Context: an optimization exercise on an open-source flow, tuned for small area, a short achievable clock period and few clock cycles per item. The choices shown serve that exercise and are no tape-out recipe. At most, simulation tests tie the RTL to the original design; equivalence was not proved. Some runs may be left out. An edit can pass the tests and still lose a function that they never use. Function not checked in runs 1 to 3, 5 and 6: the RTL went through the layout flow alone.

Run 1, sizing map:
(3 px per um)
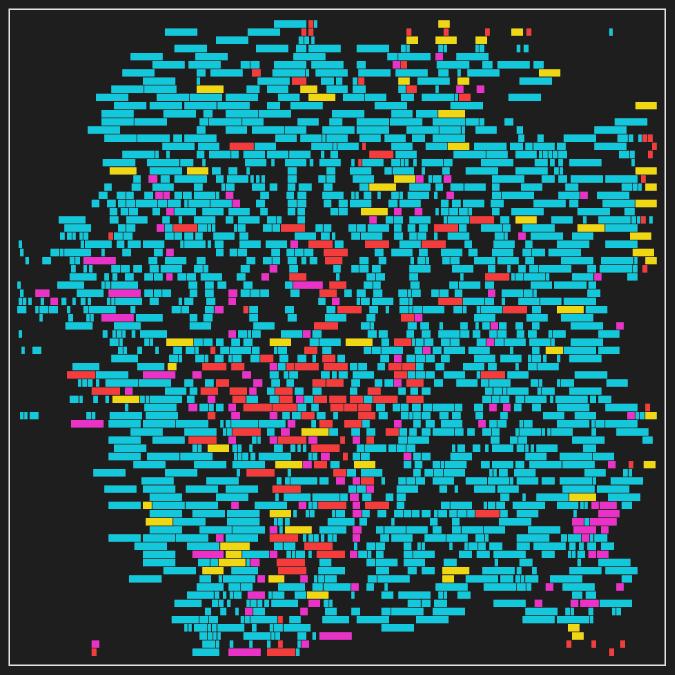
Run 1, close-up of the layout:
Region (149, 149) to (179, 179) um. Cells in grey, sequential cells in the stronger grey; small squares are vias.
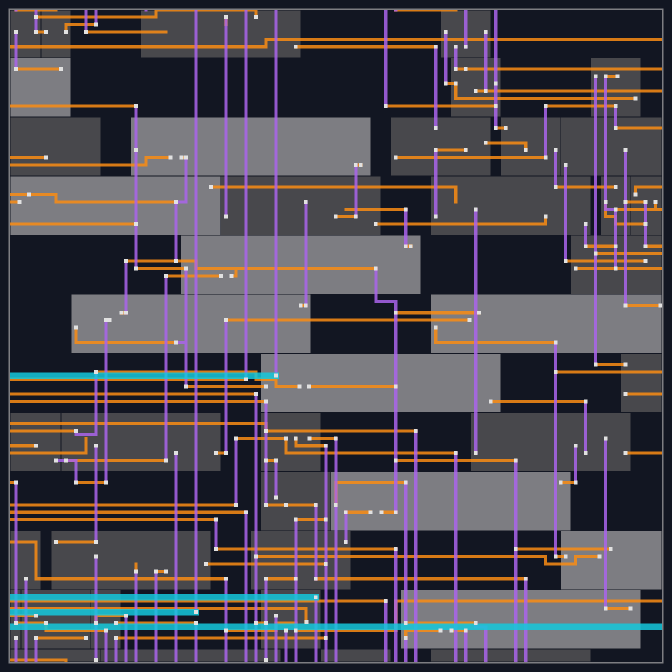
Run 1, cells coloured by class:
(1.5 px per um)
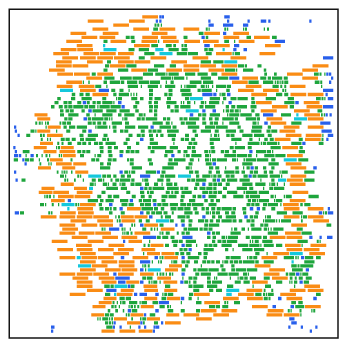
==> design.v <==
module mac_s1(input [23:0] ae, input [23:0] be, input [15:0] W, input [15:0] P, output [79:0] x);
wire p0 = ((ae[0] & W[0])) ^ ae[2];
wire p1 = ((ae[0] & W[1]) | (ae[1] & W[0])) ^ ae[2];
wire p2 = ((ae[0] & W[2]) | (ae[1] & W[1])) ^ ae[2];
wire p3 = ((ae[0] & W[3]) | (ae[1] & W[2])) ^ ae[2];
wire p4 = ((ae[0] & W[4]) | (ae[1] & W[3])) ^ ae[2];
wire p5 = ((ae[0] & W[5]) | (ae[1] & W[4])) ^ ae[2];
wire p6 = ((ae[0] & W[6]) | (ae[1] & W[5])) ^ ae[2];
wire p7 = ((ae[0] & W[7]) | (ae[1] & W[6])) ^ ae[2];
wire p8 = ((ae[0] & W[8]) | (ae[1] & W[7])) ^ ae[2];
wire p9 = ((ae[0] & W[9]) | (ae[1] & W[8])) ^ ae[2];
wire p10 = ((ae[0] & W[10]) | (ae[1] & W[9])) ^ ae[2];
wire p11 = ((ae[0] & W[11]) | (ae[1] & W[10])) ^ ae[2];
wire p12 = ((ae[0] & W[12]) | (ae[1] & W[11])) ^ ae[2];
wire p13 = ((ae[0] & W[13]) | (ae[1] & W[12])) ^ ae[2];
wire p14 = ((ae[0] & W[14]) | (ae[1] & W[13])) ^ ae[2];
wire p15 = ((ae[0] & W[15]) | (ae[1] & W[14])) ^ ae[2];
wire p16 = ~(((ae[0] & W[15]) | (ae[1] & W[15])) ^ ae[2]);
wire p17 = ((ae[3] & W[0])) ^ ae[5];
wire p18 = ((ae[3] & W[1]) | (ae[4] & W[0])) ^ ae[5];
wire p19 = ((ae[3] & W[2]) | (ae[4] & W[1])) ^ ae[5];
wire p20 = ((ae[3] & W[3]) | (ae[4] & W[2])) ^ ae[5];
wire p21 = ((ae[3] & W[4]) | (ae[4] & W[3])) ^ ae[5];
wire p22 = ((ae[3] & W[5]) | (ae[4] & W[4])) ^ ae[5];
wire p23 = ((ae[3] & W[6]) | (ae[4] & W[5])) ^ ae[5];
wire p24 = ((ae[3] & W[7]) | (ae[4] & W[6])) ^ ae[5];
wire p25 = ((ae[3] & W[8]) | (ae[4] & W[7])) ^ ae[5];
wire p26 = ((ae[3] & W[9]) | (ae[4] & W[8])) ^ ae[5];
wire p27 = ((ae[3] & W[10]) | (ae[4] & W[9])) ^ ae[5];
wire p28 = ((ae[3] & W[11]) | (ae[4] & W[10])) ^ ae[5];
wire p29 = ((ae[3] & W[12]) | (ae[4] & W[11])) ^ ae[5];
wire p30 = ((ae[3] & W[13]) | (ae[4] & W[12])) ^ ae[5];
wire p31 = ((ae[3] & W[14]) | (ae[4] & W[13])) ^ ae[5];
wire p32 = ((ae[3] & W[15]) | (ae[4] & W[14])) ^ ae[5];
wire p33 = ~(((ae[3] & W[15]) | (ae[4] & W[15])) ^ ae[5]);
wire p34 = ((ae[6] & W[0])) ^ ae[8];
wire p35 = ((ae[6] & W[1]) | (ae[7] & W[0])) ^ ae[8];
wire p36 = ((ae[6] & W[2]) | (ae[7] & W[1])) ^ ae[8];
wire p37 = ((ae[6] & W[3]) | (ae[7] & W[2])) ^ ae[8];
wire p38 = ((ae[6] & W[4]) | (ae[7] & W[3])) ^ ae[8];
wire p39 = ((ae[6] & W[5]) | (ae[7] & W[4])) ^ ae[8];
wire p40 = ((ae[6] & W[6]) | (ae[7] & W[5])) ^ ae[8];
wire p41 = ((ae[6] & W[7]) | (ae[7] & W[6])) ^ ae[8];
wire p42 = ((ae[6] & W[8]) | (ae[7] & W[7])) ^ ae[8];
wire p43 = ((ae[6] & W[9]) | (ae[7] & W[8])) ^ ae[8];
wire p44 = ((ae[6] & W[10]) | (ae[7] & W[9])) ^ ae[8];
wire p45 = ((ae[6] & W[11]) | (ae[7] & W[10])) ^ ae[8];
wire p46 = ((ae[6] & W[12]) | (ae[7] & W[11])) ^ ae[8];
wire p47 = ((ae[6] & W[13]) | (ae[7] & W[12])) ^ ae[8];
wire p48 = ((ae[6] & W[14]) | (ae[7] & W[13])) ^ ae[8];
wire p49 = ((ae[6] & W[15]) | (ae[7] & W[14])) ^ ae[8];
wire p50 = ~(((ae[6] & W[15]) | (ae[7] & W[15])) ^ ae[8]);
wire p51 = ((ae[9] & W[0])) ^ ae[11];
wire p52 = ((ae[9] & W[1]) | (ae[10] & W[0])) ^ ae[11];
wire p53 = ((ae[9] & W[2]) | (ae[10] & W[1])) ^ ae[11];
wire p54 = ((ae[9] & W[3]) | (ae[10] & W[2])) ^ ae[11];
wire p55 = ((ae[9] & W[4]) | (ae[10] & W[3])) ^ ae[11];
wire p56 = ((ae[9] & W[5]) | (ae[10] & W[4])) ^ ae[11];
wire p57 = ((ae[9] & W[6]) | (ae[10] & W[5])) ^ ae[11];
wire p58 = ((ae[9] & W[7]) | (ae[10] & W[6])) ^ ae[11];
wire p59 = ((ae[9] & W[8]) | (ae[10] & W[7])) ^ ae[11];
wire p60 = ((ae[9] & W[9]) | (ae[10] & W[8])) ^ ae[11];
wire p61 = ((ae[9] & W[10]) | (ae[10] & W[9])) ^ ae[11];
wire p62 = ((ae[9] & W[11]) | (ae[10] & W[10])) ^ ae[11];
wire p63 = ((ae[9] & W[12]) | (ae[10] & W[11])) ^ ae[11];
wire p64 = ((ae[9] & W[13]) | (ae[10] & W[12])) ^ ae[11];
wire p65 = ((ae[9] & W[14]) | (ae[10] & W[13])) ^ ae[11];
wire p66 = ((ae[9] & W[15]) | (ae[10] & W[14])) ^ ae[11];
wire p67 = ~(((ae[9] & W[15]) | (ae[10] & W[15])) ^ ae[11]);
wire p68 = ((ae[12] & W[0])) ^ ae[14];
wire p69 = ((ae[12] & W[1]) | (ae[13] & W[0])) ^ ae[14];
wire p70 = ((ae[12] & W[2]) | (ae[13] & W[1])) ^ ae[14];
wire p71 = ((ae[12] & W[3]) | (ae[13] & W[2])) ^ ae[14];
wire p72 = ((ae[12] & W[4]) | (ae[13] & W[3])) ^ ae[14];
wire p73 = ((ae[12] & W[5]) | (ae[13] & W[4])) ^ ae[14];
wire p74 = ((ae[12] & W[6]) | (ae[13] & W[5])) ^ ae[14];
wire p75 = ((ae[12] & W[7]) | (ae[13] & W[6])) ^ ae[14];
wire p76 = ((ae[12] & W[8]) | (ae[13] & W[7])) ^ ae[14];
wire p77 = ((ae[12] & W[9]) | (ae[13] & W[8])) ^ ae[14];
wire p78 = ((ae[12] & W[10]) | (ae[13] & W[9])) ^ ae[14];
wire p79 = ((ae[12] & W[11]) | (ae[13] & W[10])) ^ ae[14];
wire p80 = ((ae[12] & W[12]) | (ae[13] & W[11])) ^ ae[14];
wire p81 = ((ae[12] & W[13]) | (ae[13] & W[12])) ^ ae[14];
wire p82 = ((ae[12] & W[14]) | (ae[13] & W[13])) ^ ae[14];
wire p83 = ((ae[12] & W[15]) | (ae[13] & W[14])) ^ ae[14];
wire p84 = ((ae[15] & W[0])) ^ ae[17];
wire p85 = ((ae[15] & W[1]) | (ae[16] & W[0])) ^ ae[17];
wire p86 = ((ae[15] & W[2]) | (ae[16] & W[1])) ^ ae[17];
wire p87 = ((ae[15] & W[3]) | (ae[16] & W[2])) ^ ae[17];
wire p88 = ((ae[15] & W[4]) | (ae[16] & W[3])) ^ ae[17];
wire p89 = ((ae[15] & W[5]) | (ae[16] & W[4])) ^ ae[17];
wire p90 = ((ae[15] & W[6]) | (ae[16] & W[5])) ^ ae[17];
wire p91 = ((ae[15] & W[7]) | (ae[16] & W[6])) ^ ae[17];
wire p92 = ((ae[15] & W[8]) | (ae[16] & W[7])) ^ ae[17];
wire p93 = ((ae[15] & W[9]) | (ae[16] & W[8])) ^ ae[17];
wire p94 = ((ae[15] & W[10]) | (ae[16] & W[9])) ^ ae[17];
wire p95 = ((ae[15] & W[11]) | (ae[16] & W[10])) ^ ae[17];
wire p96 = ((ae[15] & W[12]) | (ae[16] & W[11])) ^ ae[17];
wire p97 = ((ae[15] & W[13]) | (ae[16] & W[12])) ^ ae[17];
wire p98 = ((ae[18] & W[0])) ^ ae[20];
wire p99 = ((ae[18] & W[1]) | (ae[19] & W[0])) ^ ae[20];
wire p100 = ((ae[18] & W[2]) | (ae[19] & W[1])) ^ ae[20];
wire p101 = ((ae[18] & W[3]) | (ae[19] & W[2])) ^ ae[20];
wire p102 = ((ae[18] & W[4]) | (ae[19] & W[3])) ^ ae[20];
wire p103 = ((ae[18] & W[5]) | (ae[19] & W[4])) ^ ae[20];
wire p104 = ((ae[18] & W[6]) | (ae[19] & W[5])) ^ ae[20];
wire p105 = ((ae[18] & W[7]) | (ae[19] & W[6])) ^ ae[20];
wire p106 = ((ae[18] & W[8]) | (ae[19] & W[7])) ^ ae[20];
wire p107 = ((ae[18] & W[9]) | (ae[19] & W[8])) ^ ae[20];
wire p108 = ((ae[18] & W[10]) | (ae[19] & W[9])) ^ ae[20];
wire p109 = ((ae[18] & W[11]) | (ae[19] & W[10])) ^ ae[20];
wire p110 = ((ae[21] & W[0])) ^ ae[23];
wire p111 = ((ae[21] & W[1]) | (ae[22] & W[0])) ^ ae[23];
wire p112 = ((ae[21] & W[2]) | (ae[22] & W[1])) ^ ae[23];
wire p113 = ((ae[21] & W[3]) | (ae[22] & W[2])) ^ ae[23];
wire p114 = ((ae[21] & W[4]) | (ae[22] & W[3])) ^ ae[23];
wire p115 = ((ae[21] & W[5]) | (ae[22] & W[4])) ^ ae[23];
wire p116 = ((ae[21] & W[6]) | (ae[22] & W[5])) ^ ae[23];
wire p117 = ((ae[21] & W[7]) | (ae[22] & W[6])) ^ ae[23];
wire p118 = ((ae[21] & W[8]) | (ae[22] & W[7])) ^ ae[23];
wire p119 = ((ae[21] & W[9]) | (ae[22] & W[8])) ^ ae[23];
wire p120 = ((be[0] & P[0])) ^ be[2];
wire p121 = ((be[0] & P[1]) | (be[1] & P[0])) ^ be[2];
wire p122 = ((be[0] & P[2]) | (be[1] & P[1])) ^ be[2];
wire p123 = ((be[0] & P[3]) | (be[1] & P[2])) ^ be[2];
wire p124 = ((be[0] & P[4]) | (be[1] & P[3])) ^ be[2];
wire p125 = ((be[0] & P[5]) | (be[1] & P[4])) ^ be[2];
wire p126 = ((be[0] & P[6]) | (be[1] & P[5])) ^ be[2];
wire p127 = ((be[0] & P[7]) | (be[1] & P[6])) ^ be[2];
wire p128 = ((be[0] & P[8]) | (be[1] & P[7])) ^ be[2];
wire p129 = ((be[0] & P[9]) | (be[1] & P[8])) ^ be[2];
wire p130 = ((be[0] & P[10]) | (be[1] & P[9])) ^ be[2];
wire p131 = ((be[0] & P[11]) | (be[1] & P[10])) ^ be[2];
wire p132 = ((be[0] & P[12]) | (be[1] & P[11])) ^ be[2];
wire p133 = ((be[0] & P[13]) | (be[1] & P[12])) ^ be[2];
wire p134 = ((be[0] & P[14]) | (be[1] & P[13])) ^ be[2];
wire p135 = ((be[0] & P[15]) | (be[1] & P[14])) ^ be[2];
wire p136 = ~(((be[0] & P[15]) | (be[1] & P[15])) ^ be[2]);
wire p137 = ((be[3] & P[0])) ^ be[5];
wire p138 = ((be[3] & P[1]) | (be[4] & P[0])) ^ be[5];
wire p139 = ((be[3] & P[2]) | (be[4] & P[1])) ^ be[5];
wire p140 = ((be[3] & P[3]) | (be[4] & P[2])) ^ be[5];
wire p141 = ((be[3] & P[4]) | (be[4] & P[3])) ^ be[5];
wire p142 = ((be[3] & P[5]) | (be[4] & P[4])) ^ be[5];
wire p143 = ((be[3] & P[6]) | (be[4] & P[5])) ^ be[5];
wire p144 = ((be[3] & P[7]) | (be[4] & P[6])) ^ be[5];
wire p145 = ((be[3] & P[8]) | (be[4] & P[7])) ^ be[5];
wire p146 = ((be[3] & P[9]) | (be[4] & P[8])) ^ be[5];
wire p147 = ((be[3] & P[10]) | (be[4] & P[9])) ^ be[5];
wire p148 = ((be[3] & P[11]) | (be[4] & P[10])) ^ be[5];
wire p149 = ((be[3] & P[12]) | (be[4] & P[11])) ^ be[5];
wire p150 = ((be[3] & P[13]) | (be[4] & P[12])) ^ be[5];
wire p151 = ((be[3] & P[14]) | (be[4] & P[13])) ^ be[5];
wire p152 = ((be[3] & P[15]) | (be[4] & P[14])) ^ be[5];
wire p153 = ~(((be[3] & P[15]) | (be[4] & P[15])) ^ be[5]);
wire p154 = ((be[6] & P[0])) ^ be[8];
wire p155 = ((be[6] & P[1]) | (be[7] & P[0])) ^ be[8];
wire p156 = ((be[6] & P[2]) | (be[7] & P[1])) ^ be[8];
wire p157 = ((be[6] & P[3]) | (be[7] & P[2])) ^ be[8];
wire p158 = ((be[6] & P[4]) | (be[7] & P[3])) ^ be[8];
wire p159 = ((be[6] & P[5]) | (be[7] & P[4])) ^ be[8];
wire p160 = ((be[6] & P[6]) | (be[7] & P[5])) ^ be[8];
wire p161 = ((be[6] & P[7]) | (be[7] & P[6])) ^ be[8];
wire p162 = ((be[6] & P[8]) | (be[7] & P[7])) ^ be[8];
wire p163 = ((be[6] & P[9]) | (be[7] & P[8])) ^ be[8];
wire p164 = ((be[6] & P[10]) | (be[7] & P[9])) ^ be[8];
wire p165 = ((be[6] & P[11]) | (be[7] & P[10])) ^ be[8];
wire p166 = ((be[6] & P[12]) | (be[7] & P[11])) ^ be[8];
wire p167 = ((be[6] & P[13]) | (be[7] & P[12])) ^ be[8];
wire p168 = ((be[6] & P[14]) | (be[7] & P[13])) ^ be[8];
wire p169 = ((be[6] & P[15]) | (be[7] & P[14])) ^ be[8];
wire p170 = ~(((be[6] & P[15]) | (be[7] & P[15])) ^ be[8]);
wire p171 = ((be[9] & P[0])) ^ be[11];
wire p172 = ((be[9] & P[1]) | (be[10] & P[0])) ^ be[11];
wire p173 = ((be[9] & P[2]) | (be[10] & P[1])) ^ be[11];
wire p174 = ((be[9] & P[3]) | (be[10] & P[2])) ^ be[11];
wire p175 = ((be[9] & P[4]) | (be[10] & P[3])) ^ be[11];
wire p176 = ((be[9] & P[5]) | (be[10] & P[4])) ^ be[11];
wire p177 = ((be[9] & P[6]) | (be[10] & P[5])) ^ be[11];
wire p178 = ((be[9] & P[7]) | (be[10] & P[6])) ^ be[11];
wire p179 = ((be[9] & P[8]) | (be[10] & P[7])) ^ be[11];
wire p180 = ((be[9] & P[9]) | (be[10] & P[8])) ^ be[11];
wire p181 = ((be[9] & P[10]) | (be[10] & P[9])) ^ be[11];
wire p182 = ((be[9] & P[11]) | (be[10] & P[10])) ^ be[11];
wire p183 = ((be[9] & P[12]) | (be[10] & P[11])) ^ be[11];
wire p184 = ((be[9] & P[13]) | (be[10] & P[12])) ^ be[11];
wire p185 = ((be[9] & P[14]) | (be[10] & P[13])) ^ be[11];
wire p186 = ((be[9] & P[15]) | (be[10] & P[14])) ^ be[11];
wire p187 = ~(((be[9] & P[15]) | (be[10] & P[15])) ^ be[11]);
wire p188 = ((be[12] & P[0])) ^ be[14];
wire p189 = ((be[12] & P[1]) | (be[13] & P[0])) ^ be[14];
wire p190 = ((be[12] & P[2]) | (be[13] & P[1])) ^ be[14];
wire p191 = ((be[12] & P[3]) | (be[13] & P[2])) ^ be[14];
wire p192 = ((be[12] & P[4]) | (be[13] & P[3])) ^ be[14];
wire p193 = ((be[12] & P[5]) | (be[13] & P[4])) ^ be[14];
wire p194 = ((be[12] & P[6]) | (be[13] & P[5])) ^ be[14];
wire p195 = ((be[12] & P[7]) | (be[13] & P[6])) ^ be[14];
wire p196 = ((be[12] & P[8]) | (be[13] & P[7])) ^ be[14];
wire p197 = ((be[12] & P[9]) | (be[13] & P[8])) ^ be[14];
wire p198 = ((be[12] & P[10]) | (be[13] & P[9])) ^ be[14];
wire p199 = ((be[12] & P[11]) | (be[13] & P[10])) ^ be[14];
wire p200 = ((be[12] & P[12]) | (be[13] & P[11])) ^ be[14];
wire p201 = ((be[12] & P[13]) | (be[13] & P[12])) ^ be[14];
wire p202 = ((be[12] & P[14]) | (be[13] & P[13])) ^ be[14];
wire p203 = ((be[12] & P[15]) | (be[13] & P[14])) ^ be[14];
wire p204 = ((be[15] & P[0])) ^ be[17];
wire p205 = ((be[15] & P[1]) | (be[16] & P[0])) ^ be[17];
wire p206 = ((be[15] & P[2]) | (be[16] & P[1])) ^ be[17];
wire p207 = ((be[15] & P[3]) | (be[16] & P[2])) ^ be[17];
wire p208 = ((be[15] & P[4]) | (be[16] & P[3])) ^ be[17];
wire p209 = ((be[15] & P[5]) | (be[16] & P[4])) ^ be[17];
wire p210 = ((be[15] & P[6]) | (be[16] & P[5])) ^ be[17];
wire p211 = ((be[15] & P[7]) | (be[16] & P[6])) ^ be[17];
wire p212 = ((be[15] & P[8]) | (be[16] & P[7])) ^ be[17];
wire p213 = ((be[15] & P[9]) | (be[16] & P[8])) ^ be[17];
wire p214 = ((be[15] & P[10]) | (be[16] & P[9])) ^ be[17];
wire p215 = ((be[15] & P[11]) | (be[16] & P[10])) ^ be[17];
wire p216 = ((be[15] & P[12]) | (be[16] & P[11])) ^ be[17];
wire p217 = ((be[15] & P[13]) | (be[16] & P[12])) ^ be[17];
wire p218 = ((be[18] & P[0])) ^ be[20];
wire p219 = ((be[18] & P[1]) | (be[19] & P[0])) ^ be[20];
wire p220 = ((be[18] & P[2]) | (be[19] & P[1])) ^ be[20];
wire p221 = ((be[18] & P[3]) | (be[19] & P[2])) ^ be[20];
wire p222 = ((be[18] & P[4]) | (be[19] & P[3])) ^ be[20];
wire p223 = ((be[18] & P[5]) | (be[19] & P[4])) ^ be[20];
wire p224 = ((be[18] & P[6]) | (be[19] & P[5])) ^ be[20];
wire p225 = ((be[18] & P[7]) | (be[19] & P[6])) ^ be[20];
wire p226 = ((be[18] & P[8]) | (be[19] & P[7])) ^ be[20];
wire p227 = ((be[18] & P[9]) | (be[19] & P[8])) ^ be[20];
wire p228 = ((be[18] & P[10]) | (be[19] & P[9])) ^ be[20];
wire p229 = ((be[18] & P[11]) | (be[19] & P[10])) ^ be[20];
wire p230 = ((be[21] & P[0])) ^ be[23];
wire p231 = ((be[21] & P[1]) | (be[22] & P[0])) ^ be[23];
wire p232 = ((be[21] & P[2]) | (be[22] & P[1])) ^ be[23];
wire p233 = ((be[21] & P[3]) | (be[22] & P[2])) ^ be[23];
wire p234 = ((be[21] & P[4]) | (be[22] & P[3])) ^ be[23];
wire p235 = ((be[21] & P[5]) | (be[22] & P[4])) ^ be[23];
wire p236 = ((be[21] & P[6]) | (be[22] & P[5])) ^ be[23];
wire p237 = ((be[21] & P[7]) | (be[22] & P[6])) ^ be[23];
wire p238 = ((be[21] & P[8]) | (be[22] & P[7])) ^ be[23];
wire p239 = ((be[21] & P[9]) | (be[22] & P[8])) ^ be[23];
wire p240 = ae[2] ^ be[2] ^ p0;
wire p241 = (ae[2] & be[2]) | (ae[2] & p0) | (be[2] & p0);
wire p242 = p1 ^ p121;
wire p243 = p1 & p121;
wire p244 = ae[5] ^ be[5] ^ p122;
wire p245 = (ae[5] & be[5]) | (ae[5] & p122) | (be[5] & p122);
wire p246 = p137 ^ p17 ^ p2;
wire p247 = (p137 & p17) | (p137 & p2) | (p17 & p2);
wire p248 = p243 ^ p244;
wire p249 = p243 & p244;
wire p250 = p123 ^ p138 ^ p18;
wire p251 = (p123 & p138) | (p123 & p18) | (p138 & p18);
wire p252 = p3 ^ p245 ^ p247;
wire p253 = (p3 & p245) | (p3 & p247) | (p245 & p247);
wire p254 = p250 ^ p249;
wire p255 = p250 & p249;
wire p256 = ae[8] ^ be[8] ^ p124;
wire p257 = (ae[8] & be[8]) | (ae[8] & p124) | (be[8] & p124);
wire p258 = p139 ^ p154 ^ p19;
wire p259 = (p139 & p154) | (p139 & p19) | (p154 & p19);
wire p260 = p34 ^ p4 ^ p251;
wire p261 = (p34 & p4) | (p34 & p251) | (p4 & p251);
wire p262 = p256 ^ p258 ^ p253;
wire p263 = (p256 & p258) | (p256 & p253) | (p258 & p253);
wire p264 = p255 ^ p260;
wire p265 = p255 & p260;
wire p266 = p125 ^ p140 ^ p155;
wire p267 = (p125 & p140) | (p125 & p155) | (p140 & p155);
wire p268 = p20 ^ p35 ^ p5;
wire p269 = (p20 & p35) | (p20 & p5) | (p35 & p5);
wire p270 = p257 ^ p259 ^ p266;
wire p271 = (p257 & p259) | (p257 & p266) | (p259 & p266);
wire p272 = p268 ^ p261 ^ p270;
wire p273 = (p268 & p261) | (p268 & p270) | (p261 & p270);
wire p274 = p265 ^ p263;
wire p275 = p265 & p263;
wire p276 = ae[11] ^ be[11] ^ p126;
wire p277 = (ae[11] & be[11]) | (ae[11] & p126) | (be[11] & p126);
wire p278 = p141 ^ p156 ^ p171;
wire p279 = (p141 & p156) | (p141 & p171) | (p156 & p171);
wire p280 = p21 ^ p36 ^ p51;
wire p281 = (p21 & p36) | (p21 & p51) | (p36 & p51);
wire p282 = p6 ^ p267 ^ p269;
wire p283 = (p6 & p267) | (p6 & p269) | (p267 & p269);
wire p284 = p276 ^ p278 ^ p280;
wire p285 = (p276 & p278) | (p276 & p280) | (p278 & p280);
wire p286 = p271 ^ p282 ^ p284;
wire p287 = (p271 & p282) | (p271 & p284) | (p282 & p284);
wire p288 = p275 ^ p273;
wire p289 = p275 & p273;
wire p290 = p127 ^ p142 ^ p157;
wire p291 = (p127 & p142) | (p127 & p157) | (p142 & p157);
wire p292 = p172 ^ p22 ^ p37;
wire p293 = (p172 & p22) | (p172 & p37) | (p22 & p37);
wire p294 = p52 ^ p7 ^ p277;
wire p295 = (p52 & p7) | (p52 & p277) | (p7 & p277);
wire p296 = p279 ^ p281 ^ p290;
wire p297 = (p279 & p281) | (p279 & p290) | (p281 & p290);
wire p298 = p292 ^ p283 ^ p285;
wire p299 = (p292 & p283) | (p292 & p285) | (p283 & p285);
wire p300 = p294 ^ p296 ^ p287;
wire p301 = (p294 & p296) | (p294 & p287) | (p296 & p287);
wire p302 = p298 ^ p289;
wire p303 = p298 & p289;
wire p304 = ae[14] ^ be[14] ^ p128;
wire p305 = (ae[14] & be[14]) | (ae[14] & p128) | (be[14] & p128);
wire p306 = p143 ^ p158 ^ p173;
wire p307 = (p143 & p158) | (p143 & p173) | (p158 & p173);
wire p308 = p188 ^ p23 ^ p38;
wire p309 = (p188 & p23) | (p188 & p38) | (p23 & p38);
wire p310 = p53 ^ p68 ^ p8;
wire p311 = (p53 & p68) | (p53 & p8) | (p68 & p8);
wire p312 = p291 ^ p293 ^ p304;
wire p313 = (p291 & p293) | (p291 & p304) | (p293 & p304);
wire p314 = p306 ^ p308 ^ p310;
wire p315 = (p306 & p308) | (p306 & p310) | (p308 & p310);
wire p316 = p295 ^ p297 ^ p312;
wire p317 = (p295 & p297) | (p295 & p312) | (p297 & p312);
wire p318 = p314 ^ p299;
wire p319 = p314 & p299;
wire p320 = p129 ^ p144 ^ p159;
wire p321 = (p129 & p144) | (p129 & p159) | (p144 & p159);
wire p322 = p174 ^ p189 ^ p24;
wire p323 = (p174 & p189) | (p174 & p24) | (p189 & p24);
wire p324 = p39 ^ p54 ^ p69;
wire p325 = (p39 & p54) | (p39 & p69) | (p54 & p69);
wire p326 = p9 ^ p305 ^ p307;
wire p327 = (p9 & p305) | (p9 & p307) | (p305 & p307);
wire p328 = p309 ^ p311 ^ p320;
wire p329 = (p309 & p311) | (p309 & p320) | (p311 & p320);
wire p330 = p322 ^ p324 ^ p313;
wire p331 = (p322 & p324) | (p322 & p313) | (p324 & p313);
wire p332 = p315 ^ p326 ^ p328;
wire p333 = (p315 & p326) | (p315 & p328) | (p326 & p328);
wire p334 = ae[17] ^ be[17] ^ p10;
wire p335 = (ae[17] & be[17]) | (ae[17] & p10) | (be[17] & p10);
wire p336 = p130 ^ p145 ^ p160;
wire p337 = (p130 & p145) | (p130 & p160) | (p145 & p160);
wire p338 = p175 ^ p190 ^ p204;
wire p339 = (p175 & p190) | (p175 & p204) | (p190 & p204);
wire p340 = p25 ^ p40 ^ p55;
wire p341 = (p25 & p40) | (p25 & p55) | (p40 & p55);
wire p342 = p70 ^ p84 ^ p321;
wire p343 = (p70 & p84) | (p70 & p321) | (p84 & p321);
wire p344 = p323 ^ p325 ^ p334;
wire p345 = (p323 & p325) | (p323 & p334) | (p325 & p334);
wire p346 = p336 ^ p338 ^ p340;
wire p347 = (p336 & p338) | (p336 & p340) | (p338 & p340);
wire p348 = p327 ^ p329 ^ p342;
wire p349 = (p327 & p329) | (p327 & p342) | (p329 & p342);
wire p350 = p344 ^ p346;
wire p351 = p344 & p346;
wire p352 = p11 ^ p131 ^ p146;
wire p353 = (p11 & p131) | (p11 & p146) | (p131 & p146);
wire p354 = p161 ^ p176 ^ p191;
wire p355 = (p161 & p176) | (p161 & p191) | (p176 & p191);
wire p356 = p205 ^ p26 ^ p41;
wire p357 = (p205 & p26) | (p205 & p41) | (p26 & p41);
wire p358 = p56 ^ p71 ^ p85;
wire p359 = (p56 & p71) | (p56 & p85) | (p71 & p85);
wire p360 = p335 ^ p337 ^ p339;
wire p361 = (p335 & p337) | (p335 & p339) | (p337 & p339);
wire p362 = p341 ^ p352 ^ p354;
wire p363 = (p341 & p352) | (p341 & p354) | (p352 & p354);
wire p364 = p356 ^ p358 ^ p343;
wire p365 = (p356 & p358) | (p356 & p343) | (p358 & p343);
wire p366 = p345 ^ p347 ^ p360;
wire p367 = (p345 & p347) | (p345 & p360) | (p347 & p360);
wire p368 = p362 ^ p351;
wire p369 = p362 & p351;
wire p370 = ae[20] ^ be[20] ^ p12;
wire p371 = (ae[20] & be[20]) | (ae[20] & p12) | (be[20] & p12);
wire p372 = p132 ^ p147 ^ p162;
wire p373 = (p132 & p147) | (p132 & p162) | (p147 & p162);
wire p374 = p177 ^ p192 ^ p206;
wire p375 = (p177 & p192) | (p177 & p206) | (p192 & p206);
wire p376 = p218 ^ p27 ^ p42;
wire p377 = (p218 & p27) | (p218 & p42) | (p27 & p42);
wire p378 = p57 ^ p72 ^ p86;
wire p379 = (p57 & p72) | (p57 & p86) | (p72 & p86);
wire p380 = p98 ^ p353 ^ p355;
wire p381 = (p98 & p353) | (p98 & p355) | (p353 & p355);
wire p382 = p357 ^ p359 ^ p370;
wire p383 = (p357 & p359) | (p357 & p370) | (p359 & p370);
wire p384 = p372 ^ p374 ^ p376;
wire p385 = (p372 & p374) | (p372 & p376) | (p374 & p376);
wire p386 = p378 ^ p361 ^ p363;
wire p387 = (p378 & p361) | (p378 & p363) | (p361 & p363);
wire p388 = p380 ^ p382 ^ p384;
wire p389 = (p380 & p382) | (p380 & p384) | (p382 & p384);
wire p390 = p365 ^ p367;
wire p391 = p365 & p367;
wire p392 = p13 ^ p133 ^ p148;
wire p393 = (p13 & p133) | (p13 & p148) | (p133 & p148);
wire p394 = p163 ^ p178 ^ p193;
wire p395 = (p163 & p178) | (p163 & p193) | (p178 & p193);
wire p396 = p207 ^ p219 ^ p28;
wire p397 = (p207 & p219) | (p207 & p28) | (p219 & p28);
wire p398 = p43 ^ p58 ^ p73;
wire p399 = (p43 & p58) | (p43 & p73) | (p58 & p73);
wire p400 = p87 ^ p99 ^ p371;
wire p401 = (p87 & p99) | (p87 & p371) | (p99 & p371);
wire p402 = p373 ^ p375 ^ p377;
wire p403 = (p373 & p375) | (p373 & p377) | (p375 & p377);
wire p404 = p379 ^ p392 ^ p394;
wire p405 = (p379 & p392) | (p379 & p394) | (p392 & p394);
wire p406 = p396 ^ p398 ^ p381;
wire p407 = (p396 & p398) | (p396 & p381) | (p398 & p381);
wire p408 = p383 ^ p385 ^ p400;
wire p409 = (p383 & p385) | (p383 & p400) | (p385 & p400);
wire p410 = p402 ^ p404 ^ p387;
wire p411 = (p402 & p404) | (p402 & p387) | (p404 & p387);
wire p412 = p406 ^ p389;
wire p413 = p406 & p389;
wire p414 = ae[23] ^ be[23] ^ p100;
wire p415 = (ae[23] & be[23]) | (ae[23] & p100) | (be[23] & p100);
wire p416 = p110 ^ p134 ^ p14;
wire p417 = (p110 & p134) | (p110 & p14) | (p134 & p14);
wire p418 = p149 ^ p164 ^ p179;
wire p419 = (p149 & p164) | (p149 & p179) | (p164 & p179);
wire p420 = p194 ^ p208 ^ p220;
wire p421 = (p194 & p208) | (p194 & p220) | (p208 & p220);
wire p422 = p230 ^ p29 ^ p44;
wire p423 = (p230 & p29) | (p230 & p44) | (p29 & p44);
wire p424 = p59 ^ p74 ^ p88;
wire p425 = (p59 & p74) | (p59 & p88) | (p74 & p88);
wire p426 = p393 ^ p395 ^ p397;
wire p427 = (p393 & p395) | (p393 & p397) | (p395 & p397);
wire p428 = p399 ^ p414 ^ p416;
wire p429 = (p399 & p414) | (p399 & p416) | (p414 & p416);
wire p430 = p418 ^ p420 ^ p422;
wire p431 = (p418 & p420) | (p418 & p422) | (p420 & p422);
wire p432 = p424 ^ p401 ^ p403;
wire p433 = (p424 & p401) | (p424 & p403) | (p401 & p403);
wire p434 = p405 ^ p426 ^ p428;
wire p435 = (p405 & p426) | (p405 & p428) | (p426 & p428);
wire p436 = p430 ^ p407 ^ p409;
wire p437 = (p430 & p407) | (p430 & p409) | (p407 & p409);
wire p438 = p432 ^ p434;
wire p439 = p432 & p434;
wire p440 = p101 ^ p111 ^ p135;
wire p441 = (p101 & p111) | (p101 & p135) | (p111 & p135);
wire p442 = p15 ^ p150 ^ p165;
wire p443 = (p15 & p150) | (p15 & p165) | (p150 & p165);
wire p444 = p180 ^ p195 ^ p209;
wire p445 = (p180 & p195) | (p180 & p209) | (p195 & p209);
wire p446 = p221 ^ p231 ^ p30;
wire p447 = (p221 & p231) | (p221 & p30) | (p231 & p30);
wire p448 = p45 ^ p60 ^ p75;
wire p449 = (p45 & p60) | (p45 & p75) | (p60 & p75);
wire p450 = p89 ^ p415 ^ p417;
wire p451 = (p89 & p415) | (p89 & p417) | (p415 & p417);
wire p452 = p419 ^ p421 ^ p423;
wire p453 = (p419 & p421) | (p419 & p423) | (p421 & p423);
wire p454 = p425 ^ p440 ^ p442;
wire p455 = (p425 & p440) | (p425 & p442) | (p440 & p442);
wire p456 = p444 ^ p446 ^ p448;
wire p457 = (p444 & p446) | (p444 & p448) | (p446 & p448);
wire p458 = p427 ^ p429 ^ p431;
wire p459 = (p427 & p429) | (p427 & p431) | (p429 & p431);
wire p460 = p450 ^ p452 ^ p454;
wire p461 = (p450 & p452) | (p450 & p454) | (p452 & p454);
wire p462 = p456 ^ p433 ^ p435;
wire p463 = (p456 & p433) | (p456 & p435) | (p433 & p435);
wire p464 = p458 ^ p460;
wire p465 = p458 & p460;
wire p466 = p102 ^ p112 ^ p136;
wire p467 = (p102 & p112) | (p102 & p136) | (p112 & p136);
wire p468 = p151 ^ p16 ^ p166;
wire p469 = (p151 & p16) | (p151 & p166) | (p16 & p166);
wire p470 = p181 ^ p196 ^ p210;
wire p471 = (p181 & p196) | (p181 & p210) | (p196 & p210);
wire p472 = p222 ^ p232 ^ p31;
wire p473 = (p222 & p232) | (p222 & p31) | (p232 & p31);
wire p474 = p46 ^ p61 ^ p76;
wire p475 = (p46 & p61) | (p46 & p76) | (p61 & p76);
wire p476 = p90 ^ p441 ^ p443;
wire p477 = (p90 & p441) | (p90 & p443) | (p441 & p443);
wire p478 = p445 ^ p447 ^ p449;
wire p479 = (p445 & p447) | (p445 & p449) | (p447 & p449);
wire p480 = p466 ^ p468 ^ p470;
wire p481 = (p466 & p468) | (p466 & p470) | (p468 & p470);
wire p482 = p472 ^ p474 ^ p451;
wire p483 = (p472 & p474) | (p472 & p451) | (p474 & p451);
wire p484 = p453 ^ p455 ^ p457;
wire p485 = (p453 & p455) | (p453 & p457) | (p455 & p457);
wire p486 = p476 ^ p478 ^ p480;
wire p487 = (p476 & p478) | (p476 & p480) | (p478 & p480);
wire p488 = p459 ^ p482 ^ p461;
wire p489 = (p459 & p482) | (p459 & p461) | (p482 & p461);
wire p490 = p484 ^ p486;
wire p491 = p484 & p486;
wire p492 = ~(p103 ^ p113);
wire p493 = p103 | p113;
wire p494 = p152 ^ p167 ^ p182;
wire p495 = (p152 & p167) | (p152 & p182) | (p167 & p182);
wire p496 = p197 ^ p211 ^ p223;
wire p497 = (p197 & p211) | (p197 & p223) | (p211 & p223);
wire p498 = p233 ^ p32 ^ p47;
wire p499 = (p233 & p32) | (p233 & p47) | (p32 & p47);
wire p500 = p62 ^ p77 ^ p91;
wire p501 = (p62 & p77) | (p62 & p91) | (p77 & p91);
wire p502 = p467 ^ p469 ^ p471;
wire p503 = (p467 & p469) | (p467 & p471) | (p469 & p471);
wire p504 = p473 ^ p475 ^ p492;
wire p505 = (p473 & p475) | (p473 & p492) | (p475 & p492);
wire p506 = p494 ^ p496 ^ p498;
wire p507 = (p494 & p496) | (p494 & p498) | (p496 & p498);
wire p508 = p500 ^ p477 ^ p479;
wire p509 = (p500 & p477) | (p500 & p479) | (p477 & p479);
wire p510 = p481 ^ p502 ^ p504;
wire p511 = (p481 & p502) | (p481 & p504) | (p502 & p504);
wire p512 = p506 ^ p483 ^ p485;
wire p513 = (p506 & p483) | (p506 & p485) | (p483 & p485);
wire p514 = p508 ^ p487 ^ p510;
wire p515 = (p508 & p487) | (p508 & p510) | (p487 & p510);
wire p516 = ~(p104 ^ p114);
wire p517 = p104 | p114;
wire p518 = p153 ^ p168 ^ p183;
wire p519 = (p153 & p168) | (p153 & p183) | (p168 & p183);
wire p520 = p198 ^ p212 ^ p224;
wire p521 = (p198 & p212) | (p198 & p224) | (p212 & p224);
wire p522 = p234 ^ p33 ^ p48;
wire p523 = (p234 & p33) | (p234 & p48) | (p33 & p48);
wire p524 = p63 ^ p78 ^ p92;
wire p525 = (p63 & p78) | (p63 & p92) | (p78 & p92);
wire p526 = p493 ^ p495 ^ p497;
wire p527 = (p493 & p495) | (p493 & p497) | (p495 & p497);
wire p528 = p499 ^ p501 ^ p516;
wire p529 = (p499 & p501) | (p499 & p516) | (p501 & p516);
wire p530 = p518 ^ p520 ^ p522;
wire p531 = (p518 & p520) | (p518 & p522) | (p520 & p522);
wire p532 = p524 ^ p503 ^ p505;
wire p533 = (p524 & p503) | (p524 & p505) | (p503 & p505);
wire p534 = p507 ^ p526 ^ p528;
wire p535 = (p507 & p526) | (p507 & p528) | (p526 & p528);
wire p536 = p530 ^ p509 ^ p511;
wire p537 = (p530 & p509) | (p530 & p511) | (p509 & p511);
wire p538 = p532 ^ p534;
wire p539 = p532 & p534;
wire p540 = p105 ^ p115 ^ p169;
wire p541 = (p105 & p115) | (p105 & p169) | (p115 & p169);
wire p542 = p184 ^ p199 ^ p213;
wire p543 = (p184 & p199) | (p184 & p213) | (p199 & p213);
wire p544 = p225 ^ p235 ^ p49;
wire p545 = (p225 & p235) | (p225 & p49) | (p235 & p49);
wire p546 = p64 ^ p79 ^ p93;
wire p547 = (p64 & p79) | (p64 & p93) | (p79 & p93);
wire p548 = p517 ^ p519 ^ p521;
wire p549 = (p517 & p519) | (p517 & p521) | (p519 & p521);
wire p550 = p523 ^ p525 ^ p540;
wire p551 = (p523 & p525) | (p523 & p540) | (p525 & p540);
wire p552 = p542 ^ p544 ^ p546;
wire p553 = (p542 & p544) | (p542 & p546) | (p544 & p546);
wire p554 = p527 ^ p529 ^ p531;
wire p555 = (p527 & p529) | (p527 & p531) | (p529 & p531);
wire p556 = p548 ^ p550 ^ p552;
wire p557 = (p548 & p550) | (p548 & p552) | (p550 & p552);
wire p558 = p533 ^ p535 ^ p554;
wire p559 = (p533 & p535) | (p533 & p554) | (p535 & p554);
wire p560 = ~(p106 ^ p116);
wire p561 = p106 | p116;
wire p562 = p170 ^ p185 ^ p200;
wire p563 = (p170 & p185) | (p170 & p200) | (p185 & p200);
wire p564 = p214 ^ p226 ^ p236;
wire p565 = (p214 & p226) | (p214 & p236) | (p226 & p236);
wire p566 = p50 ^ p65 ^ p80;
wire p567 = (p50 & p65) | (p50 & p80) | (p65 & p80);
wire p568 = p94 ^ p541 ^ p543;
wire p569 = (p94 & p541) | (p94 & p543) | (p541 & p543);
wire p570 = p545 ^ p547 ^ p560;
wire p571 = (p545 & p547) | (p545 & p560) | (p547 & p560);
wire p572 = p562 ^ p564 ^ p566;
wire p573 = (p562 & p564) | (p562 & p566) | (p564 & p566);
wire p574 = p549 ^ p551 ^ p553;
wire p575 = (p549 & p551) | (p549 & p553) | (p551 & p553);
wire p576 = p568 ^ p570 ^ p572;
wire p577 = (p568 & p570) | (p568 & p572) | (p570 & p572);
wire p578 = p555 ^ p557;
wire p579 = p555 & p557;
wire p580 = p107 ^ p117 ^ p186;
wire p581 = (p107 & p117) | (p107 & p186) | (p117 & p186);
wire p582 = p201 ^ p215 ^ p227;
wire p583 = (p201 & p215) | (p201 & p227) | (p215 & p227);
wire p584 = p237 ^ p66 ^ p81;
wire p585 = (p237 & p66) | (p237 & p81) | (p66 & p81);
wire p586 = p95 ^ p561 ^ p563;
wire p587 = (p95 & p561) | (p95 & p563) | (p561 & p563);
wire p588 = p565 ^ p567 ^ p580;
wire p589 = (p565 & p567) | (p565 & p580) | (p567 & p580);
wire p590 = p582 ^ p584 ^ p569;
wire p591 = (p582 & p584) | (p582 & p569) | (p584 & p569);
wire p592 = p571 ^ p573 ^ p586;
wire p593 = (p571 & p573) | (p571 & p586) | (p573 & p586);
wire p594 = p588 ^ p575 ^ p590;
wire p595 = (p588 & p575) | (p588 & p590) | (p575 & p590);
wire p596 = ~(p108 ^ p118);
wire p597 = p108 | p118;
wire p598 = p187 ^ p202 ^ p216;
wire p599 = (p187 & p202) | (p187 & p216) | (p202 & p216);
wire p600 = p228 ^ p238 ^ p67;
wire p601 = (p228 & p238) | (p228 & p67) | (p238 & p67);
wire p602 = p82 ^ p96 ^ p581;
wire p603 = (p82 & p96) | (p82 & p581) | (p96 & p581);
wire p604 = p583 ^ p585 ^ p596;
wire p605 = (p583 & p585) | (p583 & p596) | (p585 & p596);
wire p606 = p598 ^ p600 ^ p587;
wire p607 = (p598 & p600) | (p598 & p587) | (p600 & p587);
wire p608 = p589 ^ p602 ^ p604;
wire p609 = (p589 & p602) | (p589 & p604) | (p602 & p604);
wire p610 = p591 ^ p593;
wire p611 = p591 & p593;
wire p612 = p109 ^ p119 ^ p203;
wire p613 = (p109 & p119) | (p109 & p203) | (p119 & p203);
wire p614 = p217 ^ p229 ^ p239;
wire p615 = (p217 & p229) | (p217 & p239) | (p229 & p239);
wire p616 = p83 ^ p97 ^ p597;
wire p617 = (p83 & p97) | (p83 & p597) | (p97 & p597);
wire p618 = p599 ^ p601 ^ p612;
wire p619 = (p599 & p601) | (p599 & p612) | (p601 & p612);
wire p620 = p614 ^ p603 ^ p605;
wire p621 = (p614 & p603) | (p614 & p605) | (p603 & p605);
wire p622 = p616 ^ p618 ^ p607;
wire p623 = (p616 & p618) | (p616 & p607) | (p618 & p607);
assign x = {p622, p611, p620, p609, p595, p610, p608, p606, p594, p579, p592, p577, p559, p578, p576, p574, p558, p537, p539, p556, p536, p515, p538, p513, p514, p512, p489, p491, p488, p490, p463, p465, p462, p464, p439, p437, p438, p436, p411, p413, p410, p412, p391, p408, p390, p388, p386, p369, p368, p366, p364, p349, p348, p333, p350, p331, p332, p319, p330, p317, p303, p301, p318, p316, p302, p300, p288, p286, p274, p272, p262, p264, p254, p252, p248, p246, p241, p242, p240, p120};
endmodule
module mac_s2(input [79:0] x, output [15:0] y);
wire q0 = x[16] ^ x[17] ^ x[18];
wire q1 = (x[16] & x[17]) | (x[16] & x[18]) | (x[17] & x[18]);
wire q2 = x[20] ^ x[21] ^ x[22];
wire q3 = (x[20] & x[21]) | (x[20] & x[22]) | (x[21] & x[22]);
wire q4 = x[23] ^ q1;
wire q5 = x[23] & q1;
wire q6 = x[24] ^ x[25] ^ x[26];
wire q7 = (x[24] & x[25]) | (x[24] & x[26]) | (x[25] & x[26]);
wire q8 = x[27] ^ q3 ^ q6;
wire q9 = (x[27] & q3) | (x[27] & q6) | (q3 & q6);
wire q10 = x[28] ^ x[29] ^ x[30];
wire q11 = (x[28] & x[29]) | (x[28] & x[30]) | (x[29] & x[30]);
wire q12 = x[31] ^ q7 ^ q10;
wire q13 = (x[31] & q7) | (x[31] & q10) | (q7 & q10);
wire q14 = x[32] ^ x[33] ^ x[34];
wire q15 = (x[32] & x[33]) | (x[32] & x[34]) | (x[33] & x[34]);
wire q16 = x[35] ^ q11 ^ q14;
wire q17 = (x[35] & q11) | (x[35] & q14) | (q11 & q14);
wire q18 = x[36] ^ x[37] ^ x[38];
wire q19 = (x[36] & x[37]) | (x[36] & x[38]) | (x[37] & x[38]);
wire q20 = x[39] ^ q15 ^ q18;
wire q21 = (x[39] & q15) | (x[39] & q18) | (q15 & q18);
wire q22 = x[40] ^ x[41] ^ x[42];
wire q23 = (x[40] & x[41]) | (x[40] & x[42]) | (x[41] & x[42]);
wire q24 = x[43] ^ q19 ^ q22;
wire q25 = (x[43] & q19) | (x[43] & q22) | (q19 & q22);
wire q26 = x[44] ^ x[45] ^ x[46];
wire q27 = (x[44] & x[45]) | (x[44] & x[46]) | (x[45] & x[46]);
wire q28 = x[47] ^ q23 ^ q26;
wire q29 = (x[47] & q23) | (x[47] & q26) | (q23 & q26);
wire q30 = x[48] ^ x[49] ^ x[50];
wire q31 = (x[48] & x[49]) | (x[48] & x[50]) | (x[49] & x[50]);
wire q32 = x[51] ^ q27 ^ q30;
wire q33 = (x[51] & q27) | (x[51] & q30) | (q27 & q30);
wire q34 = x[52] ^ x[53] ^ x[54];
wire q35 = (x[52] & x[53]) | (x[52] & x[54]) | (x[53] & x[54]);
wire q36 = x[55] ^ q31 ^ q34;
wire q37 = (x[55] & q31) | (x[55] & q34) | (q31 & q34);
wire q38 = x[56] ^ x[57] ^ x[58];
wire q39 = (x[56] & x[57]) | (x[56] & x[58]) | (x[57] & x[58]);
wire q40 = x[59] ^ q35 ^ q38;
wire q41 = (x[59] & q35) | (x[59] & q38) | (q35 & q38);
wire q42 = x[60] ^ x[61] ^ x[62];
wire q43 = (x[60] & x[61]) | (x[60] & x[62]) | (x[61] & x[62]);
wire q44 = x[63] ^ q39 ^ q42;
wire q45 = (x[63] & q39) | (x[63] & q42) | (q39 & q42);
wire q46 = x[64] ^ x[65] ^ x[66];
wire q47 = (x[64] & x[65]) | (x[64] & x[66]) | (x[65] & x[66]);
wire q48 = x[67] ^ q43 ^ q46;
wire q49 = (x[67] & q43) | (x[67] & q46) | (q43 & q46);
wire q50 = x[68] ^ x[69] ^ x[70];
wire q51 = (x[68] & x[69]) | (x[68] & x[70]) | (x[69] & x[70]);
wire q52 = x[71] ^ q47 ^ q50;
wire q53 = (x[71] & q47) | (x[71] & q50) | (q47 & q50);
wire q54 = x[72] ^ x[73] ^ x[74];
wire q55 = (x[72] & x[73]) | (x[72] & x[74]) | (x[73] & x[74]);
wire q56 = x[75] ^ q51 ^ q54;
wire q57 = (x[75] & q51) | (x[75] & q54) | (q51 & q54);
wire q58 = x[76] ^ x[77] ^ x[78];
wire q59 = (x[76] & x[77]) | (x[76] & x[78]) | (x[77] & x[78]);
wire q60 = x[79] ^ q55 ^ q58;
wire q61 = (x[79] & q55) | (x[79] & q58) | (q55 & q58);
wire [23:0] sum = {q57, q53, q49, q45, q41, q37, q33, q29, q25, q21, q17, q13, q9, q5, q2, x[19], x[14], x[12], x[10], x[8], x[6], x[4], x[2], x[0]} + {q60, q56, q52, q48, q44, q40, q36, q32, q28, q24, q20, q16, q12, q8, q4, q0, x[15], x[13], x[11], x[9], x[7], x[5], x[3], x[1]};
assign y = sum[23:8];
endmodule
`timescale 1ns/1ps
module phase_ctrl(
                  input             clk,
                  input             resetn,
                  input             i2c_wr,
                  input  [15:0]     i2c_wdata,
                  input  [3:0]      i2c_addr,
                  input             fifo_empty,
                  input  [17:0]     fifo_rdata,
                  output            fifo_rden,
                  output     [17:0] fifo_wdata,
                  output            fifo_wren,
                  input             fifo_almost_full
                 );
localparam NX = 80;
wire [23:0] enc_a, enc_b;
genvar k;
generate
    for (k = 0; k < 8; k = k + 1) begin : benc
        wire hi  = i2c_wdata[2*k+1];
        wire mid = i2c_wdata[2*k];
        wire lo  = (k == 0) ? 1'b0 : i2c_wdata[(k == 0) ? 0 : 2*k-1];
        wire one = mid ^ lo;
        wire two = (hi & ~mid & ~lo) | (~hi & mid & lo);
        assign enc_a[3*k+2:3*k] = {hi, two, one};
        assign enc_b[3*k+2:3*k] = {~hi, two, one};
    end
endgenerate
reg [23:0] ae;   
reg [23:0] be;   
always @(posedge clk or negedge resetn) begin
    if (!resetn) begin
        ae <= 24'h001000;
        be <= 24'h925924;
    end else if (i2c_wr) begin
        if (i2c_addr == 4'd0) ae <= enc_a;
        if (i2c_addr == 4'd1) be <= enc_b;
    end
end
reg [8:0] sr;
reg [2:0] credit;        
reg       hv;            
reg       adv;           
reg       rd_okn;        
reg       rd_gon;        
wire mid = |sr[4:0];
wire ov = |sr[8:3];      
wire can_wr = |credit;
wire idle = ~|sr;
assign fifo_rden = ~(rd_gon & (rd_okn | fifo_empty));    
assign fifo_wren = ov & can_wr;
wire       ov_n = adv ? |sr[7:2] : ov;
wire [2:0] credit_n = (fifo_almost_full ? (idle ? 3'd0 : credit) : 3'd6) - {2'b00, fifo_wren};
wire       adv_n = ~ov_n | (|credit_n);
wire       mid_n = adv ? (|sr[3:0]) | (~mid & ~fifo_empty) : mid;
always @(posedge clk or negedge resetn) begin
    if (!resetn) begin
        sr <= 9'd0;
        hv <= 1'b0;
    end else if (adv) begin
        sr <= {sr[7:0], ~mid & ~fifo_empty};
        if (sr[6]) hv <= 1'b1;
    end
end
always @(posedge clk or negedge resetn) begin
    if (!resetn) begin
        credit <= 3'd0;
        adv <= 1'b1;
        rd_okn <= 1'b0;
        rd_gon <= 1'b1;
    end else begin
        credit <= credit_n;
        adv <= adv_n;
        rd_okn <= ~adv_n;
        rd_gon <= ~(adv_n & mid_n);
    end
end
reg  [15:0]   W;
reg  [15:0]   H0, H1, H2, H3, H4;
reg  [NX-1:0] X;
reg  [15:0]   Y, D;
wire [NX-1:0] x_n;
wire [15:0]   y_n;
wire        rot = sr[1] | sr[2] | sr[3] | sr[5] | sr[6];
wire [15:0] P = H0 & {16{hv}};
mac_s1 s1(.ae(ae), .be(be), .W(W), .P(P), .x(x_n));
mac_s2 s2(.x(X), .y(y_n));
always @(posedge clk) begin
    if (adv) begin
        W <= fifo_rdata[15:0];
        X <= x_n;
        Y <= y_n;
        D <= Y;
        if (rot) begin
            H0 <= H1;
            H1 <= H2;
            H2 <= H3;
            H3 <= H4;
            H4 <= W;
        end
    end
end
assign fifo_wdata = sr[3] ? {2'b01, fifo_rdata[15:0]} :
                    (sr[4] | sr[5] | sr[6]) ? {2'b00, D} :
                    {sr[8], 1'b0, Y};
endmodule
==> flow/run.sh <==
#!/bin/bash
# Own flow: the standard flow (standard.sh) with two extra netlist steps
# between Yosys and the rest of the layout.  Only combinational cells change;
# the registers are Yosys's own, with their names and cell types.
#  1. fa_polarity.py removes inverters around the full-adder cells: a full
#     adder fed complemented inputs computes complemented outputs.
#  2. remap.py + ABC (area.abc) re-map the plain logic for area, keeping the
#     flip-flops, full/half adders and tie cells as they are.
# The ports are buffered with the smallest buffer cell (buffer_ports
# -buffer_cell) instead of the delay cell buffer_ports picks by itself.
# Each step is proved equivalent to its input netlist (check_eq.ys); a step
# whose proof fails is dropped.
set -euo pipefail
W=$PWD
RES=$W/orfs/results/sky130hd/phase_ctrl/base
YOSYS=$FLOW_HOME/../tools/install/yosys/bin/yosys
LIB=$FLOW_HOME/platforms/sky130hd/lib/sky130_fd_sc_hd__tt_025C_1v80.lib

check() {  # check GOLD GATE LOG
    sed -e "s#LIBFILE#$LIB#" -e "s#GOLDFILE#$1#" -e "s#GATEFILE#$2#" flow/check_eq.ys > $3.ys
    "$YOSYS" -q $3.ys > $3.log 2>&1
}

bash standard.sh $RES/1_2_yosys.v > synth.log 2>&1
cp $RES/1_2_yosys.v $W/netlist_yosys.v
CUR=$W/netlist_yosys.v

if python3 flow/fa_polarity.py $CUR $W/netlist_fapol.v > fa_polarity.log 2>&1 &&
   check $CUR $W/netlist_fapol.v check_fapol; then
    CUR=$W/netlist_fapol.v
    echo "fa_polarity: used" >> fa_polarity.log
else
    echo "fa_polarity: dropped" >> fa_polarity.log
fi

if python3 flow/remap.py $LIB $CUR $W/netlist_remap.v $W/flow/area.abc > remap_run.ys 2> remap_py.log &&
   "$YOSYS" -q remap_run.ys > remap.log 2>&1 &&
   check $CUR $W/netlist_remap.v check_remap; then
    CUR=$W/netlist_remap.v
    echo "remap: used" >> remap.log
else
    echo "remap: dropped" >> remap.log
fi

cp $CUR $RES/1_2_yosys.v
bash standard.sh finish BUFFER_PORTS_ARGS="-buffer_cell sky130_fd_sc_hd__buf_1" > layout.log 2>&1
==> flow/area.abc <==
&get -n
&st
&dch -f
&nf -R 20
&st
&syn2
&dch -f
&nf -R 20
&st
&synch2
&nf -R 20
&put
topo
stime -c
==> flow/check_eq.ys <==
# equivalence of the rewritten netlist (gate) with yosys's netlist (gold)
read_liberty -ignore_miss_func LIBFILE
read_verilog GOLDFILE
rename phase_ctrl gold
read_verilog GATEFILE
rename phase_ctrl gate
flatten
async2sync
equiv_make gold gate eq
hierarchy -top eq
equiv_simple -seq 2
equiv_status -assert
==> flow/fa_polarity.py <==
#!/usr/bin/env python3
"""Remove inverters around full-adder cells in a Yosys netlist.

A full adder is self-dual: FA(~a, ~b, ~c) = (~sum, ~cout).  Each
sky130_fd_sc_hd__fa_* cell may therefore be "flipped" (fed complemented
inputs, producing complemented outputs).  This script chooses flips that
minimise the number of inverters needed, then rewrites the netlist.
The logic function of every port and flip-flop input is unchanged.

usage: fa_polarity.py in.v out.v
"""
import re
import sys

INV_RE = re.compile(r'^sky130_fd_sc_hd__(inv|clkinv)_\d+$')
FA_RE = re.compile(r'^sky130_fd_sc_hd__fa_\d+$')
OUT_PINS = {'X', 'Y', 'Q', 'Q_N', 'SUM', 'COUT', 'HI', 'LO'}

src = open(sys.argv[1]).read()
m = re.search(r'\bmodule\b.*?;', src, re.S)
head_end = m.end()
body_end = src.rindex('endmodule')
body = src[head_end:body_end]

# split body into statements
stmts = [s.strip() for s in body.split(';')]
decls, assigns, cells = [], [], []
inst_re = re.compile(r'^(\S+)\s+(\S+)\s*\((.*)\)$', re.S)
pin_re = re.compile(r'\.(\w+)\s*\(\s*(.*?)\s*\)\s*(?:,|$)', re.S)
for s in stmts:
    if not s:
        continue
    if re.match(r'^(wire|input|output|inout|reg)\b', s):
        decls.append(s)
    elif s.startswith('assign'):
        assigns.append(s)
    else:
        mm = inst_re.match(s)
        if not mm:
            sys.exit('cannot parse: ' + s[:200])
        typ, name, pins = mm.groups()
        pd = {}
        for p, n in pin_re.findall(pins + ','):
            pd[p] = n.strip()
        cells.append([typ, name, pd])

fixed_nets = set()
for d in decls:
    if re.match(r'^(input|output|inout)\b', d):
        for n in re.findall(r'(\\\S+|[A-Za-z_][\w$]*)\s*$', d):
            fixed_nets.add(n)
for a in assigns:
    for tok in re.findall(r'\\\S+|[A-Za-z_][\w$]*(?:\s*\[\d+\])?', a[len('assign'):]):
        fixed_nets.add(tok.split('[')[0].strip())
        fixed_nets.add(tok.replace(' ', ''))


def base(n):
    return n.split('[')[0].strip()


driver = {}
loads = {}
for ci, (typ, name, pd) in enumerate(cells):
    for p, n in pd.items():
        if p in OUT_PINS:
            driver[n] = (ci, p)
        else:
            loads.setdefault(n, []).append((ci, p))

# resolve each consumer pin to (root signal, parity) through inverter chains
inv_cells = set(ci for ci, c in enumerate(cells) if INV_RE.match(c[0]))
fa_cells = [ci for ci, c in enumerate(cells) if FA_RE.match(c[0])]


def root(n):
    par = 0
    seen = 0
    while n in driver and driver[n][0] in inv_cells and seen < 50:
        n = cells[driver[n][0]][2]['A']
        par ^= 1
        seen += 1
    return n, par


def is_fixed(n):
    return n in fixed_nets or base(n) in fixed_nets


# consumer list: every non-inverter pin, with the signal it needs
consumers = []          # (ci, pin, root, parity)
for ci, (typ, name, pd) in enumerate(cells):
    if ci in inv_cells:
        continue
    for p, n in pd.items():
        if p in OUT_PINS:
            continue
        r, par = root(n)
        consumers.append((ci, p, r, par))
# fixed nets driven through inverters (ports / assigns) are consumers too
port_consumers = []
for n in list(driver):
    if driver[n][0] in inv_cells and is_fixed(n):
        r, par = root(n)
        port_consumers.append((n, r, par))

fa_index = {ci: k for k, ci in enumerate(fa_cells)}
flip = [0] * len(fa_cells)


def src_flip(r):
    d = driver.get(r)
    if d and d[0] in fa_index:
        return flip[fa_index[d[0]]]
    return 0


def need_inv(ci, r, par):
    """Does consumer (cell ci) of signal r with wanted parity par need an inverter?"""
    v = par ^ src_flip(r)
    if ci in fa_index:
        v ^= flip[fa_index[ci]]
    return v


def cost():
    need = set()
    for ci, p, r, par in consumers:
        if need_inv(ci, r, par):
            need.add(r)
    for n, r, par in port_consumers:
        if par ^ src_flip(r):
            need.add(r)
    # a flipped FA whose output net is fixed needs an inverter to restore it
    for ci in fa_cells:
        if flip[fa_index[ci]]:
            for p in ('SUM', 'COUT'):
                if is_fixed(cells[ci][2][p]):
                    need.add(cells[ci][2][p] + '#fixed')
    return len(need)


best = cost()
orig_inv = len(inv_cells)
improved = True
passes = 0
while improved and passes < 20:
    improved = False
    passes += 1
    for k in range(len(fa_cells)):
        flip[k] ^= 1
        c = cost()
        if c < best:
            best = c
            improved = True
        else:
            flip[k] ^= 1
sys.stderr.write('fa_polarity: %d FAs, %d flipped, inverters %d -> %d\n'
                 % (len(fa_cells), sum(flip), orig_inv, best))

# rebuild: physical net of a root r carries r ^ src_flip(r).
new_cells = []
inv_of = {}        # root -> net carrying the complement of the physical net
counter = [0]
extra_wires = []


def fresh(prefix):
    counter[0] += 1
    n = '\\fapol_%s_%d ' % (prefix, counter[0])
    extra_wires.append(n)
    return n


# physical net names: a flipped FA output that is a fixed net must be renamed
phys = {}
for ci in fa_cells:
    if flip[fa_index[ci]]:
        for p in ('SUM', 'COUT'):
            n = cells[ci][2][p]
            phys[n] = fresh('o')
fixed_renamed = [n for n in phys if is_fixed(n)]


def phys_net(r):
    return phys.get(r, r)


def inverted(r):
    if r not in inv_of:
        o = fresh('n')
        inv_of[r] = o
        new_cells.append(['sky130_fd_sc_hd__inv_1', '\\fapol_inv_%d ' % counter[0],
                          {'A': phys_net(r), 'Y': o}])
    return inv_of[r]


for ci, (typ, name, pd) in enumerate(cells):
    if ci in inv_cells:
        continue
    npd = {}
    for p, n in pd.items():
        if p in OUT_PINS:
            npd[p] = phys_net(n) if ci in fa_index else n
            continue
        r, par = root(n)
        if need_inv(ci, r, par):
            npd[p] = inverted(r)
        else:
            npd[p] = phys_net(r)
    if ci in fa_index and flip[fa_index[ci]]:
        name = '\\fapol_fa_%d ' % ci     # a flipped cell computes complemented values
    new_cells.append([typ, name, npd])
# restore fixed nets: renamed FA outputs and port nets driven by inverters
for n in fixed_renamed:
    o = phys[n]
    new_cells.append(['sky130_fd_sc_hd__inv_1', '\\fapol_fix_%d ' % len(new_cells), {'A': o, 'Y': n}])
for n, r, par in port_consumers:
    v = par ^ src_flip(r)
    if v:
        new_cells.append(['sky130_fd_sc_hd__inv_1', '\\fapol_port_%d ' % len(new_cells), {'A': phys_net(r), 'Y': n}])
    else:
        new_cells.append(['sky130_fd_sc_hd__buf_1', '\\fapol_port_%d ' % len(new_cells), {'A': phys_net(r), 'X': n}])

out = [src[:head_end], '\n']
for d in decls:
    out.append('  %s ;\n' % d)
for w in extra_wires:
    out.append('  wire %s ;\n' % w)
for a in assigns:
    out.append('  %s ;\n' % a)
for typ, name, pd in new_cells:
    out.append('  %s %s (%s);\n' % (typ, name, ', '.join('.%s(%s )' % (p, n) for p, n in pd.items())))
out.append('endmodule\n')
open(sys.argv[2], 'w').write(''.join(out))
==> flow/remap.py <==
#!/usr/bin/env python3
"""Write a Yosys script that re-maps the plain logic of a netlist with ABC
for area.  Flip-flops, full/half adders and tie cells are kept as they are
(same instances, same names); only the other combinational cells change.

usage: remap.py LIB IN.v OUT.v SCRIPT.abc > remap_run.ys
"""
import re
import sys

lib, src, dst, script = sys.argv[1:5]
text = open(src).read()
types = sorted(set(re.findall(r'^\s*(sky130_fd_sc_hd__\w+)\s', text, re.M)))
keep = [t for t in types if re.match(r'sky130_fd_sc_hd__(e?df|sdf|fa_|ha_|conb)', t)]
libcells = re.findall(r'^\s*cell\s*\(\s*"?(\w+)"?\s*\)', open(lib).read(), re.M)
dont = [c for c in libcells if re.search(r'lpflow|probe', c)]
print('read_liberty -ignore_miss_func %s' % lib)
print('read_verilog %s' % src)
print('hierarchy -top phase_ctrl')
print('setattr -mod -set keep_hierarchy 1 %s' % ' '.join(keep))
print('flatten')
print('opt_clean')
print('abc -liberty %s %s -script %s' % (lib, ' '.join('-dont_use %s' % c for c in dont), script))
print('opt_clean -purge')
print('hilomap -singleton -hicell sky130_fd_sc_hd__conb_1 HI -locell sky130_fd_sc_hd__conb_1 LO')
print('insbuf -buf sky130_fd_sc_hd__buf_4 A X')
print('splitnets')
print('opt_clean -purge')
print('select phase_ctrl')
print('write_verilog -noattr -nohex -nodec -selected %s' % dst)
==> standard.sh <==
#!/bin/bash
# synth_recipe.tcl (not shown) runs the flow's synth.tcl, then flattens the netlist and writes it again
# the make line also repeats each setting of config.mk as NAME=value (left out here)
make -C /OpenROAD-flow-scripts/flow DESIGN_CONFIG=/design/flow/config.mk WORK_HOME=/design/flow/orfs CLKGATE_MAP_FILE= SYNTH_SCRIPT=/design/flow/synth_recipe.tcl "${@:-finish}"
==> config.mk <==
export PLATFORM = sky130hd
export DESIGN_NAME = phase_ctrl
export DESIGN_NICKNAME = phase_ctrl
export VERILOG_FILES = /design/flow/design.v
export SDC_FILE = /design/flow/constraint.sdc
export NUM_CORES = 4
export LEC_CHECK = 0
export ABC_CLOCK_PERIOD_IN_PS = 3600
export CAP_MARGIN = 20
export CORE_MARGIN = 2
export CORE_UTILIZATION = 40
export CTS_CLUSTER_DIAMETER = 100
export CTS_CLUSTER_SIZE = 25
export SETUP_SLACK_MARGIN = 4.4
export SLEW_MARGIN = 20
==> constraint.sdc <==
create_clock -name core_clock -period 8.0 [get_ports {clk}]
set_input_delay 1.6000 -clock core_clock [delete_from_list [all_inputs] [get_ports {clk}]]
set_output_delay 1.6000 -clock core_clock [all_outputs]
set_load 0.01 [all_outputs]
==> run summary, run 1 <==
- Critical path capture point type: register
- Met3 Use GR: under 10%
- Setup Viol. Count Final: 0
- Max-cap violations: 0
- Period utilisation layout: about half
- Post-DR vias/cell: 5.57
- Rel. slew slack: 32.7%
- Clk Tree Root Cell: clkbuf_16
- Post-DP HPWL: approximately 34,000 um
- Setup_tns: 0 ns
- DRT Wirelength: a little under 50,000 um
- M1 GR Usage: 29.3%
- Share of cells above drive strength 1: 18.0%
- Reg2reg path depth: 17
- R2r setup slk: just over 4 ns
- GRT Resource Usage Total: 21.1%
- Fillers: ~4,100
- Syn_nets: 1,684
- First-pass GRT wire length: ~75,000 um
- Routed Antenna Nets: 0
- Iter 0 DRT Violations: approximately 1,200
- Vias in the first global route: approximately 12,000
- Antenna cells: 0
- Crit-path max FO: 4
- Max frequency: 0.256 GHz
- Max clock buf depth: 3
- CP Cell Sequence: fa_1, fa_1, ha_4, a21oi_4, nand2_4, a31oi_4, a211oi_4, o21ai_1, nand2b_1, a21o_1, nand4_1, a21boi_2, o21a_1, o21ai_1, nand2b_1, a21oi_2, xnor2_1
- Area Growth Syn to Fin: 17.2%
- Synth warn: 1
- Effective utilization at floorplan: 40.5%
- Crit path launch type: register
- Initial antenna violation count: 0
- Placed cell areas: ~19,000 um^2
- CP peak stage delay: approximately 0.58 ns
- Crit path capture: Y[15]
- Post-layout min period: ~4 ns
- Final Hold Vio Count: 0
- Post-Route M1 WL: about 22,000 um
- Clock insertion delay at the later pin of the skew report: 0.53 ns
- Max Slew Vio Count: 0
- RR Startpoint: X[24]
- Hold WC Path Type: register to register
- RSZ-0062 raised after global routing: yes
- DR vias: between 10,000 and 15,000
- Sequential Area: around 7900 um^2
- Actual slew at the worst max-slew pin: around 1.0 ns
- CTS tree: done
- Count of input and output buffers: 60
- Status: complete, no violations
- Kind of critical path: register to register
- Wire length on met3: approximately 3300 um
- CP required: around 8.3 ns
- Final setup skew: between 0.02 and 0.03 ns
- Largest net degree at the start of global routing: 81
- I/O pin total: 63
- Mapped cell area: around 18,000 um^2
- DR pass1 iterations: 5
- DR top layer: met4
- Clk sinks: approximately 270
- Met2 wire length: ~24,000 um
- Routed length per instance: between 20 and 25 um
Back to the opening pictures, 'sizing map':
Key: cyan = x1 and smaller [cells 1,306]; yellow = x6 and larger [cells 55]; magenta = x3 and x4 [cells 116]; red = x2 [cells 116]

Back to the opening pictures, 'close-up of the layout':
Key: purple = M2; orange = M1; cyan = M3
Most frequent: edfxtp_1 (8), fa_1 (7), ha_1 (4). 32 logic cells have their middle in the window. Sequential cells in the window: 8. Netlist names of flops here include `X` (8).

Back to the opening pictures, 'cells coloured by class':
Key: orange = registers [cells 272]; blue = remaining buffers and delay cells [cells 161]; green = remaining logic cells [cells 1,132]; cyan = clock drivers and dummy loads [cells 28]

run 1: cells in the final DEF (no fill, tap or decap), types with 4 or more instances in the layout:
cell type  instances
o21ai_1           16
clkbuf_1           6
clkbuf_16         18
a22oi_1          161
nand2b_1           6
and2_4            14
ha_1              46
clkinv_2           4
xnor2_1          198
xnor2_2            9
nand3_1            5
buf_1             27
edfxtp_1         208
mux2i_1           16
buf_12            17
nand2_1           89
a32oi_1           17
buf_2             19
mux2_1            14
dfstp_2            5
nor2_1            29
a21oi_1           22
dfrtp_2           11
dfrtp_1           40
fa_1             168
xor2_1            71
dfstp_4            7
fa_2              23
a22oi_2           24
buf_4             77
nor3_1             4
buf_6             12
o21ai_0           44
a22o_1            11
clkinv_1          90
clkbuf_2           5
run 1: cell type report:
type | count | share of cell area, %
multi-input combinational | 1030 | 49.2
sequential | 272 | 36.8
timing repair buffer | 161 | 6.31
tap | 600 | 3.49
clock buffer | 23 | 2.08
inverter | 102 | 1.91
clock inverter | 5 | 0.285
run 1: repair_timing:
| action | in CTS | in global routing |
|---|---|---|
| gates resized for setup | 94 | 127 |
| cloned | 0 | 4 |
| buffers inserted | 40 | 44 |
| hold buffers | 0 | 0 |
| pin swaps | 19 | 43 |
| setup endpoints to repair | 84 | 47 |
run 1: sequential cells by signal, summed over array words and instances, names as in the netlist, 3 cells and up:
signal and flops:
X 80, ae 24, be 24, D 16
H0 16, H1 16, H2 16, H3 16
H4 16, W 16, Y 16, sr 9
credit 3
run 1: critical path: cells and delay by family, from the launching register on:
kind                     cells  cell delay [ns]
AND/OR/NAND/NOR              4             0.49
flip-flops                   1             0.40
AO/OA/AOI/OAI                9             1.36
adder cells (fa/ha/maj)      3             1.34
XOR/XNOR                     1             0.07
run 1: stage by stage:
stage,std cells,hold slack [ns],utilization (%),worst slack (ns)
CTS,2145,0.410,45.5,4.02
global route,2193,0.414,47.5,3.87
detailed placement,2077,0.405,43.0,3.79
finish,2193,0.407,47.5,4.10
global placement,2077,0.400,43.0,3.83
floorplan,1403,0.400,-,4.40
==> run 2: changes to the inputs <==
--- a/config.mk
+++ b/config.mk
@@ -11,5 +11,5 @@
 export CORE_UTILIZATION = 40
 export CTS_CLUSTER_DIAMETER = 100
 export CTS_CLUSTER_SIZE = 25
-export SETUP_SLACK_MARGIN = 4.4
+export SETUP_SLACK_MARGIN = 4.3
 export SLEW_MARGIN = 20
==> run 2 against run 1 <==
Net effect:
- cell area fell by 3.9%
- register-to-register slack hardly changed
- sequential share of layout area rose by 1.4 points
- final cell count decreased by 2.1%
- count of clock-buffer cells in the layout did not move
==> run summary, run 2 <==
- Pre-CTS setup slack: roughly 3.5 ns
- CP peak stage delay: between 0.5 and 0.6 ns
- Total Die Area: approximately 48,000 um^2
- Synth warn: 1
- Routed length per instance: approximately 23 um
- First-pass GRT wire length: roughly 76,000 um
- CP Depth: 17
- Crit path launch type: register
- Antenna cells: 0
- Final Hold Vio Count: 0
- H-tree depth: 1
- Max Slew Vio Count: 0
- Kind of critical path: register to register
- Mapped cell area: approximately 18,000 um^2
- Initial antenna violation count: 2
- Share of cells above drive strength 1: 10.6%
- Largest Register: X
- Clk Tree Root Cell: clkbuf_16
- Met2 wire length: approximately 23,000 um
- Largest net degree at the start of global routing: between 80 and 90
- Post-Route M1 WL: around 21,000 um
- Setup_tns: 0 ns
- CTS tree: done
- Non-Filler Instances: 2,146
- Routed Antenna Nets: 0
- Effective utilization at floorplan: about 40%
- Clock insertion delay at the later pin of the skew report: between 0.5 and 0.6 ns
- Most frequent cells in the layout: 208 x edfxtp_1, 206 x xnor2_1, 185 x fa_1, 179 x a22oi_1, 92 x clkinv_1
- Count of input and output buffers: 60
- Max frequency: 0.256 GHz
- DR top layer: met4
- Setup Viol. Count Final: 0
- Post-DR vias/cell: between 5 and 6
- CP Cell Sequence: fa_1, fa_1, ha_4, a21oi_2, nand2_2, a31oi_4, a211oi_4, o21ai_1, nand2b_1, a21o_1, nand4_1, a21boi_2, o21a_1, o21ai_2, nand2b_1, a21oi_2, xnor2_1
- I/O pin total: 63
- Fillers: about 4,100
- Period utilisation layout: 48.9%
- Family with the most delay on the worst path: compound AO/OA/AOI/OAI gates
- Actual slew at the worst max-slew pin: roughly 1.0 ns
- Commonest non-fill, non-tap cell in the layout: edfxtp_1
- Drt drc: 0
- Vias in the first global route: ~13,000
- Clk sinks: 272
- DR vias: roughly 12,000
- Iter 0 DRT Violations: about 1,100
- Rel. slew slack: between 30 and 40%
- Max clock buf depth: 3
- CP required: between 8 and 9 ns
- Max-cap violations: 0
- Largest regs: X (80), ae (24), be (24)
- DR pass1 iterations: 6
- Critical path capture point type: register
- Row Count: between 70 and 80
- RSZ-0062 raised after global routing: yes
- Worst path buffer plus inverter count: 0
- Placed Cells: around 2,100
- Post-layout min period: ~3.9 ns
- Post-DP HPWL: 34,000 um
- Syn_area_per_cell: 13.1 um^2
- Wire length on met3: around 3500 um
- Final setup skew: 0.0208 ns
- GRT Resource Usage Total: between 20% and 30%
- Die X: about 220 um
- Hold WC Path Type: register to register
- Reg2reg path depth: 17
- Syn_nets: between 1,500 and 2,000
- Status: complete, no violations
- DRT Wirelength: 49,300 um
- Crit-path max FO: 4
- Largest register FFs: 80
- Sequential Area: slightly below 8000 um^2
## run 2: worst paths after layout
| check | start | end | slack (ns) |
|---|---|---|---|
| max | X[24] | Y[15] | 4.09 |
| min | H2[3] | H1[3] | 0.41 |
| max reg2reg | X[24] | Y[15] | 4.09 |
| min reg2reg | H2[3] | H1[3] | 0.41 |
| max in group asynchronous | resetn | ae[10] | 6.14 |
| min in group asynchronous | resetn | sr[5] | 1.23 |
## run 2: per-layer routing
layer  up-vias  GRT usage [%]
met1      6219           29.4
met3        85           2.99
met5         -              0
met4         0           6.87
li1       5285              -
met2       503           34.6
## run 2: stage by stage
step / hold WS [ns] / area, um^2
2_1_floorplan: 0.400 / 18400
3_3_place_gp: 0.400 / 19400
3_5_place_dp: 0.405 / 19400
4_1_cts: 0.413 / 20100
5_1_grt: 0.413 / 20700
6_report: 0.410 / 20700
## run 2: repair_timing
action,in CTS,in global routing
hold buffers,0,0
gates resized for setup,51,65
cloned,0,0
setup buffers,9,34
setup endpoints to repair,95,40
pin swaps,9,20
## run 2: cell type report
class / instances / area share [%]
Sequential cell: 272 / 38.2
Clock inverter: 5 / 0.321
Tap cell: 600 / 3.63
Inverter: 102 / 1.96
Clock buffer: 23 / 2.17
Multi-Input combinational cell: 1028 / 49.9
Timing Repair Buffer: 116 / 3.87
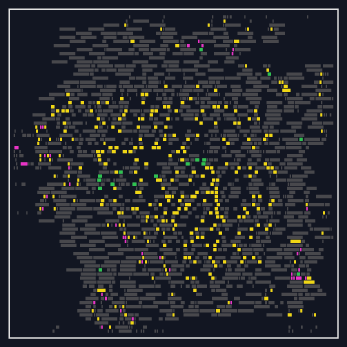
Run 2: logic cells by family
(1.5 px per um)
Key: magenta = nor cells [cells 39, most used nor2_1, where widely spread]; yellow = aoi and oai cells [cells 298, most used a22oi_1]; green = non-inverting ao/oa cells [cells 16, most used a22o_1]

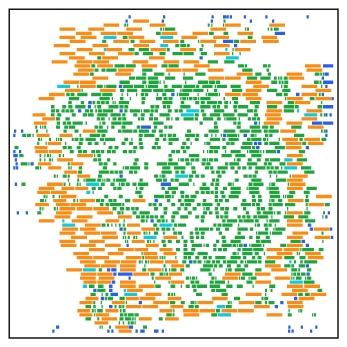
Run 2: cells coloured by class
(1.5 px per um)
Final Cell Area: 20,700 um^2
Core Util, Final: 45.6%
CORE AREA: 45,300 um^2

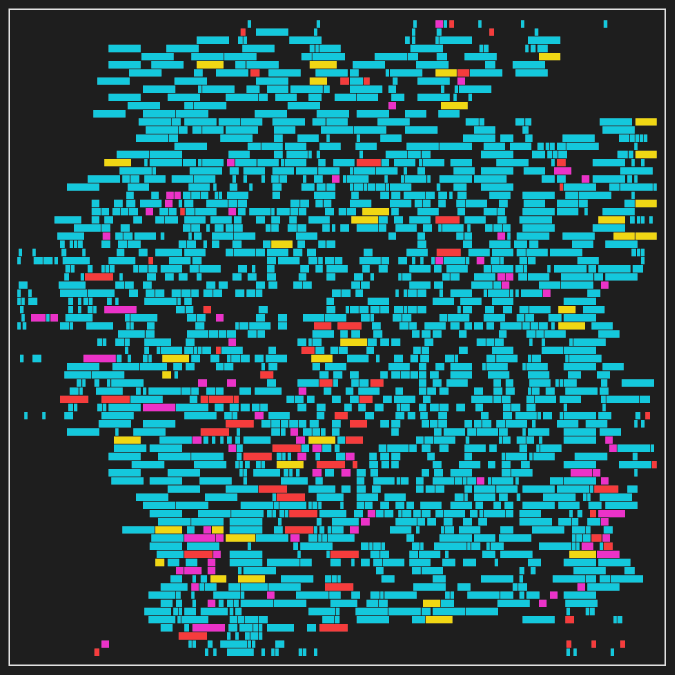
Run 2: sizing map
(3 px per um)
Final Worst Setup Slack: 4.09 ns
bufs w/o clock: 116
Area Growth Syn to Fin: 12.6%

==> run 3: changes to the inputs <==
--- a/flow/run.sh
+++ b/flow/run.sh
@@ -4,7 +4,8 @@
 # the registers are Yosys's own, with their names and cell types.
 #  1. fa_polarity.py removes inverters around the full-adder cells: a full
 #     adder fed complemented inputs computes complemented outputs.
-#  2. remap.py + ABC (area.abc) re-map the plain logic for area, keeping the
+#  2. remap.py + ABC (area.abc) re-map the plain logic (one plain &dch; &nf mapping, without
+#     the sizing and buffering that the layout redoes), keeping the
 #     flip-flops, full/half adders and tie cells as they are.
 # The ports are buffered with the smallest buffer cell (buffer_ports
 # -buffer_cell) instead of the delay cell buffer_ports picks by itself.
==> flow/area.abc (replaced) <==
&get -n
&st
&dch
&nf
&put
topo
==> run 3 against run 2 <==
Net effect:
- area after synthesis is 0.48% higher
- critical path depth shrank 8
- die area rose by 0.48%
- first-iteration DRC count rose by 0.90%
==> run summary, run 3 <==
- Status: complete, no violations
- Max Slew Vio Count: 0
- Max clock buf depth: 3
- RSZ-0062 raised after global routing: yes
- Total Die Area: approximately 48,000 um^2
- Synth warn: 1
- Setup Viol. Count Final: 0
- Fillers: 4,217
- CP required: between 8 and 9 ns
- Placed cell areas: ~20,000 um^2
- CP Cell Sequence: buf_4, and2_1, a32oi_2, xor2_1, fa_1, fa_1, fa_1, clkinv_1, fa_1
- CORE AREA: around 45,000 um^2
- DR vias: between 10,000 and 15,000
- Pre-CTS setup slack: 3.62 ns
- Clk Tree Root Cell: clkbuf_16
- Max-cap violations: 0
- Max frequency: around 0.27 GHz
- Initial antenna violation count: 3
- Mapped cell area: around 18,000 um^2
- Hold WC Path Type: register to register
- Core Util, Final: between 40% and 50%
- CTS tree: done
- Largest net degree at the start of global routing: between 80 and 90
- Actual slew at the worst max-slew pin: approximately 1.0 ns
- Kind of critical path: register to register
- Routed Antenna Nets: 0
- Commonest non-fill, non-tap cell in the layout: edfxtp_1
- Antenna cells: 0
- I/O pin total: 63
- Syn_area_per_cell: around 13 um^2
- Critical path origin: hv
- DRT Wirelength: between 50,000 and 60,000 um
- RR Startpoint: hv
- Post-DR vias/cell: around 5.7
- Largest register FFs: 80
- Hold_sp: H1[7]
- Crit path launch type: register
- Clk sinks: approximately 270
- Iter 0 DRT Violations: 1,127
- Vias in the first global route: between 10,000 and 15,000
- First-pass GRT wire length: ~76,000 um
==> run 3: final timing paths <==
kind	endpoint	cells after the start
max	X[55]	9
min	H0[7]	0
max reg2reg	X[55]	9
min reg2reg	H0[7]	0
max in group asynchronous	ae[9]	2
min in group asynchronous	rd_okn	2
==> run 3: layer usage <==
| metal | wire [um] | global-route usage [%] | part of all wire (%) | up-vias |
|---|---|---|---|---|
| met2 | 23300 | 33.4 | 46 | 532 |
| met4 | 2280 | 8.92 | 4.5 | 0 |
| met1 | 21100 | 29.1 | 42 | 6229 |
| met3 | 3920 | 3.40 | 7.7 | 106 |
| li1 | - | - | - | 5348 |
| met5 | 0 | 0 | 0 | - |
==> run 3: repair_timing <==
action                                  in CTS  in global routing
endpoints found under the setup margin      92                 41
gates cloned                                 0                  1
gates resized for setup                     38                 45
buffers inserted                             3                 18
hold buffers                                 0                  0
pin swaps                                    0                  4
==> run 3: critical path, delay by kind of cell, from the launching register on <==
family	cells	cell delay, ns
fa+ha+maj	4	1.94
buf+inv	2	0.30
simple gates	1	0.24
xor+xnor	1	0.24
flops	1	0.54
compound gates	1	0.21
==> run 3: layout make-up <==
type                            instances  area, um^2  area share (%)
Sequential cell                       272        7880            38.4
Clock inverter                          4        56.3           0.275
Tap cell                              600         751            3.66
Timing Repair Buffer                  101         629            3.07
Clock buffer                           24         462            2.25
Inverter                              104         400            1.95
Multi-Input combinational cell       1051       10300            50.4
==> run 3: stage by stage <==
step / hold slack [ns] / std cells
final: 0.405 / 2156
after global routing: 0.406 / 2156
after detailed placement: 0.405 / 2106
after CTS: 0.401 / 2137
after floorplan: 0.400 / 1428
after global placement: 0.401 / 2106
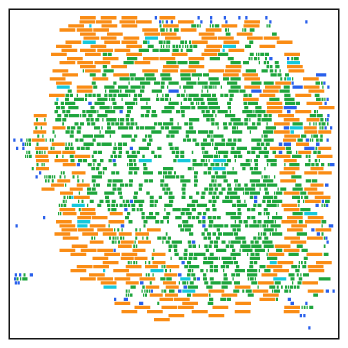
Run 3: cells coloured by class
(1.5 px per um)
Key: orange = registers [cells 272]; green = remaining logic cells [cells 1,155]; blue = remaining buffers and delay cells [cells 101]; cyan = clock drivers and dummy loads [cells 28]

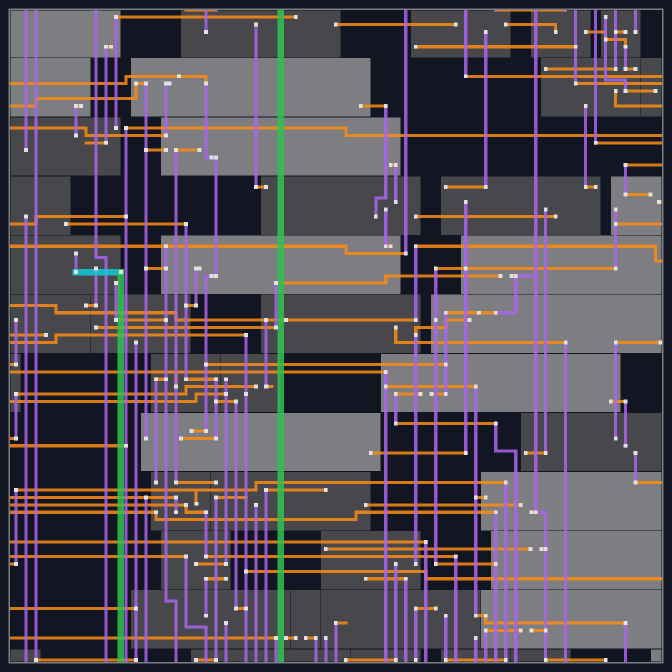
Run 3: close-up of the layout
Region (149, 149) to (179, 179) um. Cells in grey, sequential cells in the stronger grey; small squares are vias.
Key: orange = M1; cyan = M3; green = M4; purple = M2
Sequential cells in the window: 10. Most frequent: edfxtp_1 (10), fa_1 (10), ha_1 (4). Netlist names of flops here include `X` (10). 32 logic cells have their middle in the window.

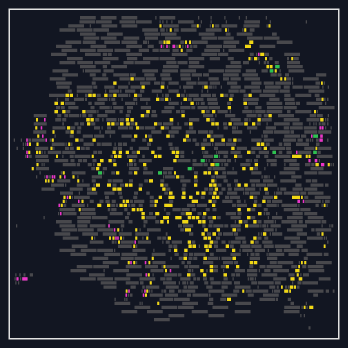
Run 3: logic cells by family
(1.5 px per um)
Key: green = non-inverting ao/oa cells [cells 11, most used a22o_1]; magenta = nor cells [cells 47, most used nor2_1]; yellow = aoi and oai cells [cells 324, most used a22oi_1]

==> run 4: changes to the inputs <==
--- a/design.v
+++ b/design.v
@@ -734,18 +734,14 @@
 reg [2:0] credit;        
 reg       hv;            
 reg       adv;           
-reg       rd_okn;        
-reg       rd_gon;        
 wire mid = |sr[4:0];
 wire ov = |sr[8:3];      
 wire can_wr = |credit;
 wire idle = ~|sr;
-assign fifo_rden = ~(rd_gon & (rd_okn | fifo_empty));    
+assign fifo_rden = (adv & mid) | (adv & ~fifo_empty);
 assign fifo_wren = ov & can_wr;
 wire       ov_n = adv ? |sr[7:2] : ov;
 wire [2:0] credit_n = (fifo_almost_full ? (idle ? 3'd0 : credit) : 3'd6) - {2'b00, fifo_wren};
-wire       adv_n = ~ov_n | (|credit_n);
-wire       mid_n = adv ? (|sr[3:0]) | (~mid & ~fifo_empty) : mid;
 always @(posedge clk or negedge resetn) begin
     if (!resetn) begin
         sr <= 9'd0;
@@ -759,13 +755,9 @@
     if (!resetn) begin
         credit <= 3'd0;
         adv <= 1'b1;
-        rd_okn <= 1'b0;
-        rd_gon <= 1'b1;
     end else begin
         credit <= credit_n;
-        adv <= adv_n;
-        rd_okn <= ~adv_n;
-        rd_gon <= ~(adv_n & mid_n);
+        adv <= ~ov_n | (|credit_n);
     end
 end
 reg  [15:0]   W;
==> run 4 against run 3 <==
Net effect:
- final cell count rose by 2.9%
- critical path depth fell by 2
- critical path type unchanged
- highest routed layer unchanged
- via count rose by 2.1%
==> run summary, run 4 <==
- Commonest non-fill, non-tap cell in the layout: edfxtp_1
- Critical path capture point type: register
- Share of cells above drive strength 1: between 6 and 7%
- Crit path launch type: register
- Hold_sp: H1[9]
- Max Slew Vio Count: 0
- CTS tree: done
- Synth warn: 1
- Total Die Area: approximately 48,000 um^2
- Clock slew at reported path FFs: around 0.1 ns
- Largest net degree at the start of global routing: 80
- Syn_nets: between 1,500 and 2,000
- Clock insertion delay at the later pin of the skew report: around 0.53 ns
- Initial antenna violation count: 0
- Routed Antenna Nets: 0
- Status: complete, no violations
- Most frequent cells in the layout: 208 x edfxtp_1, 199 x xnor2_1, 191 x fa_1, 144 x a22oi_1, 141 x nand2_1
- Largest register FFs: 80
- Drt drc: 0
- Sequential Area: 7830 um^2
- Final setup skew: about 0.022 ns
- Antenna cells: 0
- Syn_area_per_cell: 12.6 um^2
- Period utilisation layout: a little under half
- DRT Wirelength: about 50,000 um
- Largest regs: X (80), ae (24), be (24)
- DR vias: 12,500
- Setup Viol. Count Final: 0
- Setup_tns: 0 ns
- Max frequency: between 0.2 and 0.3 GHz
- Fillers: 4,266
- Routability cong.: ~0.91
- Effective utilization at floorplan: about 40%
- Clk sinks: 270
- First-pass GRT wire length: around 77,000 um
- Largest Register: X
- Mapped cell area: approximately 19,000 um^2
- Multi-input logic area: roughly 10,000 um^2
- Post-DP HPWL: roughly 35,000 um
- Crit-path max FO: 12
- Iter 0 DRT Violations: roughly 1,400
- CP required: between 8 and 9 ns
- Vias in the first global route: ~13,000
- Final-stage net count: about 1,900
- Post-layout min period: 3.66 ns
- Post-DR vias/cell: around 5.6
- Clk Tree Root Cell: clkbuf_16
- Hold WC Path Type: register to register
- Critical path origin: be[14]
- H-tree depth: 1
- RSZ-0062 raised after global routing: yes
- TritonCTS buffer count: 15
- CORE AREA: about 46,000 um^2
- Count of input and output buffers: 60
- Final Hold Vio Count: 0
- Kind of critical path: register to register
- Area Growth Syn to Fin: 10.9%
- RR Startpoint: be[14]
- Reg2reg path depth: 7
- Worst hold stages: 0
- Max clock buf depth: 3
- Actual slew at the worst max-slew pin: 1.02 ns
- Total grt overflow: 0
- I/O pin total: 63
- DR pass1 iterations: 6
- Rel. slew slack: 31.7%
- Die X: about 220 um
- Die Y: around 220 um
- Crit path DAT: just under 4 ns
- Max-cap violations: 0
- Row Count: a little under 80
- Syn Inst Count: ~1,500
Testbench counts for the RTL of run 4, summed over its fixed seeds: cycles 2,336, frames 384.
==> run 4: layout make-up <==
type	instances	share of cell area, %
multi-input combinational	1108	50.7
inverter	103	1.96
clock inverter	5	0.351
tap	607	3.67
clock buffer	21	1.92
timing repair buffer	104	3.50
sequential	270	37.9
==> run 4: final timing paths <==
check	endpoint	slack, ns
min reg2reg	H0[9]	0.41
max reg2reg	X[55]	4.34
min in group asynchronous	hv	1.25
max in group asynchronous	ae[10]	6.14
min	H0[9]	0.41
max	X[55]	4.34
==> run 4: timing repair <==
item | in CTS | in global routing
hold buffers | 0 | 0
endpoints found under the setup margin | 70 | 16
gates resized for setup | 21 | 22
pin swaps | 0 | 1
setup buffers | 5 | 23
==> run 4: stage by stage <==
step,utilization [%],hold slack (ns),area (um^2),setup slack (ns),std cells
floorplan,-,0.400,18700,4.30,1482
detailed placement,42.7,0.405,19800,3.62,2164
global route,44.7,0.423,20700,4.24,2218
global placement,42.7,0.401,19800,3.64,2164
CTS,44.0,0.414,20400,4.30,2195
finish,44.7,0.411,20700,4.34,2218
==> run 4: critical path, cell delays in order (launching register included) <==
cell and delay (ns):
dfstp_4 0.78, clkinv_2 0.27, xnor2_1 0.30, fa_1 0.48, fa_1 0.48, fa_1 0.57
clkinv_1 0.07, fa_1 0.45
==> run 4: metal layers <==
layer  track usage [%]  wire, um  vias up  share of wire, %
met5                 0         0        -                 0
met4              5.79      1320        0               2.6
met2              34.4     23600      498                47
met1              29.4     21600     6383                43
met3              2.64      3360       65               6.7
li1                  -         -     5526                 -
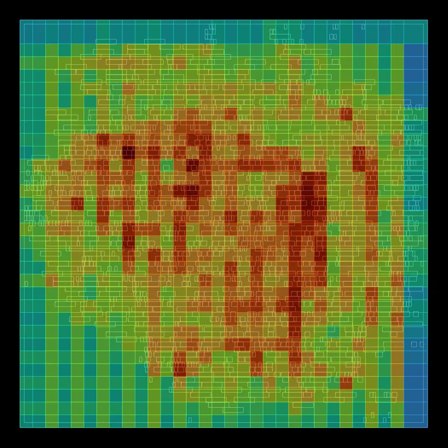
Run 4: routing congestion
Core Util, Final: 44.7%
met2 Track Usage GR: 34.4%
routed length per instance: 22.5 um
busiest grt layer: met2
GRT Resource Usage Total: 21.0%

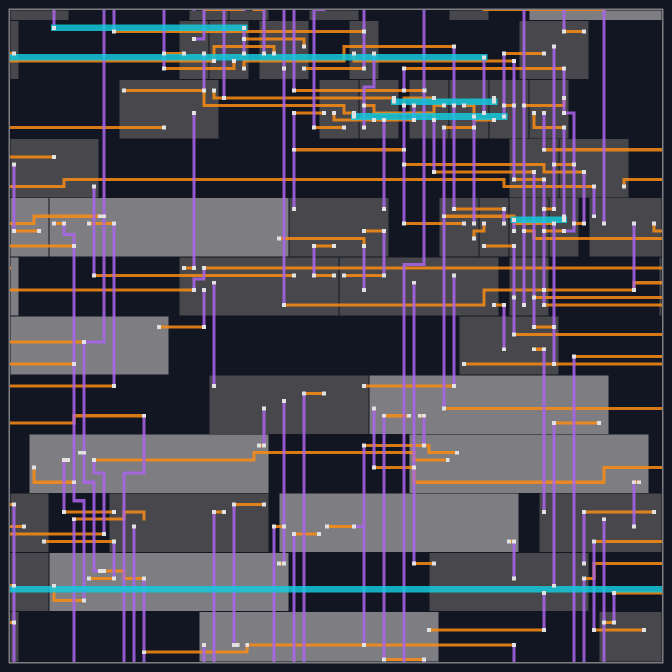
Run 4: close-up of the layout
Region (150, 150) to (180, 180) um. Cells in grey, sequential cells in the stronger grey; small squares are vias.
Key: cyan = M3; orange = M1; purple = M2
Most frequent: edfxtp_1 (8), fa_1 (7). 39 logic cells have their middle in the window. Sequential cells in the window: 8. Netlist names of flops here include `X` (8).

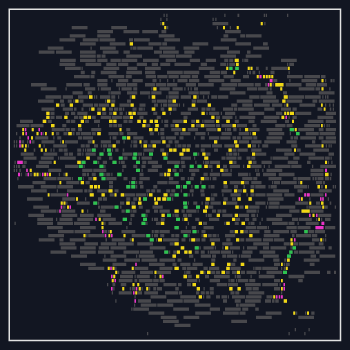
Run 4: logic cells by family
(1.5 px per um)
Key: yellow = aoi and oai cells [cells 278, most used a22oi_1]; magenta = nor cells [cells 52, most used nor2_1]; green = non-inverting ao/oa cells [cells 66, most used a22o_1]

==> run 5: changes to the inputs <==
--- a/design.v
+++ b/design.v
@@ -1,4 +1,4 @@
-module mac_s1(input [23:0] ae, input [23:0] be, input [15:0] W, input [15:0] P, output [79:0] x);
+module mac_s1(input [23:0] ae, input [23:0] be, input [15:0] W, input [15:0] P, output [68:0] x);
 wire p0 = ((ae[0] & W[0])) ^ ae[2];
 wire p1 = ((ae[0] & W[1]) | (ae[1] & W[0])) ^ ae[2];
 wire p2 = ((ae[0] & W[2]) | (ae[1] & W[1])) ^ ae[2];
@@ -623,72 +623,79 @@
 wire p621 = (p614 & p603) | (p614 & p605) | (p603 & p605);
 wire p622 = p616 ^ p618 ^ p607;
 wire p623 = (p616 & p618) | (p616 & p607) | (p618 & p607);
-assign x = {p622, p611, p620, p609, p595, p610, p608, p606, p594, p579, p592, p577, p559, p578, p576, p574, p558, p537, p539, p556, p536, p515, p538, p513, p514, p512, p489, p491, p488, p490, p463, p465, p462, p464, p439, p437, p438, p436, p411, p413, p410, p412, p391, p408, p390, p388, p386, p369, p368, p366, p364, p349, p348, p333, p350, p331, p332, p319, p330, p317, p303, p301, p318, p316, p302, p300, p288, p286, p274, p272, p262, p264, p254, p252, p248, p246, p241, p242, p240, p120};
+wire [6:0] lo_sum = {1'b0, p272, p264, p252, p246, p242, p120} + {1'b0, p274, p262, p254, p248, p241, p240};
+assign x = {p622, p611, p620, p609, p595, p610, p608, p606, p594, p579, p592, p577, p559, p578, p576, p574, p558, p537, p539, p556, p536, p515, p538, p513, p514, p512, p489, p491, p488, p490, p463, p465, p462, p464, p439, p437, p438, p436, p411, p413, p410, p412, p391, p408, p390, p388, p386, p369, p368, p366, p364, p349, p348, p333, p350, p331, p332, p319, p330, p317, p303, p301, p318, p316, p302, p300, lo_sum[6], p288, p286};
 endmodule
-module mac_s2(input [79:0] x, output [15:0] y);
-wire q0 = x[16] ^ x[17] ^ x[18];
-wire q1 = (x[16] & x[17]) | (x[16] & x[18]) | (x[17] & x[18]);
-wire q2 = x[20] ^ x[21] ^ x[22];
-wire q3 = (x[20] & x[21]) | (x[20] & x[22]) | (x[21] & x[22]);
-wire q4 = x[23] ^ q1;
-wire q5 = x[23] & q1;
-wire q6 = x[24] ^ x[25] ^ x[26];
-wire q7 = (x[24] & x[25]) | (x[24] & x[26]) | (x[25] & x[26]);
-wire q8 = x[27] ^ q3 ^ q6;
-wire q9 = (x[27] & q3) | (x[27] & q6) | (q3 & q6);
-wire q10 = x[28] ^ x[29] ^ x[30];
-wire q11 = (x[28] & x[29]) | (x[28] & x[30]) | (x[29] & x[30]);
-wire q12 = x[31] ^ q7 ^ q10;
-wire q13 = (x[31] & q7) | (x[31] & q10) | (q7 & q10);
-wire q14 = x[32] ^ x[33] ^ x[34];
-wire q15 = (x[32] & x[33]) | (x[32] & x[34]) | (x[33] & x[34]);
-wire q16 = x[35] ^ q11 ^ q14;
-wire q17 = (x[35] & q11) | (x[35] & q14) | (q11 & q14);
-wire q18 = x[36] ^ x[37] ^ x[38];
-wire q19 = (x[36] & x[37]) | (x[36] & x[38]) | (x[37] & x[38]);
-wire q20 = x[39] ^ q15 ^ q18;
-wire q21 = (x[39] & q15) | (x[39] & q18) | (q15 & q18);
-wire q22 = x[40] ^ x[41] ^ x[42];
-wire q23 = (x[40] & x[41]) | (x[40] & x[42]) | (x[41] & x[42]);
-wire q24 = x[43] ^ q19 ^ q22;
-wire q25 = (x[43] & q19) | (x[43] & q22) | (q19 & q22);
-wire q26 = x[44] ^ x[45] ^ x[46];
-wire q27 = (x[44] & x[45]) | (x[44] & x[46]) | (x[45] & x[46]);
-wire q28 = x[47] ^ q23 ^ q26;
-wire q29 = (x[47] & q23) | (x[47] & q26) | (q23 & q26);
-wire q30 = x[48] ^ x[49] ^ x[50];
-wire q31 = (x[48] & x[49]) | (x[48] & x[50]) | (x[49] & x[50]);
-wire q32 = x[51] ^ q27 ^ q30;
-wire q33 = (x[51] & q27) | (x[51] & q30) | (q27 & q30);
-wire q34 = x[52] ^ x[53] ^ x[54];
-wire q35 = (x[52] & x[53]) | (x[52] & x[54]) | (x[53] & x[54]);
-wire q36 = x[55] ^ q31 ^ q34;
-wire q37 = (x[55] & q31) | (x[55] & q34) | (q31 & q34);
-wire q38 = x[56] ^ x[57] ^ x[58];
-wire q39 = (x[56] & x[57]) | (x[56] & x[58]) | (x[57] & x[58]);
-wire q40 = x[59] ^ q35 ^ q38;
-wire q41 = (x[59] & q35) | (x[59] & q38) | (q35 & q38);
-wire q42 = x[60] ^ x[61] ^ x[62];
-wire q43 = (x[60] & x[61]) | (x[60] & x[62]) | (x[61] & x[62]);
-wire q44 = x[63] ^ q39 ^ q42;
-wire q45 = (x[63] & q39) | (x[63] & q42) | (q39 & q42);
-wire q46 = x[64] ^ x[65] ^ x[66];
-wire q47 = (x[64] & x[65]) | (x[64] & x[66]) | (x[65] & x[66]);
-wire q48 = x[67] ^ q43 ^ q46;
-wire q49 = (x[67] & q43) | (x[67] & q46) | (q43 & q46);
-wire q50 = x[68] ^ x[69] ^ x[70];
-wire q51 = (x[68] & x[69]) | (x[68] & x[70]) | (x[69] & x[70]);
-wire q52 = x[71] ^ q47 ^ q50;
-wire q53 = (x[71] & q47) | (x[71] & q50) | (q47 & q50);
-wire q54 = x[72] ^ x[73] ^ x[74];
-wire q55 = (x[72] & x[73]) | (x[72] & x[74]) | (x[73] & x[74]);
-wire q56 = x[75] ^ q51 ^ q54;
-wire q57 = (x[75] & q51) | (x[75] & q54) | (q51 & q54);
-wire q58 = x[76] ^ x[77] ^ x[78];
-wire q59 = (x[76] & x[77]) | (x[76] & x[78]) | (x[77] & x[78]);
-wire q60 = x[79] ^ q55 ^ q58;
-wire q61 = (x[79] & q55) | (x[79] & q58) | (q55 & q58);
-wire [23:0] sum = {q57, q53, q49, q45, q41, q37, q33, q29, q25, q21, q17, q13, q9, q5, q2, x[19], x[14], x[12], x[10], x[8], x[6], x[4], x[2], x[0]} + {q60, q56, q52, q48, q44, q40, q36, q32, q28, q24, q20, q16, q12, q8, q4, q0, x[15], x[13], x[11], x[9], x[7], x[5], x[3], x[1]};
+module mac_s2(input [68:0] x, output [15:0] y);
+wire q0 = x[0] ^ x[1];
+wire q1 = x[0] & x[1];
+wire q2 = x[3] ^ x[4];
+wire q3 = x[3] & x[4];
+wire q4 = x[5] ^ x[6] ^ x[7];
+wire q5 = (x[5] & x[6]) | (x[5] & x[7]) | (x[6] & x[7]);
+wire q6 = x[8] ^ q3;
+wire q7 = x[8] & q3;
+wire q8 = x[10] ^ x[11] ^ x[12];
+wire q9 = (x[10] & x[11]) | (x[10] & x[12]) | (x[11] & x[12]);
+wire q10 = x[9] ^ q5 ^ q7;
+wire q11 = (x[9] & q5) | (x[9] & q7) | (q5 & q7);
+wire q12 = x[13] ^ x[14] ^ x[15];
+wire q13 = (x[13] & x[14]) | (x[13] & x[15]) | (x[14] & x[15]);
+wire q14 = x[16] ^ q9 ^ q12;
+wire q15 = (x[16] & q9) | (x[16] & q12) | (q9 & q12);
+wire q16 = x[17] ^ x[18] ^ x[19];
+wire q17 = (x[17] & x[18]) | (x[17] & x[19]) | (x[18] & x[19]);
+wire q18 = x[20] ^ q13 ^ q16;
+wire q19 = (x[20] & q13) | (x[20] & q16) | (q13 & q16);
+wire q20 = x[21] ^ x[22] ^ x[23];
+wire q21 = (x[21] & x[22]) | (x[21] & x[23]) | (x[22] & x[23]);
+wire q22 = x[24] ^ q17 ^ q20;
+wire q23 = (x[24] & q17) | (x[24] & q20) | (q17 & q20);
+wire q24 = x[25] ^ x[26] ^ x[27];
+wire q25 = (x[25] & x[26]) | (x[25] & x[27]) | (x[26] & x[27]);
+wire q26 = x[28] ^ q21 ^ q24;
+wire q27 = (x[28] & q21) | (x[28] & q24) | (q21 & q24);
+wire q28 = x[29] ^ x[30] ^ x[31];
+wire q29 = (x[29] & x[30]) | (x[29] & x[31]) | (x[30] & x[31]);
+wire q30 = x[32] ^ q25 ^ q28;
+wire q31 = (x[32] & q25) | (x[32] & q28) | (q25 & q28);
+wire q32 = x[33] ^ x[34] ^ x[35];
+wire q33 = (x[33] & x[34]) | (x[33] & x[35]) | (x[34] & x[35]);
+wire q34 = x[36] ^ q29 ^ q32;
+wire q35 = (x[36] & q29) | (x[36] & q32) | (q29 & q32);
+wire q36 = x[37] ^ x[38] ^ x[39];
+wire q37 = (x[37] & x[38]) | (x[37] & x[39]) | (x[38] & x[39]);
+wire q38 = x[40] ^ q33 ^ q36;
+wire q39 = (x[40] & q33) | (x[40] & q36) | (q33 & q36);
+wire q40 = x[41] ^ x[42] ^ x[43];
+wire q41 = (x[41] & x[42]) | (x[41] & x[43]) | (x[42] & x[43]);
+wire q42 = x[44] ^ q37 ^ q40;
+wire q43 = (x[44] & q37) | (x[44] & q40) | (q37 & q40);
+wire q44 = x[45] ^ x[46] ^ x[47];
+wire q45 = (x[45] & x[46]) | (x[45] & x[47]) | (x[46] & x[47]);
+wire q46 = x[48] ^ q41 ^ q44;
+wire q47 = (x[48] & q41) | (x[48] & q44) | (q41 & q44);
+wire q48 = x[49] ^ x[50] ^ x[51];
+wire q49 = (x[49] & x[50]) | (x[49] & x[51]) | (x[50] & x[51]);
+wire q50 = x[52] ^ q45 ^ q48;
+wire q51 = (x[52] & q45) | (x[52] & q48) | (q45 & q48);
+wire q52 = x[53] ^ x[54] ^ x[55];
+wire q53 = (x[53] & x[54]) | (x[53] & x[55]) | (x[54] & x[55]);
+wire q54 = x[56] ^ q49 ^ q52;
+wire q55 = (x[56] & q49) | (x[56] & q52) | (q49 & q52);
+wire q56 = x[57] ^ x[58] ^ x[59];
+wire q57 = (x[57] & x[58]) | (x[57] & x[59]) | (x[58] & x[59]);
+wire q58 = x[60] ^ q53 ^ q56;
+wire q59 = (x[60] & q53) | (x[60] & q56) | (q53 & q56);
+wire q60 = x[61] ^ x[62] ^ x[63];
+wire q61 = (x[61] & x[62]) | (x[61] & x[63]) | (x[62] & x[63]);
+wire q62 = x[64] ^ q57 ^ q60;
+wire q63 = (x[64] & q57) | (x[64] & q60) | (q57 & q60);
+wire q64 = x[65] ^ x[66] ^ x[67];
+wire q65 = (x[65] & x[66]) | (x[65] & x[67]) | (x[66] & x[67]);
+wire q66 = x[68] ^ q61 ^ q64;
+wire q67 = (x[68] & q61) | (x[68] & q64) | (q61 & q64);
+wire [23:0] sum = {q63, q59, q55, q51, q47, q43, q39, q35, q31, q27, q23, q19, q15, q11, q8, q4, q1, x[2], 1'b0, 1'b0, 1'b0, 1'b0, 1'b0, 1'b0} + {q66, q62, q58, q54, q50, q46, q42, q38, q34, q30, q26, q22, q18, q14, q10, q6, q2, q0, 1'b0, 1'b0, 1'b0, 1'b0, 1'b0, 1'b0};
 assign y = sum[23:8];
 endmodule
 `timescale 1ns/1ps
@@ -705,7 +712,7 @@
                   output            fifo_wren,
                   input             fifo_almost_full
                  );
-localparam NX = 80;
+localparam NX = 69;
 wire [23:0] enc_a, enc_b;
 genvar k;
 generate
@@ -734,14 +741,18 @@
 reg [2:0] credit;        
 reg       hv;            
 reg       adv;           
+reg       rd_okn;        
+reg       rd_gon;        
 wire mid = |sr[4:0];
 wire ov = |sr[8:3];      
 wire can_wr = |credit;
 wire idle = ~|sr;
-assign fifo_rden = (adv & mid) | (adv & ~fifo_empty);
+assign fifo_rden = ~(rd_gon & (rd_okn | fifo_empty));    
 assign fifo_wren = ov & can_wr;
 wire       ov_n = adv ? |sr[7:2] : ov;
 wire [2:0] credit_n = (fifo_almost_full ? (idle ? 3'd0 : credit) : 3'd6) - {2'b00, fifo_wren};
+wire       adv_n = ~ov_n | (|credit_n);
+wire       mid_n = adv ? (|sr[3:0]) | (~mid & ~fifo_empty) : mid;
 always @(posedge clk or negedge resetn) begin
     if (!resetn) begin
         sr <= 9'd0;
@@ -755,9 +766,13 @@
     if (!resetn) begin
         credit <= 3'd0;
         adv <= 1'b1;
+        rd_okn <= 1'b0;
+        rd_gon <= 1'b1;
     end else begin
         credit <= credit_n;
-        adv <= ~ov_n | (|credit_n);
+        adv <= adv_n;
+        rd_okn <= ~adv_n;
+        rd_gon <= ~(adv_n & mid_n);
     end
 end
 reg  [15:0]   W;
--- a/flow/run.sh
+++ b/flow/run.sh
@@ -4,8 +4,7 @@
 # the registers are Yosys's own, with their names and cell types.
 #  1. fa_polarity.py removes inverters around the full-adder cells: a full
 #     adder fed complemented inputs computes complemented outputs.
-#  2. remap.py + ABC (area.abc) re-map the plain logic (one plain &dch; &nf mapping, without
-#     the sizing and buffering that the layout redoes), keeping the
+#  2. remap.py + ABC (area.abc) re-map the plain logic for area, keeping the
 #     flip-flops, full/half adders and tie cells as they are.
 # The ports are buffered with the smallest buffer cell (buffer_ports
 # -buffer_cell) instead of the delay cell buffer_ports picks by itself.
==> flow/area.abc (replaced) <==
&get -n
&st
&dch -f
&nf -R 20
&st
&syn2
&dch -f
&nf -R 20
&st
&synch2
&nf -R 20
&put
topo
stime -c
==> run 5 against run 4 <==
Net effect:
- count of clock-buffer cells in the layout shrank 1
- still clean
- largest cell class unchanged
- cell area shrank 1.6%
- setup slack lost 0.13 ns
==> run summary, run 5 <==
- Clock slew at reported path FFs: 0.10 ns
- Hold_sp: H1[0]
- First-pass GRT wire length: 75,800 um
- Final setup skew: ~0.026 ns
- Syn_area_per_cell: about 13 um^2
- Kind of critical path: register to register
- Multi-input logic area: approximately 10,000 um^2
- Mapped cell area: between 15,000 and 20,000 um^2
- Status: complete, no violations
- CP required: between 8 and 9 ns
- Cts hold-fix bufs: 0
- CTS tree: done
- Crit path DAT: a little over 4 ns
- CP peak stage delay: between 0.5 and 0.6 ns
- Largest net degree at the start of global routing: 84
- Synth warn: 1
- Placed cell areas: roughly 19,000 um^2
- Row Count: a little under 80
- Area Growth Syn to Fin: 12.5%
- Clk sinks: roughly 260
- Period utilisation layout: 47.4%
- Setup_tns: 0 ns
- Most frequent cells in the layout: 239 x xnor2_1, 205 x a22oi_1, 197 x edfxtp_1, 189 x fa_1, 102 x clkinv_1
- Share of cells above drive strength 1: 10.2%
- H-tree depth: 1
- Largest Register: X
- I/O pin total: 63
- R2r setup slk: about 4.2 ns
- Final Hold Vio Count: 0
- Placed Cells: 2,074
- Drt drc: 0
- Largest regs: X (69), ae (24), be (24)
- Critical path origin: X[29]
- Max frequency: 0.264 GHz
- Total grt overflow: 0
- Clk Tree Root Cell: clkbuf_16
- Sequential Area: 7550 um^2
- Antenna cells: 0
- Iter 0 DRT Violations: approximately 1,300
- Critical path capture point type: register
[run 5: cell types whose count changed in the layout (fill, tap and decap cells not counted), sizes merged, moves of 15 or more]
cell | before | now
nand2 | 141 | 82
a32oi | 15 | 0
xor2 | 74 | 36
a22oi | 144 | 216
a21oi | 42 | 24
and2 | 9 | 26
a22o | 57 | 0
xnor2 | 199 | 242
[run 5: layer usage]
layer / vias up / track usage (%) / wire (um)
met3: 107 / 4.31 / 3990
met4: 0 / 7.95 / 1550
met1: 6061 / 28.8 / 20600
met5: - / 0 / 0
met2: 526 / 34.3 / 23500
li1: 5235 / - / -
[run 5: what timing repair did]
action                                  CTS  global route
gates resized for setup                  67            61
endpoints found under the setup margin   72            32
buffers inserted                          5            24
pin swaps                                15            20
[run 5: area by class of cell]
| type | count | share of cell area, % |
|---|---|---|
| clock buffer | 20 | 2.04 |
| clock inverter | 7 | 0.431 |
| inverter | 112 | 2.19 |
| multi-input combinational | 1034 | 51.2 |
| sequential | 261 | 37.1 |
| tap | 592 | 3.64 |
| timing repair buffer | 104 | 3.37 |
[run 5: critical path: cells and delay by family, from the launching register on]
| family | cells | cell delay [ns] |
|---|---|---|
| flip-flops | 1 | 0.40 |
| AO/OA/AOI/OAI | 8 | 1.13 |
| AND/OR/NAND/NOR | 5 | 0.71 |
| adder cells (fa/ha/maj) | 3 | 1.31 |
[run 5: path summary, 6_finish.rpt]
| check | endpoint | cells past startpoint |
|---|---|---|
| max reg2reg | Y[14] | 16 |
| min in group asynchronous | ae[7] | 2 |
| min | H0[0] | 0 |
| max | Y[14] | 16 |
| max in group asynchronous | hv | 2 |
| min reg2reg | H0[0] | 0 |
[run 5: per-stage QoR]
step           hold WS (ns)
3_3_place_gp          0.400
6_report              0.406
3_5_place_dp          0.405
2_1_floorplan         0.400
5_1_grt               0.410
4_1_cts               0.409
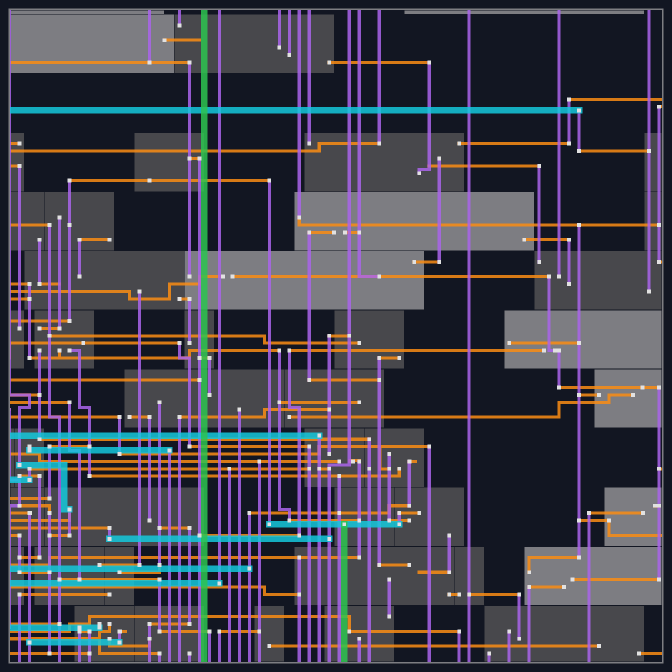
Run 5: close-up of the layout
Region (147, 147) to (177, 177) um. Cells in grey, sequential cells in the stronger grey; small squares are vias.

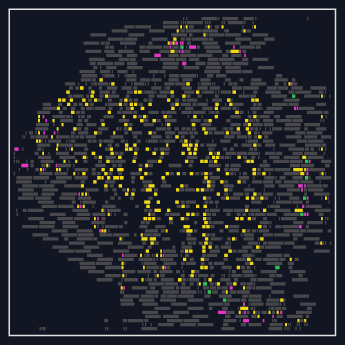
Run 5: logic cells by family
(1.5 px per um)
commonest non-fill, non-tap cell in the layout: xnor2_1
Non-Filler Instances: 2,130

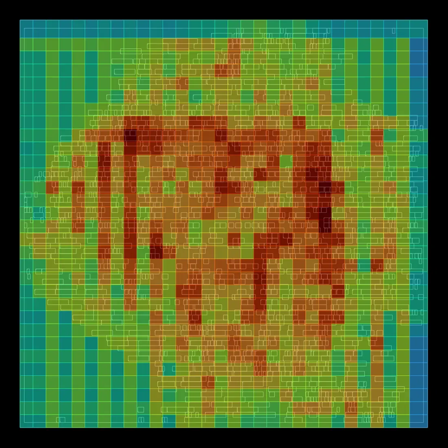
Run 5: routing congestion
Core Util, Final: 45.8%
met2 Track Usage GR: 34.3%
routed length per instance: 23.3 um
M1 GR Usage: 28.8%
GRT Resource Usage Total: 21.4%

==> run 6: changes to the inputs <==
--- a/config.mk
+++ b/config.mk
@@ -11,5 +11,5 @@
 export CORE_UTILIZATION = 40
 export CTS_CLUSTER_DIAMETER = 100
 export CTS_CLUSTER_SIZE = 25
-export SETUP_SLACK_MARGIN = 4.3
+export SETUP_SLACK_MARGIN = 4.38
 export SLEW_MARGIN = 20
==> run 6 against run 5 <==
Net effect:
- sequential share of layout area shrank 0.71 points
- highest routed layer unchanged
- global-route usage is 0.24 points higher
- non-clock buffer count is 35 higher
- critical path depth did not move
- register-to-register slack about the same
- via count increased by 1.3%
==> run summary, run 6 <==
- Die X: about 220 um
- Crit path launch type: register
- Post-DR vias/cell: 5.58
- DR vias: around 12,000
- H-tree depth: 1
- RSZ-0062 raised after global routing: yes
- Largest net degree at the start of global routing: 81
- DR pass1 iterations: 6
- Crit path DAT: roughly 4 ns
- Max Slew Vio Count: 0
- Syn_nets: roughly 1,700
- Row Count: 77
- Commonest non-fill, non-tap cell in the layout: xnor2_1
- GRT Resource Usage Total: between 20% and 30%
- Clock slew at reported path FFs: ~0.1 ns
- Area Growth Syn to Fin: 15.0%
- Final Hold Vio Count: 0
- Syn Inst Count: 1,408
- First-pass GRT wire length: approximately 76,000 um
- Post-layout min period: approximately 3.8 ns
- Largest regs: X (69), ae (24), be (24)
- Sequential Area: 7570 um^2
- Final-stage net count: ~1,800
- Share of cells above drive strength 1: roughly 15%
- TritonCTS buffer count: 16
- Most frequent cells in the layout: 237 x xnor2_1, 197 x edfxtp_1, 196 x a22oi_1, 190 x fa_1, 99 x clkinv_1
- CP required: between 8 and 9 ns
- Status: complete, no violations
- Rel. slew slack: roughly 34%
- CP max-delay cell: fa_1
- CORE AREA: around 44,000 um^2
- Syn_area_per_cell: 12.8 um^2
- CP peak stage delay: 0.56 ns
- Max frequency: roughly 0.26 GHz
- Iter 0 DRT Violations: 1,162
- DRT Wirelength: 50,500 um
- Crit-path max FO: 4
- Worst path buffer plus inverter count: 1
- Synth warn: 1
- Actual slew at the worst max-slew pin: approximately 1.0 ns
- Setup Viol. Count Final: 0
- Max clock buf depth: 3
- Drt drc: 0
- Total Die Area: about 47,000 um^2
- Initial antenna violation count: 1
- Clk sinks: roughly 260
- Hold WC Path Type: register to register
- Total grt overflow: 0
- Period utilisation layout: 47.5%
- CTS tree: done
- Multi-input logic area: roughly 11,000 um^2
- Largest Register: X
-- run 6: changes by cell type in the layout (fill, tap and decap cells not counted), sizes merged --
| cell | before | now |
|---|---|---|
| clkinv | 110 | 109 |
| clkinvlp | 0 | 2 |
| buf | 103 | 127 |
| and2 | 26 | 27 |
| inv | 9 | 8 |
| clkbuf | 21 | 33 |
-- run 6: worst reg2reg max path: cells and delay by family, from the launching register on --
family	cells	cell delay, ns
simple gates	7	1.01
buf+inv	1	0.19
compound gates	4	0.50
fa+ha+maj	3	1.35
xor+xnor	1	0.12
flops	1	0.40
-- run 6: final timing paths --
path | startpoint | end | slack (ns) | depth (start not counted)
max in group asynchronous | resetn | hv | 6.12 | 2
max reg2reg | X[31] | Y[13] | 4.20 | 16
min reg2reg | H1[9] | H0[9] | 0.41 | 0
max | X[31] | Y[13] | 4.20 | 16
min | H1[9] | H0[9] | 0.41 | 0
min in group asynchronous | resetn | be[9] | 1.25 | 2
-- run 6: layout make-up --
cell class,instances,share of cell area (%)
clock inverter,7,0.415
timing repair buffer,139,4.83
multi-input combinational,1035,50.5
tap,592,3.56
clock buffer,21,2.02
inverter,112,2.23
sequential,261,36.4
-- run 6: stage by stage --
step	hold WS [ns]	worst slack (ns)	cell area (um^2)	instances
after floorplan	0.400	4.38	18100	1408
after global placement	0.401	3.59	19200	2074
after detailed placement	0.405	3.61	19200	2074
after CTS	0.407	4.19	20200	2129
after global routing	0.416	3.97	20800	2167
final	0.406	4.20	20800	2167
-- run 6: metal layers --
metal  track usage, %  share of wire, %  vias up
li1                 -                 -     5303
met1             29.3                41     6123
met2             35.1                47      546
met3             3.89               7.6      112
met4             7.40               4.0        0
met5                0                 0        -
-- run 6: repair_timing --
| action | 4_1_cts | 5_1_grt |
|---|---|---|
| setup buffers | 27 | 37 |
| endpoints found under the hold margin | 0 | 0 |
| pin swaps | 10 | 15 |
| cloned | 0 | 1 |
| hold buffers | 0 | 0 |
| gates resized for setup | 99 | 99 |
| setup endpoints to repair | 89 | 44 |
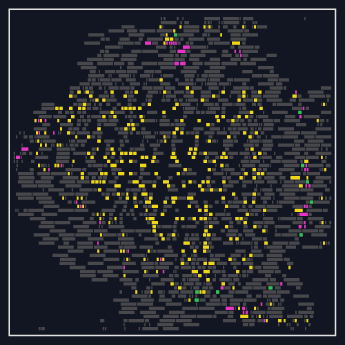
Run 6: logic cells by family
(1.5 px per um)
Key: magenta = nor cells [cells 51, most used nor2_1, where widely spread]; green = non-inverting ao/oa cells [cells 10, most used o21a_1]; yellow = aoi and oai cells [cells 308, most used a22oi_1]

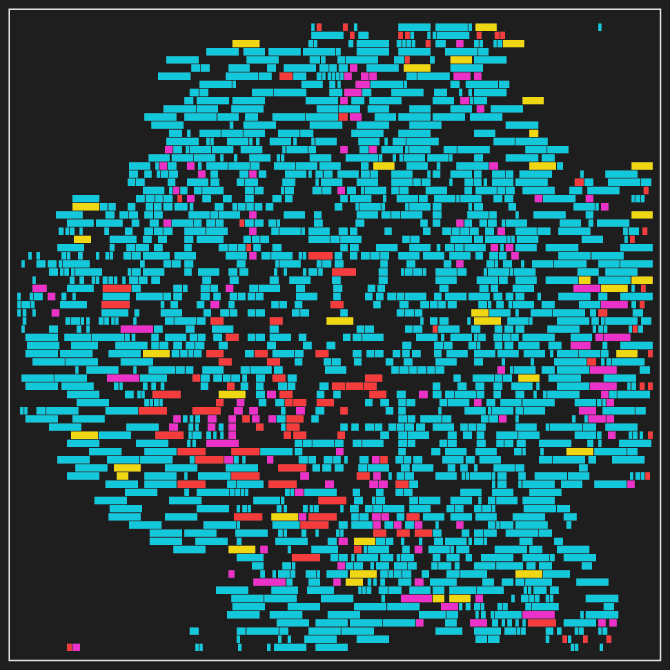
Run 6: sizing map
(3 px per um)
Key: yellow = x6 and larger [cells 35]; cyan = x1 and smaller [cells 1,336]; magenta = x3 and x4 [cells 111]; red = x2 [cells 93]

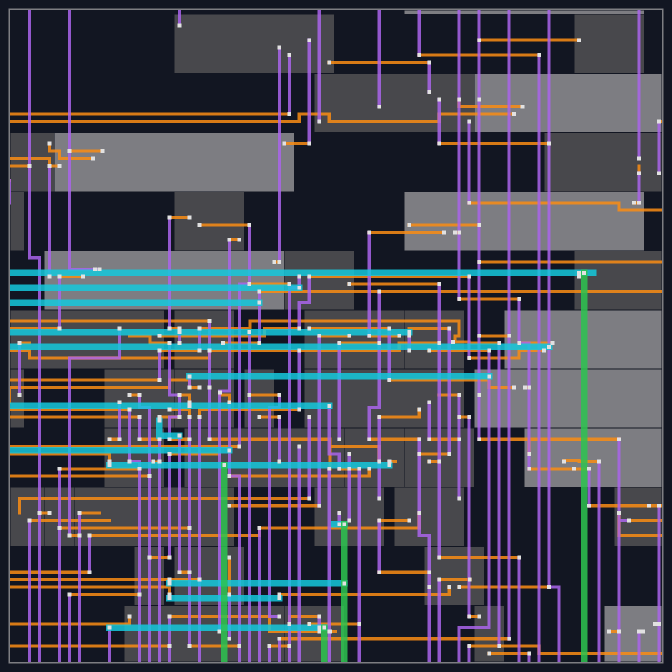
Run 6: close-up of the layout
Region (147, 147) to (177, 177) um. Cells in grey, sequential cells in the stronger grey; small squares are vias.

[separate check: timing with driven ports]
The results above use ideal ports. As a check the final layouts listed here were re-extracted and re-timed, cells and wires unchanged.
Step 1: set_driving_cell puts a clkbuf_16 on clk and a buf_2 on each other input, an assumption about the parent block.
Step 2, shift: input delay + t, output delay - t, t = (earliest + latest rising clock arrival at the registers) / 2. This alone moves slack from input paths to output paths.
Slacks: ideal / step 1 / step 2; pairs: ideal / step 1.
run	t (ns)	slack for setup (ns)	hold slack, ns	worst data-port slew with drivers (ns)	pins driven straight from the clock port
run 1	0.573	4.098 / 4.098 / 4.098	0.407 / 0.407 / 0.407	0.06	1
run 2	0.573	4.086 / 4.086 / 4.086	0.410 / 0.410 / 0.410	0.05	1
run 3	0.567	4.285 / 4.285 / 4.285	0.405 / 0.405 / 0.405	0.07	1
run 4	0.576	4.344 / 4.344 / 4.344	0.411 / 0.411 / 0.411	0.05	1
run 5	0.585	4.210 / 4.210 / 4.210	0.406 / 0.406 / 0.406	0.03	1
run 6	0.584	4.198 / 4.198 / 4.198	0.406 / 0.406 / 0.406	0.04	1
After both steps every run listed still meets setup and hold.
